Source: an optimization exercise on an open RTL-to-GDS flow (aim: a short achievable clock period and few clock cycles). Production flows keep margins and buffers that such runs may drop. Function was checked by simulation only, so behaviour that the tests miss may differ from the original. Some runs may be left out. An edit can pass the tests and still lose a function that they never use. Power figures rest on the tool's default switching activity, not on a simulated workload.

**flow/run.sh**
```bash
#!/bin/bash
# synth_recipe.tcl (not shown) runs the flow's synth.tcl, then flattens the netlist and writes it again
# the make line also repeats each setting of config.mk as NAME=value (left out here)
make -C /OpenROAD-flow-scripts/flow DESIGN_CONFIG=/design/flow/config.mk WORK_HOME=/design/flow/orfs CLKGATE_MAP_FILE= SYNTH_SCRIPT=/design/flow/synth_recipe.tcl finish
```
**flow/config.mk**
```make
export PLATFORM = sky130hd
export DESIGN_NAME = mips_core
export DESIGN_NICKNAME = mips_core
export VERILOG_FILES = /design/flow/design.v
export SDC_FILE = /design/flow/constraint.sdc
export NUM_CORES = 4
export LEC_CHECK = 0
export CAP_MARGIN = 20
export CORE_MARGIN = 2
export CORE_UTILIZATION = 40
export PLACE_DENSITY = 0.6
export SETUP_SLACK_MARGIN = 0.2
export SLEW_MARGIN = 20
```
**flow/constraint.sdc**
```tcl
create_clock -name core_clock -period 12.0 [get_ports {clk}]
set_input_delay 2.4000 -clock core_clock [delete_from_list [all_inputs] [get_ports {clk}]]
set_output_delay 2.4000 -clock core_clock [all_outputs]
set_load 0.01 [all_outputs]
```
**flow/design.v**
```verilog
module ALU (result, read_data_1, read_data_2, shmat, opcode, functioncode);
	input [31:0] read_data_1;
	input [31:0] read_data_2;
	input [4:0] shmat;
	input [5:0] opcode;
	input [5:0] functioncode;
	output reg [31:0] result;
	always @(*)
		begin
		result = 32'b0;
		if(opcode==6'b001000)						 
			result=read_data_1+read_data_2;
		else if(opcode==6'b001001)					 
			result=read_data_1+read_data_2;
		else if(opcode==6'b001100)					 
			result=read_data_1&read_data_2;
		else if(opcode==6'b001101)					 
			result=read_data_1|read_data_2;
		else if(opcode==6'b001010)					 
			result=($signed(read_data_1)<$signed(read_data_2)) ? 32'b1 : 32'b0;
		else if(opcode==6'b001011)					 
			result=(read_data_1<read_data_2) ? 32'b1 : 32'b0;
		else if(opcode==6'b100100 |opcode==6'b100101 |opcode==6'b110000 | opcode==6'b100011  
		| opcode==6'b101000 | opcode==6'b111000 | opcode==6'b101001 | opcode==6'b101011)	 
			result=read_data_1+read_data_2;
		else if(opcode==6'b000000)					 
			begin
			if(functioncode==6'b100000)  
				result=read_data_1+read_data_2;
			else if(functioncode==6'b100001)  
				result=read_data_1+read_data_2;
			else if(functioncode==6'b100100)  
				result=read_data_1 & read_data_2;
			else if(functioncode==6'b100101)  
				result=read_data_1 | read_data_2;
			else if(functioncode==6'b100111)  
				result=~(read_data_1 | read_data_2);
			else if(functioncode==6'b000000)  
				result=read_data_2 << shmat;
			else if(functioncode==6'b101010)  
				result=($signed(read_data_1)<$signed(read_data_2)) ? 32'b1 : 32'b0;
			else if(functioncode==6'b101011)	 
				result=(read_data_1<read_data_2) ? 32'b1 : 32'b0;
			else if(functioncode==6'b000011)	 
				result= $signed(read_data_2) >>> shmat;
			else if(functioncode==6'b000010)  
				result= read_data_2 >> shmat;
			else if(functioncode==6'b100010)  
				result=read_data_1-read_data_2;
			else if(functioncode==6'b100011)  
				result= read_data_1-read_data_2;
			end
		end
endmodule
module mips_registers ( read_data_1, read_data_2, write_data, read_reg_1, read_reg_2, write_reg, signal_reg_write, clk );
	output [31:0] read_data_1, read_data_2;
	input [31:0] write_data;
	input [4:0] read_reg_1, read_reg_2, write_reg;
	input signal_reg_write, clk;
	reg [31:0] registers [31:1];
	always @(posedge clk)
		if (signal_reg_write && write_reg != 5'd0)
			registers[write_reg] <= write_data;
	assign read_data_1 = (read_reg_1 == 5'd0) ? 32'b0 : registers[read_reg_1];
	assign read_data_2 = (read_reg_2 == 5'd0) ? 32'b0 : registers[read_reg_2];
endmodule
module mips_core (
	input         clk,
	input         rst,
	output [31:0] imem_addr,
	input  [31:0] imem_rdata,
	output [31:0] dmem_addr,
	output [31:0] dmem_wdata,
	output [3:0]  dmem_wmask,
	output        dmem_we,
	input  [31:0] dmem_rdata,
	output        wb_en,
	output [4:0]  wb_reg,
	output [31:0] wb_data
);
reg [31:0] PC;
wire [31:0] instruction = imem_rdata;
wire [31:0] read_data_1;
wire [31:0] read_data_2;
wire [31:0] ALU_result;
reg [31:0] ALU_mux;
reg [4:0] REG_dst_mux;
reg [31:0] REG_write_mux;
reg [31:0] MEM_result;
reg write_reg_signal;
reg write_mem_signal;
reg [3:0] mem_mask;
reg [31:0] next_PC;
wire [5:0] opcode = instruction[31:26];
wire [4:0] rs = instruction[25:21];
wire [4:0] rt = instruction[20:16];
wire [4:0] rd = instruction[15:11];
wire [4:0] shmat = instruction[10:6];
wire [5:0] functioncode = instruction[5:0];
wire [15:0] imm = instruction[15:0];
wire [25:0] adress = instruction[25:0];
wire [31:0] PC_plus4 = PC + 32'd4;
wire [31:0] branchadress = {{14{imm[15]}}, imm, 2'b00};
wire [31:0] jumpadress = {PC[31:28], adress, 2'b00};
mips_registers regblock(read_data_1, read_data_2, REG_write_mux, rs, rt, REG_dst_mux, write_reg_signal, clk);
ALU ALUblock(ALU_result, read_data_1, ALU_mux, shmat, opcode, functioncode);
always @(*)
begin
	REG_dst_mux = rt;
	write_reg_signal = 1'b1;
	write_mem_signal = 1'b0;
	mem_mask = 4'b1111;
	ALU_mux = read_data_2;
	REG_write_mux = ALU_result;
	next_PC = PC_plus4;
	if (opcode==6'b100100)           
		MEM_result = {24'b0, dmem_rdata[7:0]};
	else if (opcode==6'b100101)      
		MEM_result = {16'b0, dmem_rdata[15:0]};
	else                             
		MEM_result = dmem_rdata;
	if (opcode==6'b000000)           
		begin
		REG_dst_mux = rd;
		if (functioncode==6'b001000)   
			begin
			write_reg_signal = 1'b0;
			next_PC = read_data_1;
			end
		end
	else                             
		begin
		if (opcode==6'b000011)         
			REG_dst_mux = 5'b11111;
		if (opcode==6'b101000 | opcode==6'b101001 | opcode==6'b111000 | opcode==6'b101011)  
			begin
			write_mem_signal = 1'b1;
			write_reg_signal = 1'b0;
			if (opcode==6'b101000)       
				mem_mask = 4'b0001;
			else if (opcode==6'b101001)  
				mem_mask = 4'b0011;
			end
		else if (opcode==6'b000100 | opcode==6'b000101 | opcode==6'b000010)  
			write_reg_signal = 1'b0;
		if (opcode!=6'b001100 && opcode!=6'b001101)
			ALU_mux = {{16{imm[15]}}, imm};
		else
			ALU_mux = {16'b0, imm};
		if (opcode==6'b000011)         
			REG_write_mux = PC + 32'd8;
		else if (opcode==6'b100011 | opcode==6'b100100 | opcode==6'b100101 | opcode==6'b110000)  
			REG_write_mux = MEM_result;
		else if (opcode==6'b001111)    
			REG_write_mux = {imm, 16'b0};
		if (opcode==6'b000100 && read_data_1==read_data_2)        
			next_PC = PC_plus4 + branchadress;
		else if (opcode==6'b000101 && read_data_1!=read_data_2)   
			next_PC = PC_plus4 + branchadress;
		else if (opcode==6'b000010 | opcode==6'b000011)          
			next_PC = jumpadress;
		end
end
always @(posedge clk)
	if (rst)
		PC <= 32'b0;
	else
		PC <= next_PC;
assign imem_addr  = PC;
assign dmem_addr  = ALU_result;
assign dmem_wdata = read_data_2;
assign dmem_wmask = mem_mask;
assign dmem_we    = write_mem_signal;
assign wb_en      = write_reg_signal && (REG_dst_mux != 5'd0);
assign wb_reg     = REG_dst_mux;
assign wb_data    = REG_write_mux;
endmodule
```
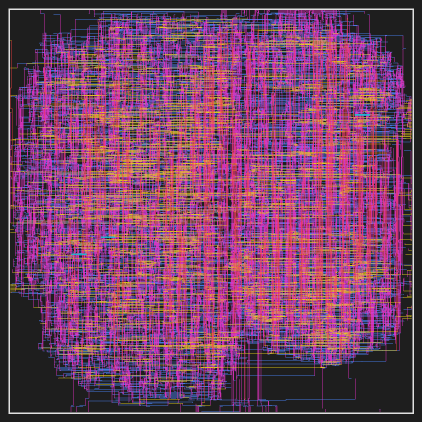
Fig. 1. Wiring by layer (run 1).
Drawn at 1 px/um.
magenta -> met2  # wire length 139 mm
yellow -> met3  # wire length 35.5 mm
cyan -> met5  # wire length 40.5 um
red -> met4  # wire length 24.8 mm
blue -> met1  # wire length 115 mm
total routing usage reported by global routing: 37.7%
Via Count: 54659
drt wl/cell: 39.5 um
total wire length after detailed routing: 314000 um

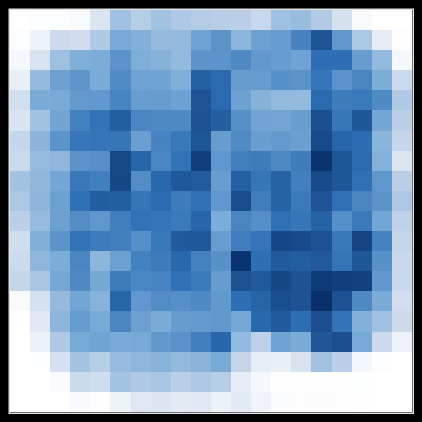
Fig. 2. Wire density map (run 1).
Drawn at 1 px/um. The die is cut into 20 by 20 equal tiles; white is low, dark blue is high, scaled to the fullest tile. Values are wire area over tile area, all layers added.
emptiest ninth of the die = south-west
mean over tiles = 0.34
fullest tile = 0.68

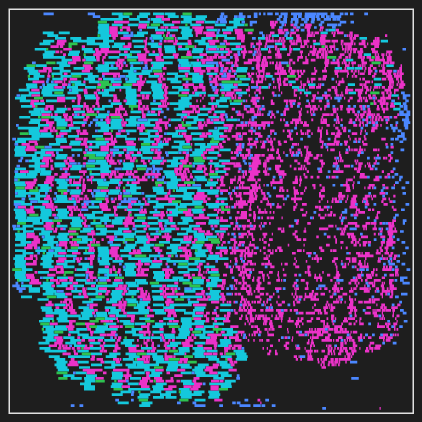
Fig. 3. Placement by cell class (run 1).
Drawn at 1 px/um.
cyan -> flops  # cells 1024, share of their area 42%
green -> clock drivers and dummy loads  # cells 197, share of their area 4.8%
blue -> other buffers and delay cells  # cells 749, share of their area 9.2%
magenta -> all other logic  # cells 3902, share of their area 44%
fraction of area in registers: 40.8%
standard cell core area: 0.158 mm2
final design instance area without fill: 0.0746 mm2
std cell rows: 146

## run 1: cells in the final DEF, fill, tap and decap left out, types with 127 or more instances in the layout
master and instances:
sky130_fd_sc_hd__nor2_1 389, sky130_fd_sc_hd__o22ai_1 180, sky130_fd_sc_hd__mux2i_1 410, sky130_fd_sc_hd__mux4_2 287, sky130_fd_sc_hd__ha_1 127, sky130_fd_sc_hd__a21oi_1 292, sky130_fd_sc_hd__o21ai_0 236, sky130_fd_sc_hd__inv_1 132
sky130_fd_sc_hd__buf_4 510, sky130_fd_sc_hd__edfxtp_1 992, sky130_fd_sc_hd__clkdlybuf4s50_1 184, sky130_fd_sc_hd__nand2_1 319
## run 1: sequential cells by signal, indices dropped and copies added (netlist names)
name and cells:
PC 32, regblock.registers 992
## run 1: Yosys cell counts (all sizes together), types with 18 or more instances
| cell | number | area share (%) |
|---|---|---|
| a2111oi | 46 | 0.71 |
| a211o | 44 | 0.61 |
| a211oi | 102 | 1.2 |
| a21o | 44 | 0.52 |
| a21oi | 303 | 2.4 |
| a221oi | 37 | 0.51 |
| a22o | 34 | 0.47 |
| a22oi | 57 | 0.70 |
| a31oi | 60 | 0.66 |
| and2 | 35 | 0.34 |
| and3 | 33 | 0.33 |
| buf | 181 | 1.8 |
| clkbuf | 230 | 1.4 |
| dfxtp | 32 | 1.0 |
| edfxtp | 992 | 47 |
| ha | 127 | 2.5 |
| inv | 139 | 0.82 |
| mux2 | 77 | 1.4 |
| mux2i | 411 | 6.5 |
| mux4 | 290 | 10 |
| nand2 | 320 | 1.9 |
| nand2b | 34 | 0.34 |
| nand3 | 79 | 0.64 |
| nand4 | 24 | 0.24 |
| nor2 | 421 | 2.5 |
| nor2b | 41 | 0.40 |
| nor3 | 73 | 0.58 |
| nor4 | 31 | 0.31 |
| o211ai | 53 | 0.63 |
| o21a | 32 | 0.38 |
| o21ai | 252 | 2.0 |
| o21bai | 23 | 0.27 |
| o221ai | 67 | 0.92 |
| o22ai | 183 | 1.8 |
| o31ai | 18 | 0.21 |
| xnor2 | 102 | 1.4 |
| xor2 | 58 | 0.80 |
## run 1: power by group
part,total [mW],internal [mW],switching [mW]
registers,4.03,4.00,0.0288
logic,2.12,0.742,1.38
clock network,3.31,1.84,1.46
total,9.46,6.59,2.87
## run 1: how the worst max path moves through the flow
stage                               from           to  slack (ps)
after floorplan           imem_rdata[30]  wb_data[31]         660
after global placement    imem_rdata[16]  wb_data[27]        -150
after detailed placement  imem_rdata[16]  wb_data[27]         120
after CTS                 imem_rdata[23]  wb_data[27]         250
after global routing      imem_rdata[31]  wb_data[27]         200
final                     imem_rdata[19]   wb_data[0]         320
## run 1: metrics by stage
step	setup WS, ps	total power [mW]	setup TNS (ps)	utilization (%)	hold slack (ps)
2_1_floorplan	662	5.15	0	-	505
3_3_place_gp	-145	6.14	-266	44.8	544
3_5_place_dp	118	6.13	0	44.8	547
4_1_cts	249	9.40	0	47.0	556
5_1_grt	200	9.68	0	47.2	578
6_report	318	9.46	0	47.2	557
## run 1: area by class of cell
type / count / area [um2] / share of cell area (%)
sequential: 1024 / 30400 / 40.8
tap: 2072 / 2590 / 3.47
multi-input combinational: 3759 / 31000 / 41.5
inverter: 143 / 537 / 0.719
antenna: 8 / 20.0 / 0.0268
clock buffer: 128 / 2760 / 3.69
timing repair buffer: 749 / 6590 / 8.83
clock inverter: 69 / 708 / 0.949
## run 1: kinds of logic (layout without fill, tap and decap cells)
family | after synthesis | after routing | synth area share, %
compound gates | 1519 | 1519 | 16.5
xor+xnor | 160 | 160 | 2.21
fa+ha+maj | 130 | 130 | 2.60
buf+inv | 555 | 1089 | 4.07
flops | 1024 | 1024 | 47.9
mux | 778 | 778 | 18.2
other cells | 1 | 9 | 0.00591
simple gates | 1171 | 1171 | 8.54
## run 1: what timing repair did
item,in CTS,in global routing
gates resized for setup,2,29
pin swaps,1,4
endpoints found under the setup margin,1,4
gates cloned,0,3
endpoints found under the hold margin,0,0
setup buffers,0,4
## run 1: layer usage
| metal | track usage (%) | up-vias | wire length, um |
|---|---|---|---|
| met2 | 57.7 | 3977 | 139000 |
| met1 | 48.0 | 27659 | 115000 |
| met5 | 0 | - | 40 |
| met4 | 24.1 | 6 | 24800 |
| li1 | - | 22080 | - |
| met3 | 9.02 | 937 | 35500 |
==> flow_results.org, run 1 <==
** Status
- Status :: no timing/DRC/antenna violations

** Setup path
- Worst Path Required :: 9600 ps
- Critical Path AT :: 9280 ps
- The largest single stage delay on the critical path is 560 ps.
- Crit-path leading delay family :: compound AO/OA/AOI/OAI gates
- CP startpoint kind :: input pin
- STA classifies the critical path endpoint as a primary output.
- The startpoint identified for the worst register-to-register timing path is regblock.registers[30][0].
- The worst setup path is of the input pin to primary output kind.
- Cell-by-cell listing of the critical path :: clkbuf_4 -> buf_4 -> nor3b_2 -> buf_4 -> a221o_1 -> a211oi_1 -> a211oi_2 -> a21boi_1 -> ha_1 -> clkinv_1 -> a21oi_1 -> a31oi_1 -> o21a_1 -> a211oi_1 -> buf_4 -> o211ai_1 -> nand3_1 -> a21o_1 -> a21oi_1 -> a2111oi_0 -> o31a_1 -> a21o_1 -> buf_12 -> clkdlybuf4s50_1
- Worst path bufs/invs :: 7
- Worst-path maximum fanout :: 22
- In this design, the critical path's most frequently occurring cell is sky130_fd_sc_hd__buf_4.
- For flop-to-flop paths, the worst setup slack is 4970 ps.
- Slowest-stage cell, CP :: sky130_fd_sc_hd__clkdlybuf4s50_1
- The number of cells on the worst reg-to-reg path is 25.
- Counting buffers and inverters, the worst setup path is 24 cells deep.
- Worst reg2reg path endpoint :: regblock.registers[16][31]

** Clock tree
- Htree depth :: 3
- CTS tree :: built
- The clock net in this run drives a total of 1024 sinks.
- In this run, post-CTS hold repair placed 0 buffers.
- At the later pin of the worst-skew pair, clock insertion delay measures 760 ps.
- Clock-pin transition on the worst setup and hold timing paths :: 70 ps
- Buffer depth of the longest clock path :: 3
- Buffer type at the clock tree root :: sky130_fd_sc_hd__clkbuf_16
- Cts bufs inserted :: 107

** STA
- Timing-limited maximum frequency :: 85.6 MHz
- Worst max-slew margin expressed relative to the limit :: 13.4%
- Number of slew-limit violations in the final report :: 0
- Clock skew on the completed layout was measured at 79.7 ps.
- Transition time at the pin with the least slew margin :: 1280 ps
- Setup repair after global routing left no endpoint under its margin.
- Setup violations remaining at the end of the flow were counted as 0.
- Post-route minimum period :: 11680 ps
- Final-report hold violation count :: 0
- After layout, the worst path uses 97.3% of the clock period.

** Hold path
- The startpoint identified for the worst hold timing path is PC[0].
- The min-delay analysis places its worst path in the category register to register.
- Worst hold path cell count :: 2
- Hold Path End :: PC[0]

** Route
- Vias per cell :: 6.87
- Number of violations reported at the end of detailed-routing iteration 0 :: 8339
- Total iterations of the first detailed-routing run :: 7
- For this run, design rule violations remaining after detail routing come to 0.
- Antenna Violating Nets Remaining :: 0

** Global routing
- Largest net degree at the start of global routing :: 75
- The via count of the first global-routing pass is 51901.
- Global-route wire length before repair :: 426000 um
- Leftover overflow at the end of global routing :: 0
- The initial antenna violation count was 11.

** Finish
- Filler Cells Inserted :: 14200
- Layout cells sized above 1 :: 20.9%
- Relative to the synthesized area, the layout overhead comes to 17.5%.
- Post-layout instance count excluding filler cells :: 7952
- Number of nets in the finished design :: 5980

** Floorplanning
- Die area :: 0.162 mm2
- The die is 402 um tall.
- For this configuration, the core starts out at a cell density of 40.2%.
- I/O pin total :: 205
- From left edge to right edge, the die measures 402 um.

** Yosys
- Counting distinct cell types in the post-synthesis netlist gives 113.
- Synthesis inferred 1024 register bits.
- In the synthesized netlist the dominant register cell turns out to be sky130_fd_sc_hd__edfxtp_1.
- The share of the Yosys chip area taken by registers is 47.9%.
- Post-synth EDFFs :: 992
- Synthesis Warnings :: 3
- Post-Synthesis Cells :: 5338
- After synthesis, the share of flip-flops with an asynchronous set or reset is 0%.
- Post-synthesis instance area :: 0.0635 mm2
- In this run the mean area of a mapped cell was 11.9 um2.

** Pwr
- In this run the power density over the cells is 127 mW/mm2.
- Maximum VDD drop :: 0.157 mV
- Leakage power :: 27.2 nW

** Place
- Detailed placement ended at an HPWL of 221000 um.
- Once placement finished, the instance area stood at 0.0709 mm2.
- Port buffering added 203 buffers.
- Once placement completed, the tool counted placed cells totaling 7739.
- Routability-driven placement finished with a final weighted congestion of 1.10.

** Job
- Across the run, the number of max-cap violations was 0.
Testbench counts for the RTL of run 1, summed over its fixed seeds: cycles 39,200.
Fig. 4: run 1, the whole layout, all layers
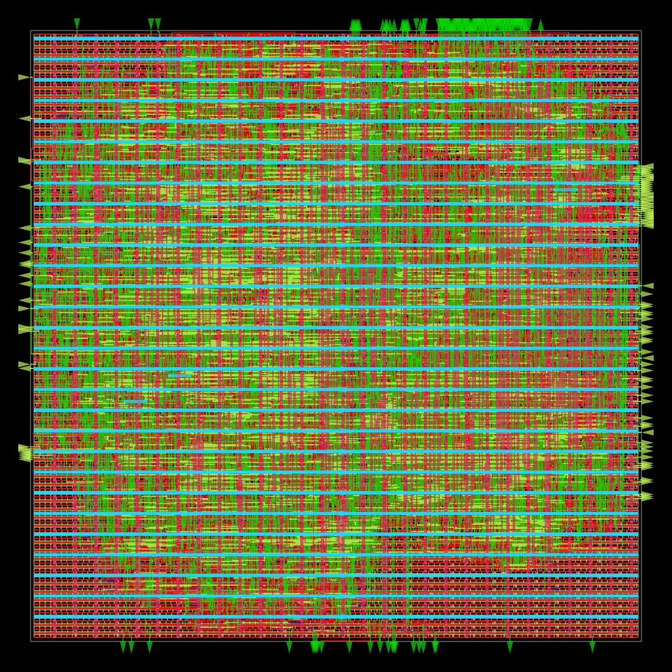

==> run 2: a larger rewrite; changed files in full <==
==> flow/design.v <==
module ALU (
	input  [31:0] a,
	input  [31:0] b,
	input  [4:0]  shamt,
	input         sub,        
	input  [1:0]  shop,       
	input  [7:0]  sel,
	output [31:0] sum,
	output [31:0] result
);
	wire [31:0] bx = sub ? ~b : b;
	wire [32:0] s33 = {1'b0, a} + {1'b0, bx} + {32'b0, sub};
	assign sum = s33[31:0];
	wire slt  = (a[31] ^ b[31]) ? a[31] : s33[31];
	wire sltu = ~s33[32];
	reg [31:0] sh;
	always @(*)
		case (shop)
			2'd0: sh = b << shamt;
			2'd3: sh = $signed(b) >>> shamt;
			default: sh = b >> shamt;
		endcase
	assign result = ({32{sel[0]}} & sum)
	              | ({32{sel[1]}} & (a & b))
	              | ({32{sel[2]}} & (a | b))
	              | ({32{sel[3]}} & ~(a | b))
	              | ({32{sel[4]}} & {31'b0, slt})
	              | ({32{sel[5]}} & {31'b0, sltu})
	              | ({32{sel[6]}} & sh)
	              | ({32{sel[7]}} & b);
endmodule
module mips_registers ( read_data_1, read_data_2, write_data, read_reg_1, read_reg_2, write_reg, signal_reg_write, clk );
	output [31:0] read_data_1, read_data_2;
	input [31:0] write_data;
	input [4:0] read_reg_1, read_reg_2, write_reg;
	input signal_reg_write, clk;
	reg [31:0] registers [31:1];
	always @(posedge clk)
		if (signal_reg_write && write_reg != 5'd0)
			registers[write_reg] <= write_data;
	assign read_data_1 = (read_reg_1 == 5'd0) ? 32'b0 : registers[read_reg_1];
	assign read_data_2 = (read_reg_2 == 5'd0) ? 32'b0 : registers[read_reg_2];
endmodule
module mips_core (
	input         clk,
	input         rst,
	output [31:0] imem_addr,
	input  [31:0] imem_rdata,
	output [31:0] dmem_addr,
	output [31:0] dmem_wdata,
	output [3:0]  dmem_wmask,
	output        dmem_we,
	input  [31:0] dmem_rdata,
	output        wb_en,
	output [4:0]  wb_reg,
	output [31:0] wb_data
);
reg  [9:0]  fa;           
reg         f_first;      
reg  [31:0] f_pc;
reg  [9:0]  lr_f;         
reg  [31:0] lr_d;         
reg  [31:0] lr_e;         
reg         d_valid;
reg  [31:0] ir;
reg  [31:0] d_pc;
reg         d_pt;         
reg         e_valid;
reg  [31:0] e_a, e_b, e_s;
reg  [4:0]  e_sh;
reg         e_sub;
reg  [1:0]  e_shop;
reg  [7:0]  e_sel;
reg  [4:0]  e_dst;
reg         e_wen, e_load, e_store, e_br, e_bne, e_pt, e_jr, e_jal;
reg  [1:0]  e_lt;         
reg  [3:0]  e_mask;
reg  [31:0] e_alt;        
reg  [31:0] m_res;
reg  [31:0] m_sdata;
reg  [3:0]  m_mask;
reg         m_we;
reg         m_wen, m_load;
reg  [1:0]  m_lt;
reg  [4:0]  m_dst;
reg         w_en;
reg  [4:0]  w_reg;
reg  [31:0] w_data;
wire [5:0]  f_op   = imem_rdata[31:26];
wire        f_j    = (f_op == 6'h02) | (f_op == 6'h03);
wire        f_jal  = (f_op == 6'h03);
wire        f_br   = (f_op == 6'h04) | (f_op == 6'h05);
wire        f_jr   = (f_op == 6'h00) & (imem_rdata[5:0] == 6'h08);
wire        f_pt   = f_br & imem_rdata[15];           
wire [9:0]  fa1    = fa + 10'd1;
wire [9:0]  f_next = f_j  ? imem_rdata[9:0] :
                     f_jr ? lr_f :
                     f_pt ? fa1 + imem_rdata[9:0] : fa1;
wire [5:0]  op     = ir[31:26];
wire [4:0]  rs     = ir[25:21];
wire [4:0]  rt     = ir[20:16];
wire [4:0]  rd     = ir[15:11];
wire [5:0]  fn     = ir[5:0];
wire [15:0] imm    = ir[15:0];
wire        d_r    = (op == 6'h00);
wire        d_jr   = d_r & (fn == 6'h08);
wire        d_j    = (op == 6'h02);
wire        d_jal  = (op == 6'h03);
wire        d_beq  = (op == 6'h04);
wire        d_bne  = (op == 6'h05);
wire        d_lw   = (op == 6'h23) | (op == 6'h30);
wire        d_lbu  = (op == 6'h24);
wire        d_lhu  = (op == 6'h25);
wire        d_load = d_lw | d_lbu | d_lhu;
wire        d_sb   = (op == 6'h28);
wire        d_sh   = (op == 6'h29);
wire        d_store= d_sb | d_sh | (op == 6'h2b) | (op == 6'h38);
wire        d_andi = (op == 6'h0c);
wire        d_ori  = (op == 6'h0d);
wire        d_slti = (op == 6'h0a);
wire        d_sltiu= (op == 6'h0b);
wire        d_lui  = (op == 6'h0f);
wire [4:0]  d_dst  = d_r ? rd : d_jal ? 5'd31 : rt;
wire        d_wen  = ~(d_jr | d_store | d_beq | d_bne | d_j) & (d_dst != 5'd0);
wire        use_rs = ~(d_j | d_jal | d_lui);
wire        use_rt = d_r | d_beq | d_bne | d_store;
wire        r_sub  = d_r & ((fn == 6'h22) | (fn == 6'h23));
wire        r_slt  = d_r & (fn == 6'h2a);
wire        r_sltu = d_r & (fn == 6'h2b);
wire        r_and  = d_r & (fn == 6'h24);
wire        r_or   = d_r & (fn == 6'h25);
wire        r_nor  = d_r & (fn == 6'h27);
wire        r_add  = d_r & ((fn == 6'h20) | (fn == 6'h21));
wire        r_shift= d_r & ((fn == 6'h00) | (fn == 6'h02) | (fn == 6'h03));
wire        is_slt = r_slt | d_slti;
wire        is_sltu= r_sltu | d_sltiu;
wire [7:0]  d_sel;
assign d_sel[0] = r_add | r_sub | ~d_r & ~(d_andi | d_ori | d_slti | d_sltiu | d_lui | d_jal);
assign d_sel[1] = r_and | d_andi;
assign d_sel[2] = r_or  | d_ori;
assign d_sel[3] = r_nor;
assign d_sel[4] = is_slt;
assign d_sel[5] = is_sltu;
assign d_sel[6] = r_shift;
assign d_sel[7] = d_lui | d_jal;
wire        d_sub  = r_sub | is_slt | is_sltu;
wire [31:0] pc4    = d_pc + 32'd4;
wire [31:0] pc8    = d_pc + 32'd8;
wire [31:0] brt    = pc4 + {{14{imm[15]}}, imm, 2'b00};
wire [31:0] jt     = {d_pc[31:28], ir[25:0], 2'b00};
wire [31:0] d_succ = (d_j | d_jal) ? jt : d_jr ? lr_d : d_pt ? brt : pc4;
wire [31:0] rf_a, rf_b;
mips_registers regblock(rf_a, rf_b, w_data, rs, rt, w_reg, w_en, clk);
wire [31:0] ldx = (m_lt == 2'd1) ? {24'b0, dmem_rdata[7:0]} :
                  (m_lt == 2'd2) ? {16'b0, dmem_rdata[15:0]} : dmem_rdata;
wire [31:0] m_val = m_load ? ldx : m_res;
wire [31:0] alu_sum, alu_res;
ALU alu(.a(e_a), .b(e_b), .shamt(e_sh), .sub(e_sub), .shop(e_shop), .sel(e_sel),
        .sum(alu_sum), .result(alu_res));
wire hitEa = e_valid & e_wen & (e_dst == rs);
wire hitMa = m_wen & (m_dst == rs);
wire hitWa = w_en & (w_reg == rs);
wire hitEb = e_valid & e_wen & (e_dst == rt);
wire hitMb = m_wen & (m_dst == rt);
wire hitWb = w_en & (w_reg == rt);
wire [31:0] va = hitEa ? alu_res : hitMa ? m_val : hitWa ? w_data : rf_a;
wire [31:0] vb = hitEb ? alu_res : hitMb ? m_val : hitWb ? w_data : rf_b;
wire stall = d_valid & e_valid & e_load & e_wen &
             ((use_rs & (e_dst == rs)) | (use_rt & (e_dst == rt)));
wire [31:0] immx = (d_andi | d_ori) ? {16'b0, imm} :
                   d_lui ? {imm, 16'b0} :
                   d_jal ? pc8 : {{16{imm[15]}}, imm};
wire        b_is_rt = d_r | d_beq | d_bne;
wire        eq       = (e_a == e_b);
wire        taken    = e_bne ? ~eq : eq;
wire        mispred  = e_valid & ((e_br & (taken != e_pt)) | (e_jr & (e_a != e_alt)));
wire [31:0] redirect = e_jr ? e_a : e_alt;
always @(posedge clk) begin
	if (rst) begin
		fa      <= 10'd0;
		f_first <= 1'b1;
		f_pc    <= 32'd0;
		lr_f    <= 10'd0;
		lr_d    <= 32'd0;
		lr_e    <= 32'd0;
		d_valid <= 1'b0;
		e_valid <= 1'b0;
		m_we    <= 1'b0;
		m_wen   <= 1'b0;
		m_load  <= 1'b0;
		w_en    <= 1'b0;
	end else begin
		w_en   <= m_wen;
		w_reg  <= m_dst;
		w_data <= m_val;
		m_res   <= alu_res;
		m_sdata <= e_s;
		m_mask  <= e_mask;
		m_we    <= e_valid & e_store;
		m_wen   <= e_valid & e_wen;
		m_load  <= e_valid & e_load;
		m_lt    <= e_lt;
		m_dst   <= e_dst;
		if (e_valid & e_jal)
			lr_e <= alu_res;
		e_valid <= d_valid & ~stall & ~mispred;
		e_a     <= use_rs ? va : 32'd0;
		e_b     <= b_is_rt ? vb : immx;
		e_s     <= vb;
		e_sh    <= ir[10:6];
		e_sub   <= d_sub;
		e_shop  <= fn[1:0];
		e_sel   <= d_sel;
		e_dst   <= d_dst;
		e_wen   <= d_wen;
		e_load  <= d_load;
		e_store <= d_store;
		e_lt    <= d_lbu ? 2'd1 : d_lhu ? 2'd2 : 2'd0;
		e_mask  <= d_sb ? 4'b0001 : d_sh ? 4'b0011 : 4'b1111;
		e_br    <= d_beq | d_bne;
		e_bne   <= d_bne;
		e_pt    <= d_pt;
		e_jr    <= d_jr;
		e_jal   <= d_jal;
		e_alt   <= d_jr ? lr_d : d_pt ? pc4 : brt;
		if (mispred) begin
			d_valid <= 1'b0;
			fa      <= redirect[11:2];
			f_first <= 1'b1;
			f_pc    <= redirect;
			lr_f    <= lr_e[11:2];
			lr_d    <= lr_e;
		end else if (~stall) begin
			d_valid <= 1'b1;
			ir      <= imem_rdata;
			d_pt    <= f_pt;
			d_pc    <= f_first ? f_pc : d_succ;
			f_first <= 1'b0;
			fa      <= f_next;
			if (f_jal)
				lr_f <= fa + 10'd2;
			if (d_valid & d_jal)
				lr_d <= pc8;
		end
	end
end
assign imem_addr  = {20'b0, fa, 2'b00};
assign dmem_addr  = m_res;
assign dmem_wdata = m_sdata;
assign dmem_wmask = m_mask;
assign dmem_we    = m_we;
assign wb_en      = w_en;
assign wb_reg     = w_reg;
assign wb_data    = w_data;
endmodule
==> flow/config.mk <==
export PLATFORM = sky130hd
export DESIGN_NAME = mips_core
export DESIGN_NICKNAME = mips_core
export VERILOG_FILES = /design/flow/design.v
export SDC_FILE = /design/flow/constraint.sdc
export NUM_CORES = 4
export LEC_CHECK = 0
export ABC_CLOCK_PERIOD_IN_PS = 3000
export CAP_MARGIN = 20
export CORE_MARGIN = 2
export CORE_UTILIZATION = 40
export PLACE_DENSITY = 0.6
export SETUP_SLACK_MARGIN = 5
export SLEW_MARGIN = 20
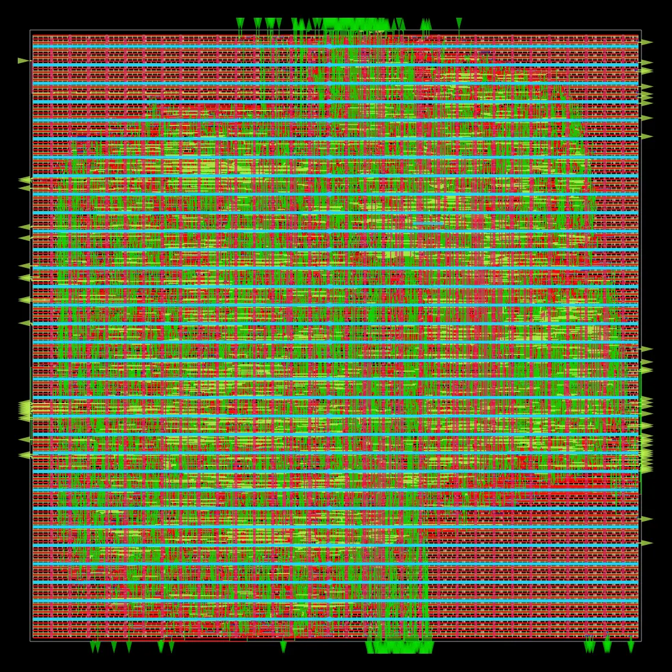
Fig. 5. The whole layout, all layers (run 2).
die area: 0.203 mm2
x dimension of the die: 450 um
final design instance area without fill: 0.0894 mm2
fraction of the core area covered by cells at the end of the flow: 45.3%

==> flow_results.org, run 2 <==
** Status
- Status :: no timing/DRC/antenna violations

** Clock tree
- CTS tree :: built
- Cts bufs inserted :: 160
- Buffer type at the clock tree root :: sky130_fd_sc_hd__clkbuf_16
- After clock tree synthesis, the clock-pin slew on the worst setup and hold paths is 60 ps.
- Sinks on the clock net :: 1461
- Htree depth :: 4
- Clock latency on the worst-skew pair, taken at its later pin, is 840 ps.
- Number of gates resized after cts :: 0
- Post-CTS repair timing setup buffer count :: 0
- Hold buffer count at CTS :: 0
- Buffer depth of the longest clock path :: 3

** Yosys
- Of the synthesized area, sequential elements account for 53.5%.
- The synthesized design devotes to its leading area cell type 50.1% of total area.
- A synthesized cell averages 13.7 um2.
- Post-synth EDFFs :: 1328
- In the synthesized netlist the async set-or-reset flop fraction comes to 0%.
- After technology mapping, the gate count stands at 5819.
- Cell taking the most area after synthesis :: sky130_fd_sc_hd__edfxtp_1
- Leading cell type by number of instances after synthesis :: sky130_fd_sc_hd__edfxtp_1
- For this run, the number of Yosys warnings is 3.
- Flip-flop cell with the highest count after synthesis :: sky130_fd_sc_hd__edfxtp_1
- Synthesis-stage register bit count :: 1461
- In the synthesized netlist, the cells that appear most often are 1328 x sky130_fd_sc_hd__edfxtp_1, 599 x sky130_fd_sc_hd__mux4_2, 409 x sky130_fd_sc_hd__nor2_1.
- Post-synthesis instance area :: 0.0796 mm2
- Distinct cell type count of the synthesized netlist :: 91
- Ranking of synthesized cells by area :: sky130_fd_sc_hd__edfxtp_1 50%, sky130_fd_sc_hd__mux4_2 17%, sky130_fd_sc_hd__dfxtp_1 3.3%

** Global routing
- Entering global routing, the biggest net connects 126 pins.
- Number of global-route vias before repair :: 53388
- Initial antenna violation count :: 7
- For this run the aggregate overflow at the end of global routing stands at 0.
- The first global-routing pass estimated 409000 um of wire.

** Floorplanning
- Initial cell density of the core :: 40.3%
- The total area inside the core boundary comes to 0.197 mm2.
- The floorplan has 163 rows.
- For this design the top-level I/O count stands at 205.

** Finish
- Leading cell types in the layout, fill and taps excluded :: 1328 x sky130_fd_sc_hd__edfxtp_1, 599 x sky130_fd_sc_hd__mux4_2, 375 x sky130_fd_sc_hd__nor2_1
- Leaving out fill and tap cells, the most frequent cell in the layout is sky130_fd_sc_hd__edfxtp_1.
- Compared with the post-synthesis result, the final layout area differs by 12.3%.
- Of the cells placed in the final design, the portion with a size suffix greater than 1 is 19.6%.
- Largest register by flop count :: regblock.registers
- Summing all multi-input logic gate instances after layout gives 0.0345 mm2.
- Number of nets in the finished design :: 6096
- In the final layout, flip-flops and latches occupy 0.0426 mm2.
- Number of flip-flops in the largest register :: 992
- Counting the fill cells in the layout gives 17434.

** Place
- Count of buffers from port buffering :: 181
- Worst setup slack before clock tree synthesis :: 6570 ps
- At the end of routability-driven placement, the weighted congestion stood at 0.961.
- Summing all placed instances gives a cell area of 0.0843 mm2.
- DPL Wire Length :: 191000 um

** STA
- Final-report hold violation count :: 0
- The final count of pins violating max slew was 0.
- Crit path setup slack, layout :: 6800 ps
- For the final routed database, the setup TNS stands at 0 ps.
- Final worst path period share :: 43.3%
- Setup repair after global routing missed its margin :: no
- Timing-limited maximum frequency :: 192 MHz
- Clock skew on the completed layout was measured at 28.2 ps.
- Post-route minimum period :: 5200 ps
- Measured against its own limit, the worst slew margin works out to 18.0%.
- Final setup fails :: 0
- For the pin with the worst max-slew slack, the measured transition is 1230 ps.

** Pwr
- Power density over cell area :: 152 mW/mm2
- Leakage power :: 29.8 nW
- Across the VDD grid, the largest voltage drop is 0.120 mV.

** Job
- Max_cap viols :: 0

** Route
- After detailed routing, the number of vias per cell comes to 6.42.
- For this run, design rule violations remaining after detail routing come to 0.
- The routed design uses 136000 um of met2 wire.
- In this run the remaining antenna-violating nets after routing total 0.
- The first TritonRoute pass finished after 8 iterations.
- Number of violations reported at the end of detailed-routing iteration 0 :: 7609
- DR top layer :: met5
- Met3 WL post-DR :: 27800 um
- M1 WL :: 111000 um

** Setup path
- Crit-path leading delay family :: compound AO/OA/AOI/OAI gates
- Largest stage delay, worst path :: 890 ps
- Among the stages of the critical path, the cell type that occurs most often is sky130_fd_sc_hd__a211oi_1.
- Counting both buffers and inverters, the worst setup path holds a total of 2.
- Worst-path maximum fanout :: 113
- The worst setup path is captured at a register.
- The critical path goes through buf_12 -> buf_4 -> mux4_2 -> a211oi_1 -> a211oi_1 -> o221ai_1 -> nor2_1 -> a211oi_1 -> o21ai_1.
- Critical Path AT :: 5740 ps
- WS Path Type :: register to register
- Across all register-to-register paths, the minimum setup slack is 6800 ps.
- Slowest-stage cell, CP :: sky130_fd_sc_hd__buf_4
- STA puts the critical path data required time at 12540 ps.
- STA classifies the critical path startpoint as a register.

** Hold path
- Start point of the worst min-delay path :: e_s[31]
- Worst hold-check path type :: register to register
Testbench counts for the RTL of run 2, summed over its fixed seeds: cycles 45,733.
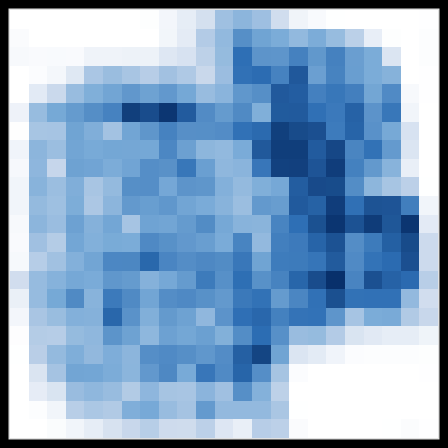
Fig. 6. Wire density map (run 2).
The die is cut into 23 by 23 equal tiles; white is low, dark blue is high, scaled to the fullest tile. Values are wire area over tile area, all layers added.
tiles over half the peak = 45%
emptiest ninth of the die = south-east
mean over tiles = 0.24
nearly empty tiles = 15%
total wire length after detailed routing: 291000 um
total routing usage reported by global routing: 28.1%
drt wl/cell: 33.6 um
Via Count: 55524

run 2: report_power, final:
group / switching, mW / leakage, nW / internal [mW]
clock network: 2.15 / 2.42 / 2.67
logic: 1.68 / 14.2 / 1.04
registers: 0.259 / 13.2 / 5.82
total: 4.09 / 29.8 / 9.52
run 2: worst reg2reg max path: cells and delay by family, from the launching register on:
kind            cells  cell delay (ps)
compound gates      5             1770
buf+inv             2             1660
flops               1              690
mux                 1              490
simple gates        1              320
run 2: metal layers:
metal / vias to the layer above / global-route usage (%)
met1: 28590 / 37.1
met3: 571 / 5.69
met5: - / 0
met2: 3194 / 44.5
li1: 23167 / -
met4: 2 / 13.4
run 2: final cells by class:
type / count / area share, %
well taps: 2640 / 3.70
clock buffers: 216 / 4.84
flip-flops and latches: 1461 / 47.6
clock inverters: 81 / 0.794
inverters: 168 / 0.715
repair buffers: 375 / 3.73
diodes: 2 / 0.00560
multi-input cells: 3708 / 38.6
run 2: path summary, 6_finish.rpt:
| kind | endpoint | cells after the start |
|---|---|---|
| max | e_b[30] | 9 |
| min reg2reg | m_sdata[31] | 0 |
| max reg2reg | e_b[30] | 9 |
| min | m_sdata[31] | 0 |
run 2: cell families (layout without fill, tap and decap cells):
group,Yosys count,in the layout,synth area share [%]
xor+xnor,220,220,2.42
other cells,2,25,0.00944
simple gates,1102,1102,6.31
buf+inv,671,840,3.70
fa+ha+maj,156,156,2.48
mux,915,915,21.0
flops,1461,1461,53.5
compound gates,1292,1292,10.6
run 2: metrics by stage:
stage,hold WS (ps),total power [mW],util [%],instances
detailed placement,407,8.83,42.7,8352
CTS,416,13.6,45.3,8649
global route,422,14.0,45.3,8650
floorplan,400,7.71,-,5840
finish,419,13.6,45.3,8651
global placement,403,8.83,42.7,8352
Fig. 7: run 2, routing view
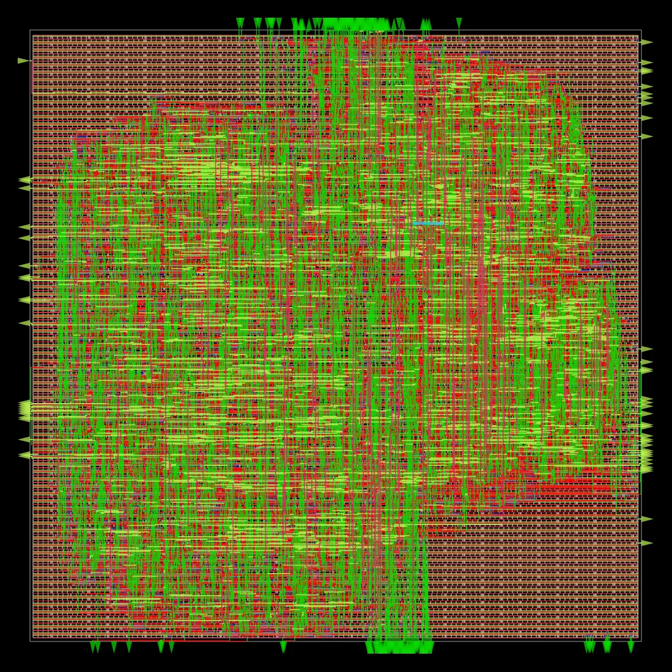

==> inputs of run 3 (changes only) <==
==> flow/flow/run.sh (new file) <==
#!/bin/bash
# Standard ORFS layout, with timing repair aiming well past the 12 ns clock:
# repair_timing treats any path with less than SETUP_SLACK_MARGIN ns of slack
# as failing, so the layout is optimised for the shortest period it can reach.
# The constraints (clock period, I/O delays, loads) are the standard flow's, unchanged.
set -euo pipefail
MARGIN=${MARGIN:-8.5}
bash standard.sh SETUP_SLACK_MARGIN=$MARGIN MATCH_CELL_FOOTPRINT=0 finish > flow_make.log 2>&1
==> flow/standard.sh (new file) <==
#!/bin/bash
# synth_recipe.tcl (not shown) runs the flow's synth.tcl, then flattens the netlist and writes it again
# the make line also repeats each setting of config.mk as NAME=value (left out here)
make -C /OpenROAD-flow-scripts/flow DESIGN_CONFIG=/design/flow/config.mk WORK_HOME=/design/flow/orfs CLKGATE_MAP_FILE= SYNTH_SCRIPT=/design/flow/synth_recipe.tcl "${@:-finish}"
--- a/flow/config.mk
+++ b/flow/config.mk
@@ -10,5 +10,4 @@
 export CORE_MARGIN = 2
 export CORE_UTILIZATION = 40
 export PLACE_DENSITY = 0.6
-export SETUP_SLACK_MARGIN = 5
 export SLEW_MARGIN = 20
removed: flow/run.sh
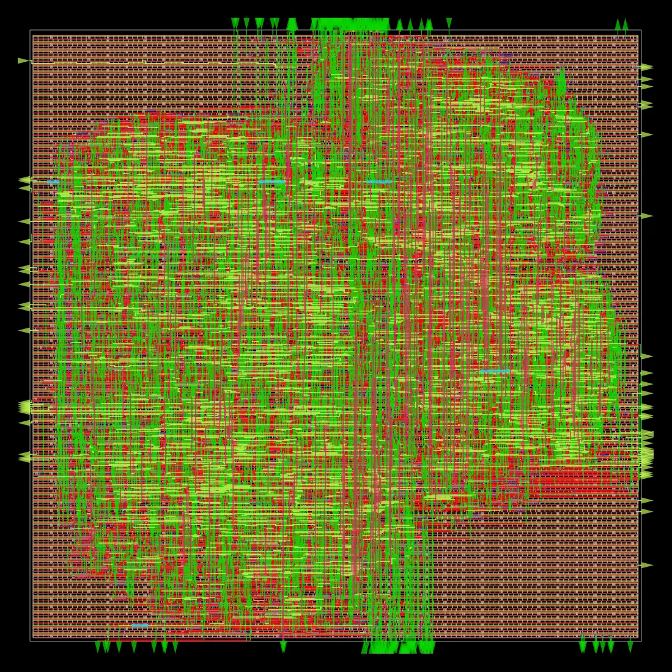
Fig. 8. Routing view (run 3).
total wire length after detailed routing: 322000 um
drt wl/cell: 35.0 um
total routing usage reported by global routing: 30.6%

==> flow_results.org, run 3 <==
** Yosys
- sky130_fd_sc_hd__edfxtp_1 is the most common cell in the netlist.
- Yosys printed 3 warnings.
- Share of async-settable or async-resettable flops after synthesis :: 0%
- Fraction of the yosys area taken by sequential cells :: 53.5%
- A synthesized cell averages 13.7 um2.
- Counting flops with a built-in enable in the synthesized netlist gives 1328.
- Synthesis produced 5819 cells.
- Ranking of synthesized cells by area :: sky130_fd_sc_hd__edfxtp_1 50%, sky130_fd_sc_hd__mux4_2 17%, sky130_fd_sc_hd__dfxtp_1 3.3%
- Synthesis-stage register bit count :: 1461
- Post-synthesis instance area :: 0.0796 mm2
- Top cell type's share of synthesized area :: 50.1%
- Cell taking the most area after synthesis :: sky130_fd_sc_hd__edfxtp_1
- Synthesis instantiated 91 different standard cells from the library.
- Top cells by count, synth :: 1328 x sky130_fd_sc_hd__edfxtp_1, 599 x sky130_fd_sc_hd__mux4_2, 409 x sky130_fd_sc_hd__nor2_1
- Flip-flop cell with the highest count after synthesis :: sky130_fd_sc_hd__edfxtp_1

** Pwr
- Combinational logic is responsible for 26.4% of the overall power.
- Switching portion of total power :: 30.7%
- Power spread over the standard cell area amounts to 149 mW/mm2.
- Summed over all nets, the switching power comes to 4.56 mW.
- Clock power share :: 33.0%
- Maximum VDD drop :: 0.103 mV
- Leakage power :: 34.4 nW
- The share of total power dissipated in sequential elements is 40.5%.
- Power Internal :: 10.3 mW

** STA
- After routing, the total negative slack on setup checks comes to 0 ps.
- Final worst path period share :: 33.3%
- Post-route minimum period :: 4000 ps
- Transition time at the pin with the least slew margin :: 1250 ps
- Setup repair after global routing could not meet its margin everywhere.
- Static timing analysis puts the maximum clock frequency at 250 MHz.
- Worst max-slew margin expressed relative to the limit :: 16.4%
- Crit path setup slack, layout :: 8000 ps
- Worst clock skew :: 49.4 ps
- The final count of pins violating max slew was 0.
- Final setup fails :: 0
- The count of final hold-check violations was 0.

** Route
- Dividing the detail-routed via count by the number of cells gives 6.59.
- The pre-antenna-repair detailed-routing pass consisted of 6 iterations.
- Antenna Violating Nets Remaining :: 0
- Residual DRC :: 0
- Number of violations reported at the end of detailed-routing iteration 0 :: 9454
- Via Count :: 60529

** Floorplanning
- In this run the vertical extent of the chip is 450 um.
- The floorplan step defined a die boundary enclosing 0.203 mm2.
- For this configuration, the core starts out at a cell density of 40.3%.
- Measured along the x axis, the die boundary spans 450 um.
- 205 I/O pins were placed.
- In this run the core area contains 163 standard-cell rows.

** Hold path
- Start point of the worst min-delay path :: e_s[2]
- The min-delay analysis places its worst path in the category register to register.
- Worst hold path cell count :: 0
- For hold timing, the worst endpoint is m_sdata[2].

** Setup path
- The endpoint identified for the worst register-to-register timing path is d_pc[29].
- Worst Path Required :: 9600 ps
- In this run the worst setup path begins at w_data[17].
- Worst-path maximum fanout :: 2
- The setup path with the least slack is of type register to primary output.
- The worst setup path is launched from a register.
- Worst Reg2Reg Path Length in Cells :: 20
- In this run the critical register-to-register path is launched from d_pc[3].
- For the worst setup path, the data arrival time is 1600 ps.
- In this run the register-to-register setup slack is 8050 ps.
- Critical Path End Type :: primary output

** Finish
- Number of flip-flops in the largest register :: 992
- Area grow syn2layout :: 25.5%
- Largest register by flop count :: regblock.registers
- Leading cell types in the layout, fill and taps excluded :: 1328 x sky130_fd_sc_hd__edfxtp_1, 599 x sky130_fd_sc_hd__mux4_2, 508 x sky130_fd_sc_hd__buf_4
- The library cell used most frequently in the layout, excluding fill and tap cells, is sky130_fd_sc_hd__edfxtp_1.
- Of the cells placed in the final design, the portion with a size suffix greater than 1 is 36.2%.
- Number of nets in the finished design :: 6643
- Leaving out filler cells and counting taps, the final layout contains 9190.

** Clock tree
- Sinks on the clock net :: 1461
- CTS tree :: built
- Htree depth :: 4
- Buffer type at the clock tree root :: sky130_fd_sc_hd__clkbuf_16
- At the later pin of the worst-skew pair, clock insertion delay measures 840 ps.
- Clock-pin transition on the worst setup and hold timing paths :: 60 ps
- The clock passes through at most 3 buffers.
- Buffers inserted during clock tree synthesis total 162.
- The number of hold buffers added after CTS was 0.

** Global routing
- Number of global-route vias before repair :: 56700
- Leftover overflow at the end of global routing :: 0
- Largest net degree at the start of global routing :: 88
- Initial antenna violation count :: 13
- Global-route wire length before repair :: 442000 um

** Place
- Worst setup slack before clock tree synthesis :: 6570 ps
- The count of buffers added on input and output ports is 181.
- The HPWL after detailed placement is 190000 um.
- The congestion estimate from routability-driven global placement came to 0.967.
- Once placement completed, the tool counted placed cells totaling 8337.
- Summing all placed instances gives a cell area of 0.0845 mm2.

** Job
- Max_cap viols :: 0

** Status
- Status :: no timing/DRC/antenna violations
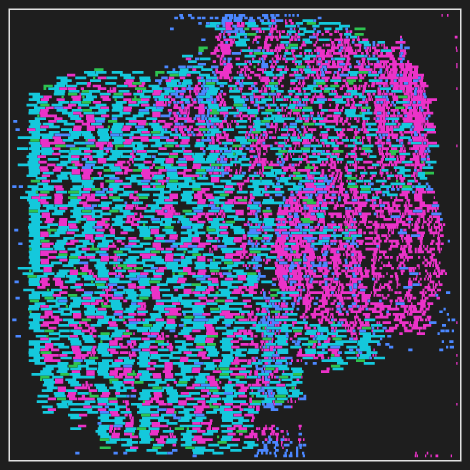
Fig. 9. Placement by cell class (run 3).
Drawn at 1 px/um.
blue -> other buffers and delay cells  # cells 918, share of their area 10%
cyan -> flops  # cells 1461, share of their area 44%
magenta -> all other logic  # cells 3878, share of their area 40%
green -> clock drivers and dummy loads  # cells 289, share of their area 5.3%
fraction of the core area covered by cells at the end of the flow: 50.6%
final design instance area without fill: 0.0999 mm2
standard cell core area: 0.197 mm2

-- run 3: cell counts after synthesis --
Identical to the previous run, type by type.
-- run 3: cell type report --
class / instances / area (um2)
multi-input cells: 3708 / 38300
well taps: 2640 / 3300
clock inverters: 78 / 743
clock buffers: 211 / 4390
diodes: 4 / 10.0
repair buffers: 918 / 9750
inverters: 168 / 694
fillers: 16578 / 97600
repair inverters: 2 / 16.3
flip-flops and latches: 1461 / 42600
-- run 3: metal layers --
metal	wire, um	share of wire [%]	GRT usage, %
met1	120000	37	40.8
met2	145000	45	46.9
met3	36700	11	7.21
met4	19900	6.2	15.7
met5	69	0.021	0
-- run 3: cells by family (layout without fill, tap and decap cells) --
kind of cell    after synthesis  count (layout)  share of synthesized area, %
compound gates             1292            1292                          10.6
xor+xnor                    220             220                          2.42
fa+ha+maj                   156             156                          2.48
buf+inv                     671            1377                          3.70
flops                      1461            1461                          53.5
mux                         915             915                          21.0
other cells                   2              27                       0.00944
simple gates               1102            1102                          6.31
-- run 3: critical path: stages, from the launching register on --
cell	delay [ps]
sky130_fd_sc_hd__edfxtp_1	450
sky130_fd_sc_hd__buf_12	180
sky130_fd_sc_hd__buf_8	130
-- run 3: per-stage QoR --
| step | hold WS, ps | power (mW) |
|---|---|---|
| floorplan | 400 | 7.73 |
| global placement | 402 | 8.83 |
| detailed placement | 405 | 8.84 |
| CTS | 411 | 14.4 |
| global route | 422 | 15.2 |
| finish | 416 | 14.8 |
-- run 3: how the worst max path moves through the flow --
stage                  endpoint  slack, ps  depth (start not counted)
floorplan                 fa[8]       7760                         11
global placement        e_b[30]       6610                          9
detailed placement  m_sdata[28]       6570                          4
CTS                 wb_data[17]       7960                          2
global route          e_alt[31]       7890                         20
finish              wb_data[17]       8000                          2
-- run 3: power groups by stage --
| stage | Sequential, mW | Clock (mW) | Combinational (mW) |
|---|---|---|---|
| 4_1_cts | 6.01 | 4.95 | 3.40 |
| 5_1_grt | 6.02 | 5.15 | 4.05 |
| 3_3_place_gp | 6.20 | 0 | 2.63 |
| 3_5_place_dp | 6.20 | 0 | 2.64 |
| 6_report | 6.02 | 4.90 | 3.92 |
| 2_1_floorplan | 6.08 | 0 | 1.65 |
-- run 3: what timing repair did --
action / in CTS / in global routing
resized for setup: 1172 / 401
setup endpoints to repair: 612 / 417
hold endpoints to repair: 0 / 0
setup buffers: 350 / 152
gates cloned: 48 / 10
pin swaps: 165 / 215
Fig. 10: run 3, wiring by layer
Drawn at 1 px/um.
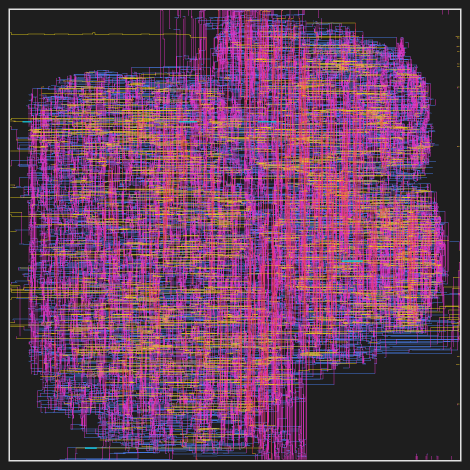

==> inputs of run 4 (changes only) <==
--- a/flow/design.v
+++ b/flow/design.v
@@ -91,7 +91,14 @@
 wire        f_jal  = (f_op == 6'h03);
 wire        f_br   = (f_op == 6'h04) | (f_op == 6'h05);
 wire        f_jr   = (f_op == 6'h00) & (imem_rdata[5:0] == 6'h08);
-wire        f_pt   = f_br & imem_rdata[15];           
+reg  [63:0] bht_v;        
+reg  [1:0]  bht_c [0:63]; 
+reg         u_en, u_tk;   
+reg  [5:0]  u_idx;
+reg  [5:0]  e_bidx;
+wire        f_bv   = bht_v[fa[5:0]];
+wire        f_bc   = bht_c[fa[5:0]][1];
+wire        f_pt   = f_br & (f_bv ? f_bc : imem_rdata[15]);   
 wire [9:0]  fa1    = fa + 10'd1;
 wire [9:0]  f_next = f_j  ? imem_rdata[9:0] :
                      f_jr ? lr_f :
@@ -176,6 +183,12 @@
 wire        mispred  = e_valid & ((e_br & (taken != e_pt)) | (e_jr & (e_a != e_alt)));
 wire [31:0] redirect = e_jr ? e_a : e_alt;
 always @(posedge clk) begin
+	u_idx <= e_bidx;
+	u_tk  <= taken;
+	if (u_en)
+		bht_c[u_idx] <= ~bht_v[u_idx] ? (u_tk ? 2'b10 : 2'b01) :
+		                u_tk ? (bht_c[u_idx] == 2'b11 ? 2'b11 : bht_c[u_idx] + 2'b01) :
+		                       (bht_c[u_idx] == 2'b00 ? 2'b00 : bht_c[u_idx] - 2'b01);
 	if (rst) begin
 		fa      <= 10'd0;
 		f_first <= 1'b1;
@@ -189,7 +202,12 @@
 		m_wen   <= 1'b0;
 		m_load  <= 1'b0;
 		w_en    <= 1'b0;
+		bht_v   <= 64'b0;
+		u_en    <= 1'b0;
 	end else begin
+		u_en    <= e_valid & e_br;
+		if (u_en)
+			bht_v[u_idx] <= 1'b1;
 		w_en   <= m_wen;
 		w_reg  <= m_dst;
 		w_data <= m_val;
@@ -223,6 +241,7 @@
 		e_jr    <= d_jr;
 		e_jal   <= d_jal;
 		e_alt   <= d_jr ? lr_d : d_pt ? pc4 : brt;
+		e_bidx  <= d_pc[7:2];
 		if (mispred) begin
 			d_valid <= 1'b0;
 			fa      <= redirect[11:2];
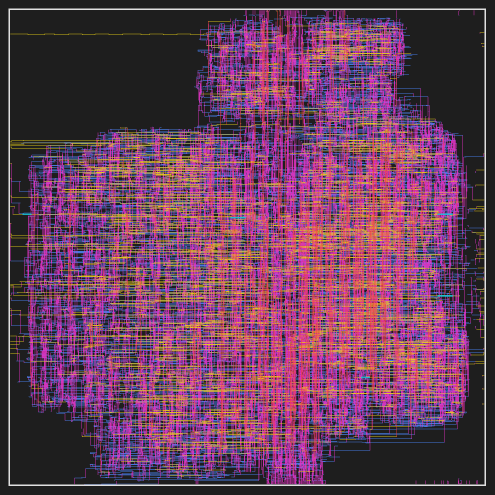
Fig. 11. Wiring by layer (run 4).
Drawn at 1 px/um.
magenta -> met2  # wire length 157 mm
yellow -> met3  # wire length 47.2 mm
red -> met4  # wire length 25.3 mm
blue -> met1  # wire length 131 mm
cyan -> met5  # wire length 56.1 um
drt wl/cell: 35.0 um
total wire length after detailed routing: 361000 um
total routing usage reported by global routing: 31.1%
Via Count: 68004

==> flow_results.org, run 4 <==
** Finish
- Final design instance area without fill :: 0.112 mm2
- Number of flip-flops in the largest register :: 992
- Number of nets in the finished design :: 7403
- Area grow syn2layout :: 26.5%
- Largest registers :: regblock.registers (992), bht_c (128), bht_v (64)
- Once layout is complete, the cells apart from fillers number 10294.
- Leading cell types in the layout, fill and taps excluded :: 1462 x sky130_fd_sc_hd__edfxtp_1, 645 x sky130_fd_sc_hd__mux4_2, 507 x sky130_fd_sc_hd__buf_4
- The library cell used most frequently in the layout, excluding fill and tap cells, is sky130_fd_sc_hd__edfxtp_1.
- Largest register by flop count :: regblock.registers
- The post-route netlist has 35.9% of its cells at a drive strength greater than 1.
- Cells fill 50.9% of the core in the end.

** Pwr
- Of the total power, the share spent switching nets is 31.4%.
- Sequential power share :: 40.2%
- The analysis attributes to net switching a power of 5.37 mW.
- Power consumption :: 17.1 mW
- Maximum VDD drop :: 0.162 mV
- Summed over all cells, the static leakage comes to 38.3 nW.
- Clock power share :: 33.1%
- Power density over cell area :: 153 mW/mm2
- Per report_power, the combinational group accounts for 26.7% of the total.
- The internal portion of the total power is 11.7 mW.

** STA
- At the pin with the least slew margin, the transition time is 1150 ps.
- Post-Route Hold Slack :: 342 ps
- Worst max-slew margin expressed relative to the limit :: 23.4%
- The final count of pins violating max slew was 0.
- Based on the critical path, the design can be clocked at up to 246 MHz.
- Total negative setup slack :: 0 ps
- The worst path meets setup with 7940 ps of slack.
- Post-route minimum period :: 4060 ps
- Setup repair after global routing missed its margin :: yes
- Setup violations remaining at the end of the flow were counted as 0.
- Worst clock skew :: 65.5 ps
- The count of final hold-check violations came to 0.
- Final worst path period share :: 33.8%

** Yosys
- In this run, synthesis produced a sequential element count of 1673.
- Cell taking the most area after synthesis :: sky130_fd_sc_hd__edfxtp_1
- During synthesis, Yosys emitted a total of 3 warnings.
- For this run, the leading register cell type out of synthesis is sky130_fd_sc_hd__edfxtp_1.
- In the post-synthesis netlist, the biggest area contributors are sky130_fd_sc_hd__edfxtp_1 50%, sky130_fd_sc_hd__mux4_2 16%, sky130_fd_sc_hd__dfxtp_1 4.8%.
- For this run, the register share of the synthesized area comes to 54.3%.
- Top cell type's share of synthesized area :: 49.6%
- Counting flops with an async set or reset pin after synthesis yields a share of 0%.
- The netlist uses 101 different library cells.
- Leading cell type by number of instances after synthesis :: sky130_fd_sc_hd__edfxtp_1
- After technology mapping, the gate count stands at 6522.
- Dividing the synthesized area by the synthesized cell count gives 13.6 um2.
- Summing every instance area after synthesis gives 0.0886 mm2.
- Counting flops with a built-in enable in the synthesized netlist gives 1462.
- Ranked by instance count, the synthesized netlist is headed by 1462 x sky130_fd_sc_hd__edfxtp_1, 643 x sky130_fd_sc_hd__mux4_2, 544 x sky130_fd_sc_hd__nor2_1.

** Clock tree
- The clock passes through at most 3 buffers.
- Buffers inserted during clock tree synthesis total 179.
- Clk Latency, worst-skew pair :: 870 ps
- CTS tree :: built
- Htree depth :: 4
- After clock tree synthesis, the clock-pin slew on the worst setup and hold paths is 70 ps.
- The clock net in this run drives a total of 1673 sinks.
- The root buffer cell chosen for the clock tree is sky130_fd_sc_hd__clkbuf_16.

** Global routing
- Initial antenna violation count :: 19
- Number of global-route vias before repair :: 64000
- Global-route wire length before repair :: 496000 um
- Entering global routing, the biggest net connects 87 pins.
- Global routing finished with a remaining overflow of 0.

** Setup path
- Critical Path AT :: 4670 ps
- Worst Path Required :: 12610 ps
- The worst register-to-register path ends at e_b[18].
- For the worst flop-to-flop path, the logic depth is 17.
- Slack of the worst reg-to-reg path :: 7940 ps
- Critical Path End Type :: register
- In this run the critical register-to-register path is launched from e_sub.
- CP startpoint kind :: register
- The setup path with the least slack is of type register to register.
- Of all nets on the critical path, the largest fanout is 7.

** Place
- Cell Area, Placed :: 0.0941 mm2
- DPL Wire Length :: 211000 um
- Counting tap cells, the placed design contains a total of 9344 instances.
- Placer's final routability congestion estimate :: 0.995
- OpenSTA, run right after detailed placement, puts the worst setup slack at 6590 ps.
- Count of buffers from port buffering :: 181

** Hold path
- Worst hold-check path type :: register to register
- Worst hold path cell count :: 0
- The startpoint identified for the worst hold timing path is e_bidx[1].
- Hold Path End :: u_idx[1]

** Route
- Vias per cell :: 6.61
- The first TritonRoute pass finished after 6 iterations.
- The detail route stage leaves a number of antenna-violating nets equal to 0.
- Number of violations reported at the end of detailed-routing iteration 0 :: 10832
- Residual DRC :: 0

** Floorplanning
- I/O pin total :: 205
- Chip Height :: 475 um
- Die area :: 0.225 mm2
- Standard cell core area :: 0.220 mm2
- X dimension of the die :: 475 um
- Initial cell density of the core :: 40.3%
- Std cell rows :: 172

** Job
- Across the run, the number of max-cap violations was 0.

** Status
- Status :: no timing/DRC/antenna violations
Testbench counts for the RTL of run 4, summed over its fixed seeds: cycles 43,607.
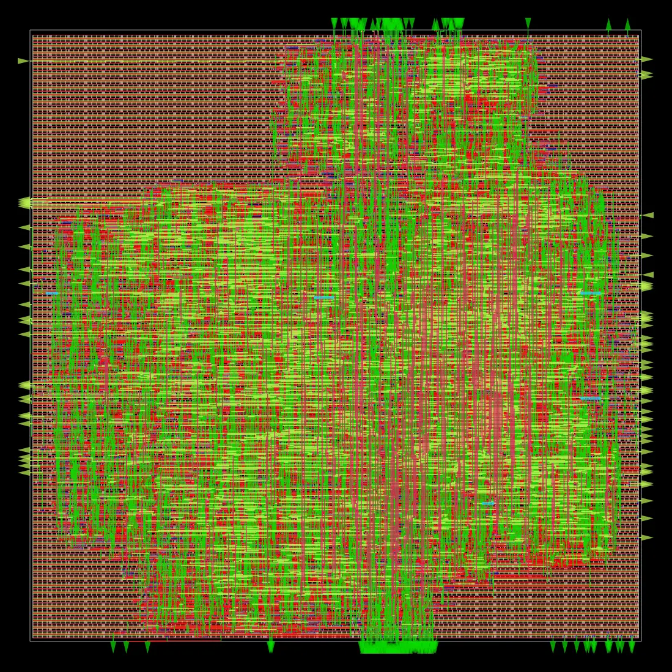
Fig. 12. Routing view (run 4).
DR top layer: met5
met3 WL post-DR: 47200 um
M1 WL: 131000 um
detailed-routed wire length on met2: 157000 um

## run 4: changes by cell type after synthesis, sizes merged, moves of 17 or more
cell / change
o22ai: +47
nand2: +27
mux2: -25
nor2: +134
nor3: +21
dfxtp: +78
o21ai: -28
edfxtp: +134
a22oi: +70
mux4: +55
nor4: +17
a21oi: +56
clkbuf: +60
o211ai: +17
## run 4: layout make-up
class	count	area, um2
Fill cell	18363	108000
Sequential cell	1673	48200
Multi-Input combinational cell	4150	42500
Timing Repair Buffer	999	10900
Clock buffer	231	4780
Tap cell	2958	3700
Clock inverter	104	1190
Inverter	173	711
Antenna cell	5	12.5
Timing Repair inverter	1	11.3
## run 4: logic make-up after synthesis
kind of cell,synth area share (%)
fa+ha+maj,2.29
xor+xnor,2.13
simple gates,6.85
mux,20.2
buf+inv,3.42
flops,54.3
compound gates,10.8
other cells,0.00848
## run 4: worst max-delay path: stages, from the launching register on
cell and delay (ps):
sky130_fd_sc_hd__edfxtp_1 440, sky130_fd_sc_hd__buf_6 170, sky130_fd_sc_hd__clkbuf_16 180, sky130_fd_sc_hd__xor2_4 200, sky130_fd_sc_hd__ha_1 360, sky130_fd_sc_hd__a21oi_1 110, sky130_fd_sc_hd__o21ai_1 510, sky130_fd_sc_hd__nor3_2 160
sky130_fd_sc_hd__a21oi_4 310, sky130_fd_sc_hd__buf_6 150, sky130_fd_sc_hd__buf_6 110, sky130_fd_sc_hd__a21oi_4 50, sky130_fd_sc_hd__xnor2_2 180, sky130_fd_sc_hd__a221oi_2 260, sky130_fd_sc_hd__buf_4 180, sky130_fd_sc_hd__buf_12 130
sky130_fd_sc_hd__o21ai_4 80, sky130_fd_sc_hd__o2bb2ai_4 200
## run 4: routing by layer
layer / vias to the layer above / part of all wire, % / GRT usage (%)
met3: 1074 / 13 / 9.24
met5: - / 0.016 / 0
met1: 34682 / 36 / 40.9
li1: 27179 / - / -
met2: 5059 / 44 / 45.7
met4: 10 / 7.0 / 17.7
## run 4: worst max-delay path by stage
stage,startpoint,to,cells past startpoint
floorplan,imem_rdata[1],fa[9],10
detailed placement,e_sub,e_b[24],12
global placement,e_sub,e_b[24],12
finish,e_sub,e_b[18],17
CTS,w_data[14],wb_data[14],2
global route,w_data[14],wb_data[14],2
## run 4: power by group through the flow
stage	combinational [mW]	clock (mW)	sequential, mW
4_1_cts	3.98	5.68	6.87
6_report	4.56	5.66	6.88
3_3_place_gp	3.04	0	7.01
2_1_floorplan	1.83	0	6.92
3_5_place_dp	3.05	0	7.01
5_1_grt	4.68	5.91	6.88
## run 4: what timing repair did
item / 4_1_cts / 5_1_grt
setup endpoints to repair: 839 / 521
hold buffers: 0 / 0
buffers inserted: 373 / 173
gates cloned: 57 / 5
pin swaps: 179 / 203
gates resized for setup: 1310 / 398
--- run 5 (changed files replaced; the others as in run 4) ---
==> flow/design.v <==
module ks_add #(parameter W = 32, parameter L = 5) (   
	input  [W-1:0] a,
	input  [W-1:0] b,
	input          cin,
	output [W-1:0] s,
	output         co
);
	wire [W-1:0] p0 = a ^ b;
	wire [W-1:0] g [0:L];
	wire [W-1:0] p [0:L];
	assign g[0] = (a & b) | {{(W-1){1'b0}}, p0[0] & cin};
	assign p[0] = p0;
	genvar l, i;
	generate
		for (l = 0; l < L; l = l + 1) begin : lv
			for (i = 0; i < W; i = i + 1) begin : bt
				if (i >= (1 << l)) begin : cb
					assign g[l+1][i] = g[l][i] | (p[l][i] & g[l][i - (1 << l)]);
					assign p[l+1][i] = p[l][i] & p[l][i - (1 << l)];
				end else begin : pb
					assign g[l+1][i] = g[l][i];
					assign p[l+1][i] = p[l][i];
				end
			end
		end
	endgenerate
	assign s  = p0 ^ {g[L][W-2:0], cin};
	assign co = g[L][W-1];
endmodule
module ALU (
	input  [31:0] a,
	input  [31:0] b,          
	input  [4:0]  shamt,
	input         sub,        
	input  [1:0]  shop,       
	input  [7:0]  sel,
	output [31:0] sum,
	output [31:0] result,
	output [31:0] logic_res   
);
	wire        co;
	ks_add #(32) add(.a(a), .b(b), .cin(sub), .s(sum), .co(co));
	wire slt  = (a[31] == b[31]) ? a[31] : sum[31];
	wire sltu = ~co;
	reg [31:0] sh;
	always @(*)
		case (shop)
			2'd0: sh = b << shamt;
			2'd3: sh = $signed(b) >>> shamt;
			default: sh = b >> shamt;
		endcase
	assign logic_res = ({32{sel[1]}} & (a & b))
	              | ({32{sel[2]}} & (a | b))
	              | ({32{sel[3]}} & ~(a | b))
	              | ({32{sel[7]}} & b);
	assign result = logic_res
	              | ({32{sel[6]}} & sh)
	              | ({32{sel[0]}} & sum)
	              | ({32{sel[4]}} & {31'b0, slt})
	              | ({32{sel[5]}} & {31'b0, sltu});
endmodule
module mips_registers (
	input         clk,
	input  [31:0] we_oh,
	input  [31:0] wdata,
	input  [31:0] ra_oh,
	input  [31:0] rb_oh,
	output [31:0] rdata_a,
	output [31:0] rdata_b
);
	wire [31:0] ra [0:31];
	wire [31:0] rb [0:31];
	assign ra[0] = 32'b0;
	assign rb[0] = 32'b0;
	genvar i;
	generate
		for (i = 1; i < 32; i = i + 1) begin : r
			reg [31:0] q;
			always @(posedge clk)
				if (we_oh[i])
					q <= wdata;
			assign ra[i] = ra[i-1] | ({32{ra_oh[i]}} & q);
			assign rb[i] = rb[i-1] | ({32{rb_oh[i]}} & q);
		end
	endgenerate
	assign rdata_a = ra[31];
	assign rdata_b = rb[31];
endmodule
module mips_core (
	input         clk,
	input         rst,
	output [31:0] imem_addr,
	input  [31:0] imem_rdata,
	output [31:0] dmem_addr,
	output [31:0] dmem_wdata,
	output [3:0]  dmem_wmask,
	output        dmem_we,
	input  [31:0] dmem_rdata,
	output        wb_en,
	output [4:0]  wb_reg,
	output [31:0] wb_data
);
reg  [9:0]  fa;           
reg  [9:0]  fa_n;         
reg         f_first;      
reg  [31:0] f_pc;
reg  [9:0]  lr_f;         
reg  [31:0] lr_d;         
reg  [31:0] lr_e;         
reg  [63:0] bht_v;        
reg  [1:0]  bht_c [0:63]; 
reg         u_en, u_tk;   
reg  [5:0]  u_idx;
reg         d_valid;
reg  [31:0] ir;
reg  [31:0] d_pc;
reg         d_pt;         
reg  [31:0] rfq_a, rfq_b; 
reg         q_hitEa, q_hitEb;    
reg         q_hitMa, q_hitMb;    
reg         q_hitWa, q_hitWb;    
reg  [31:0] w_val;               
reg         q_br, q_bne, q_mem, q_use_rs, q_za, q_zb;
reg         e_valid;
reg  [31:0] e_a, e_b;
reg  [4:0]  e_sh;
reg         e_sub;
reg  [1:0]  e_shop;
reg  [7:0]  e_sel;
reg  [4:0]  e_dst;
reg         e_wen, e_load, e_br, e_bne, e_pt, e_jr, e_jal;
reg  [1:0]  e_lt;         
reg  [5:0]  e_bidx;       
reg         e_sumw;       
reg         e_lgcw;       
reg  [9:0]  d_jrt;
reg  [29:0] d_off1;       
reg  [31:0] e_alt;        
reg  [31:0] x_addr;       
reg  [31:0] x_wdata;      
reg  [3:0]  x_mask;       
reg         x_we;         
reg         m_wen;
reg  [31:0] m_val;
reg  [31:0] m_oh;         
reg  [4:0]  o_reg;        
reg  [31:0] o_data;       
function [31:0] onehot5(input [4:0] n);
	onehot5 = 32'b1 << n;
endfunction
wire [5:0]  f_op   = imem_rdata[31:26];
wire        f_j    = (f_op == 6'h02) | (f_op == 6'h03);
wire        f_jal  = (f_op == 6'h03);
wire        f_br   = (f_op == 6'h04) | (f_op == 6'h05);
wire        f_jr   = (f_op == 6'h00) & (imem_rdata[5:0] == 6'h08);
wire [9:0]  fa_i   = ~fa_n;
wire        f_bv   = bht_v[fa_i[5:0]];
wire        f_bc   = bht_c[fa_i[5:0]][1];
wire        f_pt   = f_br & (f_bv ? f_bc : imem_rdata[15]);
wire [9:0]  fa1    = fa_i + 10'd1;
wire [9:0]  f_next = f_j  ? imem_rdata[9:0] :
                     f_jr ? lr_f :
                     f_pt ? fa1 + imem_rdata[9:0] : fa1;
wire [5:0]  op     = ir[31:26];
wire [4:0]  rs     = ir[25:21];
wire [4:0]  rt     = ir[20:16];
wire [4:0]  rd     = ir[15:11];
wire [5:0]  fn     = ir[5:0];
wire [15:0] imm    = ir[15:0];
wire        d_r    = (op == 6'h00);
wire        d_jr   = d_r & (fn == 6'h08);
wire        d_j    = (op == 6'h02);
wire        d_jal  = (op == 6'h03);
wire        d_beq  = (op == 6'h04);
wire        d_bne  = (op == 6'h05);
wire        d_br   = d_beq | d_bne;
wire        d_lw   = (op == 6'h23) | (op == 6'h30);
wire        d_lbu  = (op == 6'h24);
wire        d_lhu  = (op == 6'h25);
wire        d_load = d_lw | d_lbu | d_lhu;
wire        d_sb   = (op == 6'h28);
wire        d_sh   = (op == 6'h29);
wire        d_store= d_sb | d_sh | (op == 6'h2b) | (op == 6'h38);
wire        d_mem  = d_load | d_store;
wire        d_andi = (op == 6'h0c);
wire        d_ori  = (op == 6'h0d);
wire        d_slti = (op == 6'h0a);
wire        d_sltiu= (op == 6'h0b);
wire        d_lui  = (op == 6'h0f);
wire [4:0]  d_dst  = d_r ? rd : d_jal ? 5'd31 : rt;
wire        d_wen  = ~(d_jr | d_store | d_br | d_j) & (d_dst != 5'd0);
wire        use_rs = ~(d_j | d_jal | d_lui);
wire        r_sub  = d_r & ((fn == 6'h22) | (fn == 6'h23));
wire        r_slt  = d_r & (fn == 6'h2a);
wire        r_sltu = d_r & (fn == 6'h2b);
wire        r_and  = d_r & (fn == 6'h24);
wire        r_or   = d_r & (fn == 6'h25);
wire        r_nor  = d_r & (fn == 6'h27);
wire        r_add  = d_r & ((fn == 6'h20) | (fn == 6'h21));
wire        r_shift= d_r & ((fn == 6'h00) | (fn == 6'h02) | (fn == 6'h03));
wire        is_slt = r_slt | d_slti;
wire        is_sltu= r_sltu | d_sltiu;
wire [7:0]  d_sel;
assign d_sel[0] = r_add | r_sub | ~d_r & ~(d_andi | d_ori | d_slti | d_sltiu | d_lui | d_jal);
assign d_sel[1] = r_and | d_andi;
assign d_sel[2] = r_or  | d_ori;
assign d_sel[3] = r_nor;
assign d_sel[4] = is_slt;
assign d_sel[5] = is_sltu;
assign d_sel[6] = r_shift;
assign d_sel[7] = d_lui | d_jal;
wire        d_sub  = r_sub | is_slt | is_sltu;
wire [31:0] pc4    = d_pc + 32'd4;
wire [31:0] pc8    = d_pc + 32'd8;
wire [31:0] brt;
wire        brt_co;
ks_add #(32) brt_add(.a(d_pc), .b({d_off1, 2'b00}), .cin(1'b0), .s(brt), .co(brt_co));
wire [31:0] jt     = {d_pc[31:28], ir[25:0], 2'b00};
wire [31:0] jrt    = {lr_d[31:12], d_jrt, 2'b00};
wire [31:0] d_succ = (d_j | d_jal) ? jt : d_jr ? jrt : d_pt ? brt : pc4;
wire [31:0] d_alt  = d_jr ? jrt : d_pt ? pc4 : brt;
wire [4:0]  rd_a = stall ? rs : imem_rdata[25:21];
wire [4:0]  rd_b = stall ? rt : imem_rdata[20:16];
wire [31:0] rf_a, rf_b;
mips_registers regblock(.clk(clk), .we_oh(m_oh), .wdata(m_val),
                        .ra_oh(onehot5(rd_a)), .rb_oh(onehot5(rd_b)), .rdata_a(rf_a), .rdata_b(rf_b));
wire [31:0] alu_sum, alu_res, alu_lgc;
ALU alu(.a(e_a), .b(e_b), .shamt(e_sh), .sub(e_sub), .shop(e_shop), .sel(e_sel),
        .sum(alu_sum), .result(alu_res), .logic_res(alu_lgc));
wire [31:0] ldx   = (e_lt == 2'd1) ? {24'b0, dmem_rdata[7:0]} :
                    (e_lt == 2'd2) ? {16'b0, dmem_rdata[15:0]} : dmem_rdata;
wire [31:0] e_val = e_load ? ldx : alu_res;
wire hitEa = q_hitEa;
wire hitMa = q_hitMa;
wire hitEb = q_hitEb;
wire hitMb = q_hitMb;
wire [31:0] va0 = hitMa ? m_val : q_hitWa ? w_val : rfq_a;    
wire [31:0] vb0 = hitMb ? m_val : q_hitWb ? w_val : rfq_b;
wire [31:0] va  = hitEa ? e_val : va0;
wire [31:0] vb  = hitEb ? e_val : vb0;
wire [31:0] e_bx   = e_b;                   
wire [31:0] simm   = {{16{imm[15]}}, imm};
wire [31:0] cs_s   = e_a ^ e_bx ^ simm;
wire [31:0] cs_c   = {(e_a[30:0] & e_bx[30:0]) | (e_a[30:0] & simm[30:0]) | (e_bx[30:0] & simm[30:0]), e_sub};
wire [31:0] addr_r, addr_s, addr_l;
wire        co_r, co_s, co_l;
ks_add #(32) agu_r(.a(va0), .b(simm), .cin(1'b0), .s(addr_r), .co(co_r));
ks_add #(32) agu_s(.a(cs_s), .b(cs_c), .cin(1'b0), .s(addr_s), .co(co_s));
ks_add #(32) agu_l(.a(alu_lgc), .b(simm), .cin(1'b0), .s(addr_l), .co(co_l));
wire [31:0] addr   = ~hitEa ? addr_r : e_sumw ? addr_s : addr_l;
wire stall = d_valid & q_mem & q_use_rs & hitEa & ~e_sumw & ~e_lgcw;
wire [31:0] immx = (d_andi | d_ori) ? {16'b0, imm} :
                   d_lui ? {imm, 16'b0} :
                   d_jal ? pc8 : simm;
wire        b_is_rt = d_r | d_br;
wire        e_zero = &(~(e_a ^ e_bx) ^ {(e_a[30:0] | e_bx[30:0]), e_sub});
wire        z_a    = q_za;
wire        z_b    = q_zb;
wire        ezb    = e_sumw & ((hitEa & z_b) | (hitEb & z_a));
wire        br_rdy = ezb | ~(hitEa | hitEb);
wire        d_eq   = ezb ? e_zero : (va0 == vb0);
wire        d_tk   = q_bne ? ~d_eq : d_eq;
wire        d_res  = d_valid & q_br & br_rdy;
wire        d_mis  = d_res & (d_tk != d_pt);
wire        eq       = (e_a == e_b);
wire        taken    = e_bne ? ~eq : eq;
wire        e_bmis   = e_br & (taken != e_pt);
wire        mispred  = e_valid & (e_bmis | (e_jr & (e_a != e_alt)));
wire [31:0] redirect = e_jr ? e_a : e_alt;
always @(posedge clk) begin
	if (rst) begin
		fa      <= 10'd0;
		fa_n    <= 10'h3ff;
		f_first <= 1'b1;
		lr_f    <= 10'd0;
		lr_d    <= 32'd0;
		lr_e    <= 32'd0;
		bht_v   <= 64'b0;
		u_en    <= 1'b0;
		d_valid <= 1'b0;
		e_valid <= 1'b0;
		x_we    <= 1'b0;
		m_wen   <= 1'b0;
		m_oh    <= 32'b0;
	end else begin
		m_wen   <= e_valid & e_wen;
		m_oh    <= (e_valid & e_wen) ? onehot5(e_dst) : 32'b0;
		if (e_valid & e_jal)
			lr_e <= alu_res;
		e_valid <= d_valid & ~stall & ~mispred;
		x_we    <= d_valid & d_store & ~stall & ~mispred;
		u_en    <= (e_valid & e_br) | (d_res & ~stall & ~mispred);
		if (u_en)
			bht_v[u_idx] <= 1'b1;
		d_valid <= ~mispred & (stall ? d_valid : ~d_mis);
		f_first <= mispred | d_mis;
		fa      <= mispred ? redirect[11:2] : d_mis ? d_alt[11:2] : stall ? fa : f_next;
		fa_n    <= ~(mispred ? redirect[11:2] : d_mis ? d_alt[11:2] : stall ? fa_i : f_next);
		if (mispred) begin
			lr_f <= lr_e[11:2];
			lr_d <= lr_e;
		end else if (~stall) begin
			if (f_jal)
				lr_f <= fa_i + 10'd2;
			if (d_valid & d_jal)
				lr_d <= pc8;
		end
	end
end
always @(posedge clk) begin
	u_idx <= (e_valid & e_br) ? e_bidx : d_pc[7:2];
	u_tk  <= (e_valid & e_br) ? taken : d_tk;
	if (u_en)
		bht_c[u_idx] <= ~bht_v[u_idx] ? (u_tk ? 2'b10 : 2'b01) :
		                u_tk ? (bht_c[u_idx] == 2'b11 ? 2'b11 : bht_c[u_idx] + 2'b01) :
		                       (bht_c[u_idx] == 2'b00 ? 2'b00 : bht_c[u_idx] - 2'b01);
	o_reg  <= e_dst;
	o_data <= e_val;
	if (e_valid & e_wen)
		m_val <= e_val;
	e_a     <= use_rs ? va : 32'd0;
	e_b     <= (b_is_rt ? vb : immx) ^ {32{d_sub}};
	x_addr  <= addr;
	x_wdata <= vb;
	x_mask  <= d_sb ? 4'b0001 : d_sh ? 4'b0011 : 4'b1111;
	e_sh    <= ir[10:6];
	e_sub   <= d_sub;
	e_shop  <= fn[1:0];
	e_sel   <= d_sel;
	e_dst   <= d_dst;
	e_wen   <= d_wen;
	e_load  <= d_load;
	e_lt    <= d_lbu ? 2'd1 : d_lhu ? 2'd2 : 2'd0;
	e_br    <= d_br & ~br_rdy;
	e_bne   <= d_bne;
	e_pt    <= d_pt;
	e_jr    <= d_jr;
	e_jal   <= d_jal;
	e_alt   <= d_alt;
	e_bidx  <= d_pc[7:2];
	e_sumw  <= (d_sel[0] | d_sel[7]) & ~d_load;
	e_lgcw  <= d_sel[1] | d_sel[2] | d_sel[3];
	f_pc    <= rst ? 32'd0 : mispred ? redirect : d_alt;
	rfq_a   <= rf_a;
	rfq_b   <= rf_b;
	w_val   <= m_val;
	q_hitWa <= |(m_oh & onehot5(rd_a));
	q_hitWb <= |(m_oh & onehot5(rd_b));
	if (~stall) begin
		ir      <= imem_rdata;
		d_pt    <= f_pt;
		d_jrt   <= lr_f;
		d_off1  <= {{14{imem_rdata[15]}}, imem_rdata[15:0]} + 30'd1;
		d_pc    <= f_first ? f_pc : d_succ;
		q_hitEa <= d_valid & d_wen & (d_dst == imem_rdata[25:21]);
		q_hitEb <= d_valid & d_wen & (d_dst == imem_rdata[20:16]);
		q_hitMa <= e_valid & e_wen & (e_dst == imem_rdata[25:21]);
		q_hitMb <= e_valid & e_wen & (e_dst == imem_rdata[20:16]);
		q_br    <= f_br;
		q_bne   <= (f_op == 6'h05);
		q_mem   <= f_op[5];
		q_use_rs<= ~(f_j | (f_op == 6'h0f));
		q_za    <= (imem_rdata[25:21] == 5'd0);
		q_zb    <= (imem_rdata[20:16] == 5'd0);
	end else begin
		q_hitEa <= 1'b0;
		q_hitEb <= 1'b0;
		q_hitMa <= q_hitEa;
		q_hitMb <= q_hitEb;
	end
end
assign imem_addr  = {20'b0, fa, 2'b00};
assign dmem_addr  = x_addr;
assign dmem_wdata = x_wdata;
assign dmem_wmask = x_mask;
assign dmem_we    = x_we;
assign wb_en      = m_wen;
assign wb_reg     = o_reg;
assign wb_data    = o_data;
endmodule
==> flow/flow/run.sh <==
#!/bin/bash
# Standard ORFS layout, with timing repair aiming well past the 12 ns clock:
# repair_timing treats any path with less than SETUP_SLACK_MARGIN ns of slack
# as failing, so the layout is optimised for the shortest period it can reach.
# Sizing may change a cell's footprint, and global routing keeps more of met1
# free (flow/fastroute.tcl). Adders are left to abc as plain gates (no
# ADDER_MAP_FILE), which times them better than the mapped full adders.  The constraints (clock period, I/O delays,
# loads) are the standard flow's, unchanged.
set -euo pipefail
MARGIN=${MARGIN:-8.5}
bash standard.sh SETUP_SLACK_MARGIN=$MARGIN MATCH_CELL_FOOTPRINT=0 ADDER_MAP_FILE= FASTROUTE_TCL=$(pwd)/flow/fastroute.tcl finish > flow_make.log 2>&1
==> flow/flow/fastroute.tcl <==
# Global routing resources: as the platform's, but leaving more of met1 to the
# cells' own pins, so the detailed router meets fewer shorts on met1.
set_global_routing_layer_adjustment $::env(MIN_ROUTING_LAYER)-$::env(MAX_ROUTING_LAYER) 0.2
set_global_routing_layer_adjustment met1 0.4

set_routing_layers -clock $::env(MIN_CLK_ROUTING_LAYER)-$::env(MAX_ROUTING_LAYER)
set_routing_layers -signal $::env(MIN_ROUTING_LAYER)-$::env(MAX_ROUTING_LAYER)
==> flow/config.mk <==
export PLATFORM = sky130hd
export DESIGN_NAME = mips_core
export DESIGN_NICKNAME = mips_core
export VERILOG_FILES = /design/flow/design.v
export SDC_FILE = /design/flow/constraint.sdc
export NUM_CORES = 4
export LEC_CHECK = 0
export ABC_CLOCK_PERIOD_IN_PS = 2500
export CAP_MARGIN = 20
export CORE_MARGIN = 2
export CORE_UTILIZATION = 40
export CTS_CLUSTER_DIAMETER = 80
export CTS_CLUSTER_SIZE = 20
export PLACE_DENSITY = 0.55
export SLEW_MARGIN = 20
==> flow_results.org, run 5 <==
** Yosys
- In this run, synthesis produced a sequential element count of 1809.
- Post-synthesis instance area :: 0.0916 mm2
- Summing the sequential cell areas from Yosys gives 53.2% of the chip area.
- Synthesis Warnings :: 4
- Leading cell type by number of instances after synthesis :: sky130_fd_sc_hd__edfxtp_1
- Post-Synthesis Cells :: 8257
- A synthesized cell averages 11.1 um2.
- Summed over its instances, the top area cell type makes up 41.0% of the synthesized netlist area.
- In the synthesized netlist the dominant register cell turns out to be sky130_fd_sc_hd__edfxtp_1.
- Distinct cell type count of the synthesized netlist :: 110
- By area the synthesized netlist is led by sky130_fd_sc_hd__edfxtp_1 41%, sky130_fd_sc_hd__dfxtp_1 12%, sky130_fd_sc_hd__a22oi_1 4.7%.
- Cell taking the most area after synthesis :: sky130_fd_sc_hd__edfxtp_1
- Sorting the synthesized cells by how often they occur yields 1249 x sky130_fd_sc_hd__edfxtp_1, 795 x sky130_fd_sc_hd__nor2_1, 571 x sky130_fd_sc_hd__a22oi_1.
- Share of async-settable or async-resettable flops after synthesis :: 0%
- Counting flops with a built-in enable in the synthesized netlist gives 1249.

** Clock tree
- Cts bufs inserted :: 117
- The H-tree was split into 3 levels.
- Hold buffer count at CTS :: 0
- Buffer type at the clock tree root :: sky130_fd_sc_hd__clkbuf_16
- Counting every sink on the clock net gives 1809.
- Buffer depth of the longest clock path :: 3

** Floorplanning
- Chip Height :: 482 um
- Initial cell density of the core :: 40.2%
- X dimension of the die :: 482 um
- In this run the core area contains 175 standard-cell rows.
- I/O pin total :: 205

** Status
- The stage where the run came to a stop is 5_1_grt.
- The flow did not finish.
- First reported error :: [ERROR GRT-0232] Routing congestion too high. Check the congestion heatmap in the GUI.

** Place
- Placer's final routability congestion estimate :: 1.08
- DPL Wire Length :: 283000 um
- Buffers placed on the I/O ports in this run total 181.

** Global routing
- Leftover overflow at the end of global routing :: 4
- Entering global routing, the biggest net connects 76 pins.
- Global routing consumed, over all layers together, 50.2% of the routing resources.
Testbench counts for the RTL of run 5, summed over its fixed seeds: cycles 41,620.
-- run 5: changes by cell type after synthesis, sizes merged, moves of 172 or more --
cell,before,now
mux4,654,160
a22oi,108,572
dfxtp,211,560
nor2,545,795
xnor2,79,308
edfxtp,1462,1249
a22o,12,196
nand3,78,250
-- run 5: worst max-delay path by stage --
stage,from,endpoint,cells past startpoint
2_1_floorplan,imem_rdata[1],register,14
3_3_place_gp,q_hitWa,fa[3],13
3_5_place_dp,imem_rdata[16],rfq_b[9],9
4_1_cts,q_hitMb,register,15
-- run 5: metrics by stage --
stage / cell area (um2) / cells / setup slack [ps]
after floorplan: 94000 / 8278 / 7260
after global placement: 98400 / 11055 / 6030
after CTS: 117000 / 12031 / 7920
after detailed placement: 98500 / 11059 / 6030
-- run 5: cell families after synthesis --
logic type,after synthesis,share of synthesized area (%)
muxes,450,7.28
AOI/OAI and AO/OA,2376,18.5
adders and majority gates,78,0.866
and+or+nand+nor,2190,11.2
other,2,0.00820
DFF,1809,53.2
xor gates and xnor gates,525,5.26
buffers and inverters,827,3.68
-- run 5: repair_timing --
action	4_1_cts
buffers inserted	645
resized for setup	2063
setup endpoints to repair	734
pin swaps	365
gates cloned	110
-- run 5: metal layers --
layer | overflow | track usage [%]
met1 | 0 | 57.7
met2 | 0 | 63.6
met3 | 0 | 33.3
met4 | 4 | 42.3
met5 | 0 | 16.9
-- run 5: power groups by stage --
stage / Combinational (mW) / Clock (mW) / Sequential (mW)
after detailed placement: 4.38 / 0 / 7.75
after global placement: 4.37 / 0 / 7.75
after CTS: 5.59 / 4.41 / 7.57
after floorplan: 2.57 / 0 / 7.51
==> inputs of run 6 (changes only) <==
==> flow/flow/run.sh (replaced) <==
#!/bin/bash
# Standard ORFS layout, with timing repair aiming well past the 12 ns clock:
# repair_timing treats any path with less than SETUP_SLACK_MARGIN ns of slack
# as failing, so the layout is optimised for the shortest period it can reach.
# Sizing may change a cell's footprint, and adders are left to abc as plain
# gates (no ADDER_MAP_FILE), which times them better than mapped full adders.
# The constraints (clock period, I/O delays, loads) are the standard flow's, unchanged.
set -euo pipefail
MARGIN=${MARGIN:-8.5}
bash standard.sh SETUP_SLACK_MARGIN=$MARGIN MATCH_CELL_FOOTPRINT=0 ADDER_MAP_FILE= finish > flow_make.log 2>&1
--- a/flow/config.mk
+++ b/flow/config.mk
@@ -11,5 +11,5 @@
 export CORE_UTILIZATION = 40
 export CTS_CLUSTER_DIAMETER = 80
 export CTS_CLUSTER_SIZE = 20
-export PLACE_DENSITY = 0.55
+export PLACE_DENSITY = 0.6
 export SLEW_MARGIN = 20
removed: flow/flow/fastroute.tcl
==> flow_results.org, run 6 <==
** Place
- In this run, placement finished with an instance count of 11049.
- The congestion estimate from routability-driven global placement came to 1.05.
- In this run the cell area measured after placement is 0.0984 mm2.
- Worst setup slack before clock tree synthesis :: 6100 ps
- Count of buffers from port buffering :: 181
- DPL Wire Length :: 277000 um

** Clock tree
- Clock tree synthesis found a total of 1809 sinks.
- No sink is reached through more buffers than the 3 on the longest clock path.
- Cts bufs inserted :: 110
- In this run the clock root is driven by a sky130_fd_sc_hd__clkbuf_16.
- Htree depth :: 3

** Yosys
- Ranking of synthesized cells by area :: sky130_fd_sc_hd__edfxtp_1 41%, sky130_fd_sc_hd__dfxtp_1 12%, sky130_fd_sc_hd__a22oi_1 4.7%
- The synthesized design contains 1809 register bits.
- Synthesis produced a netlist whose cell count is 8257.
- The number of different library cells used by synthesis comes to 110.
- Dividing the synthesized area by the synthesized cell count gives 11.1 um2.
- Of all flip-flops after synthesis, the portion carrying an async set or reset was 0%.
- Top cells by count, synth :: 1249 x sky130_fd_sc_hd__edfxtp_1, 795 x sky130_fd_sc_hd__nor2_1, 571 x sky130_fd_sc_hd__a22oi_1
- Counting flops with a built-in enable in the synthesized netlist gives 1249.
- Summing every instance area after synthesis gives 0.0916 mm2.
- The synthesized design devotes to its leading area cell type 41.0% of total area.
- The most common cell in the synthesized netlist is sky130_fd_sc_hd__edfxtp_1.
- Fraction of the yosys area taken by sequential cells :: 53.2%
- Summed over all instances, the cell type with the most area after synthesis is sky130_fd_sc_hd__edfxtp_1.
- Among all flip-flop cells after synthesis, the most frequent one is sky130_fd_sc_hd__edfxtp_1.
- Synthesis Warnings :: 4

** Global routing
- Total routing usage reported by global routing :: 43.4%
- The total overflow left after global routing is 2.
- Largest net degree at the start of global routing :: 87

** Status
- Status :: stopped before the end
- Last stage reached :: 5_1_grt
- First reported error :: [ERROR GRT-0232] Routing congestion too high. Check the congestion heatmap in the GUI.

** Floorplanning
- Initial cell density of the core :: 40.2%
- Std cell rows :: 175
- Chip Height :: 482 um
- I/O pin total :: 205
- The floorplan step set the die width to 482 um.
## run 6: cells by family after synthesis
kind of cell    Yosys count  share of synthesized area [%]
mux                     450                           7.28
flops                  1809                           53.2
buf+inv                 827                           3.68
other cells               2                        0.00820
fa+ha+maj                78                          0.866
simple gates           2190                           11.2
xor+xnor                525                           5.26
compound gates         2376                           18.5
## run 6: metrics by stage
step	util, %	hold slack, ps
after detailed placement	43.3	426
after global placement	43.3	438
after CTS	48.8	437
after floorplan	-	329
## run 6: worst max path at each step
stage,start,end,slack [ps],depth (start not counted)
2_1_floorplan,imem_rdata[1],register,7260,14
3_3_place_gp,imem_rdata[18],rfq_b[21],6130,9
3_5_place_dp,imem_rdata[18],rfq_b[21],6100,9
4_1_cts,ir[6],x_addr[30],7760,15
## run 6: layer usage
layer | track usage (%) | overflow
met1 | 48.9 | 0
met5 | 13.1 | 0
met2 | 57.7 | 0
met4 | 34.0 | 2
met3 | 25.7 | 0
## run 6: what timing repair did
item                        CTS
hold buffers                  0
cloned                       65
setup buffers               364
pin swaps                   232
setup endpoints to repair   728
resized for setup          1637
## run 6: power by group through the flow
stage          sequential (mW)  combinational [mW]  clock [mW]
3_3_place_gp              7.72                4.37           0
3_5_place_dp              7.73                4.40           0
4_1_cts                   7.55                5.27        4.15
2_1_floorplan             7.51                2.57           0

==> re-timing with driven ports <==
Ports are ideal in the flow. The routed layouts listed here were re-timed in OpenROAD. Step 1 (the two cells are an assumption about what drives the block):
set clk [get_ports {clk}]
set_driving_cell -lib_cell sky130_fd_sc_hd__clkbuf_16 $clk
set_driving_cell -lib_cell sky130_fd_sc_hd__buf_2 [delete_from_list [all_inputs] $clk]
Step 2, shift: input delay + t, output delay - t, t = (earliest + latest rising clock arrival at the registers) / 2. This alone moves slack from input paths to output paths. Slacks: ideal / step 1 / step 2; pairs: ideal / step 1.
run	t (ns)	slack for setup (ns)	latest minus earliest clock arrival (ns)	slew at the worst register clock pin (ns)	pins driven straight from the clock port
run 1	0.804	0.318 / 0.060 / 0.060	0.080 / 0.080	0.07 / 0.07	1
run 2	0.913	6.804 / 6.804 / 6.597	0.035 / 0.036	0.07 / 0.07	1
run 3	0.905	8.003 / 7.916 / 7.471	0.050 / 0.050	0.07 / 0.07	1
run 4	0.940	7.939 / 7.871 / 7.347	0.084 / 0.085	0.07 / 0.07	1
After both steps setup and hold are still met in every run listed. The setup slack of run 4, which loses most, moves by -0.068 ns with the drivers and by -0.592 ns with both steps.
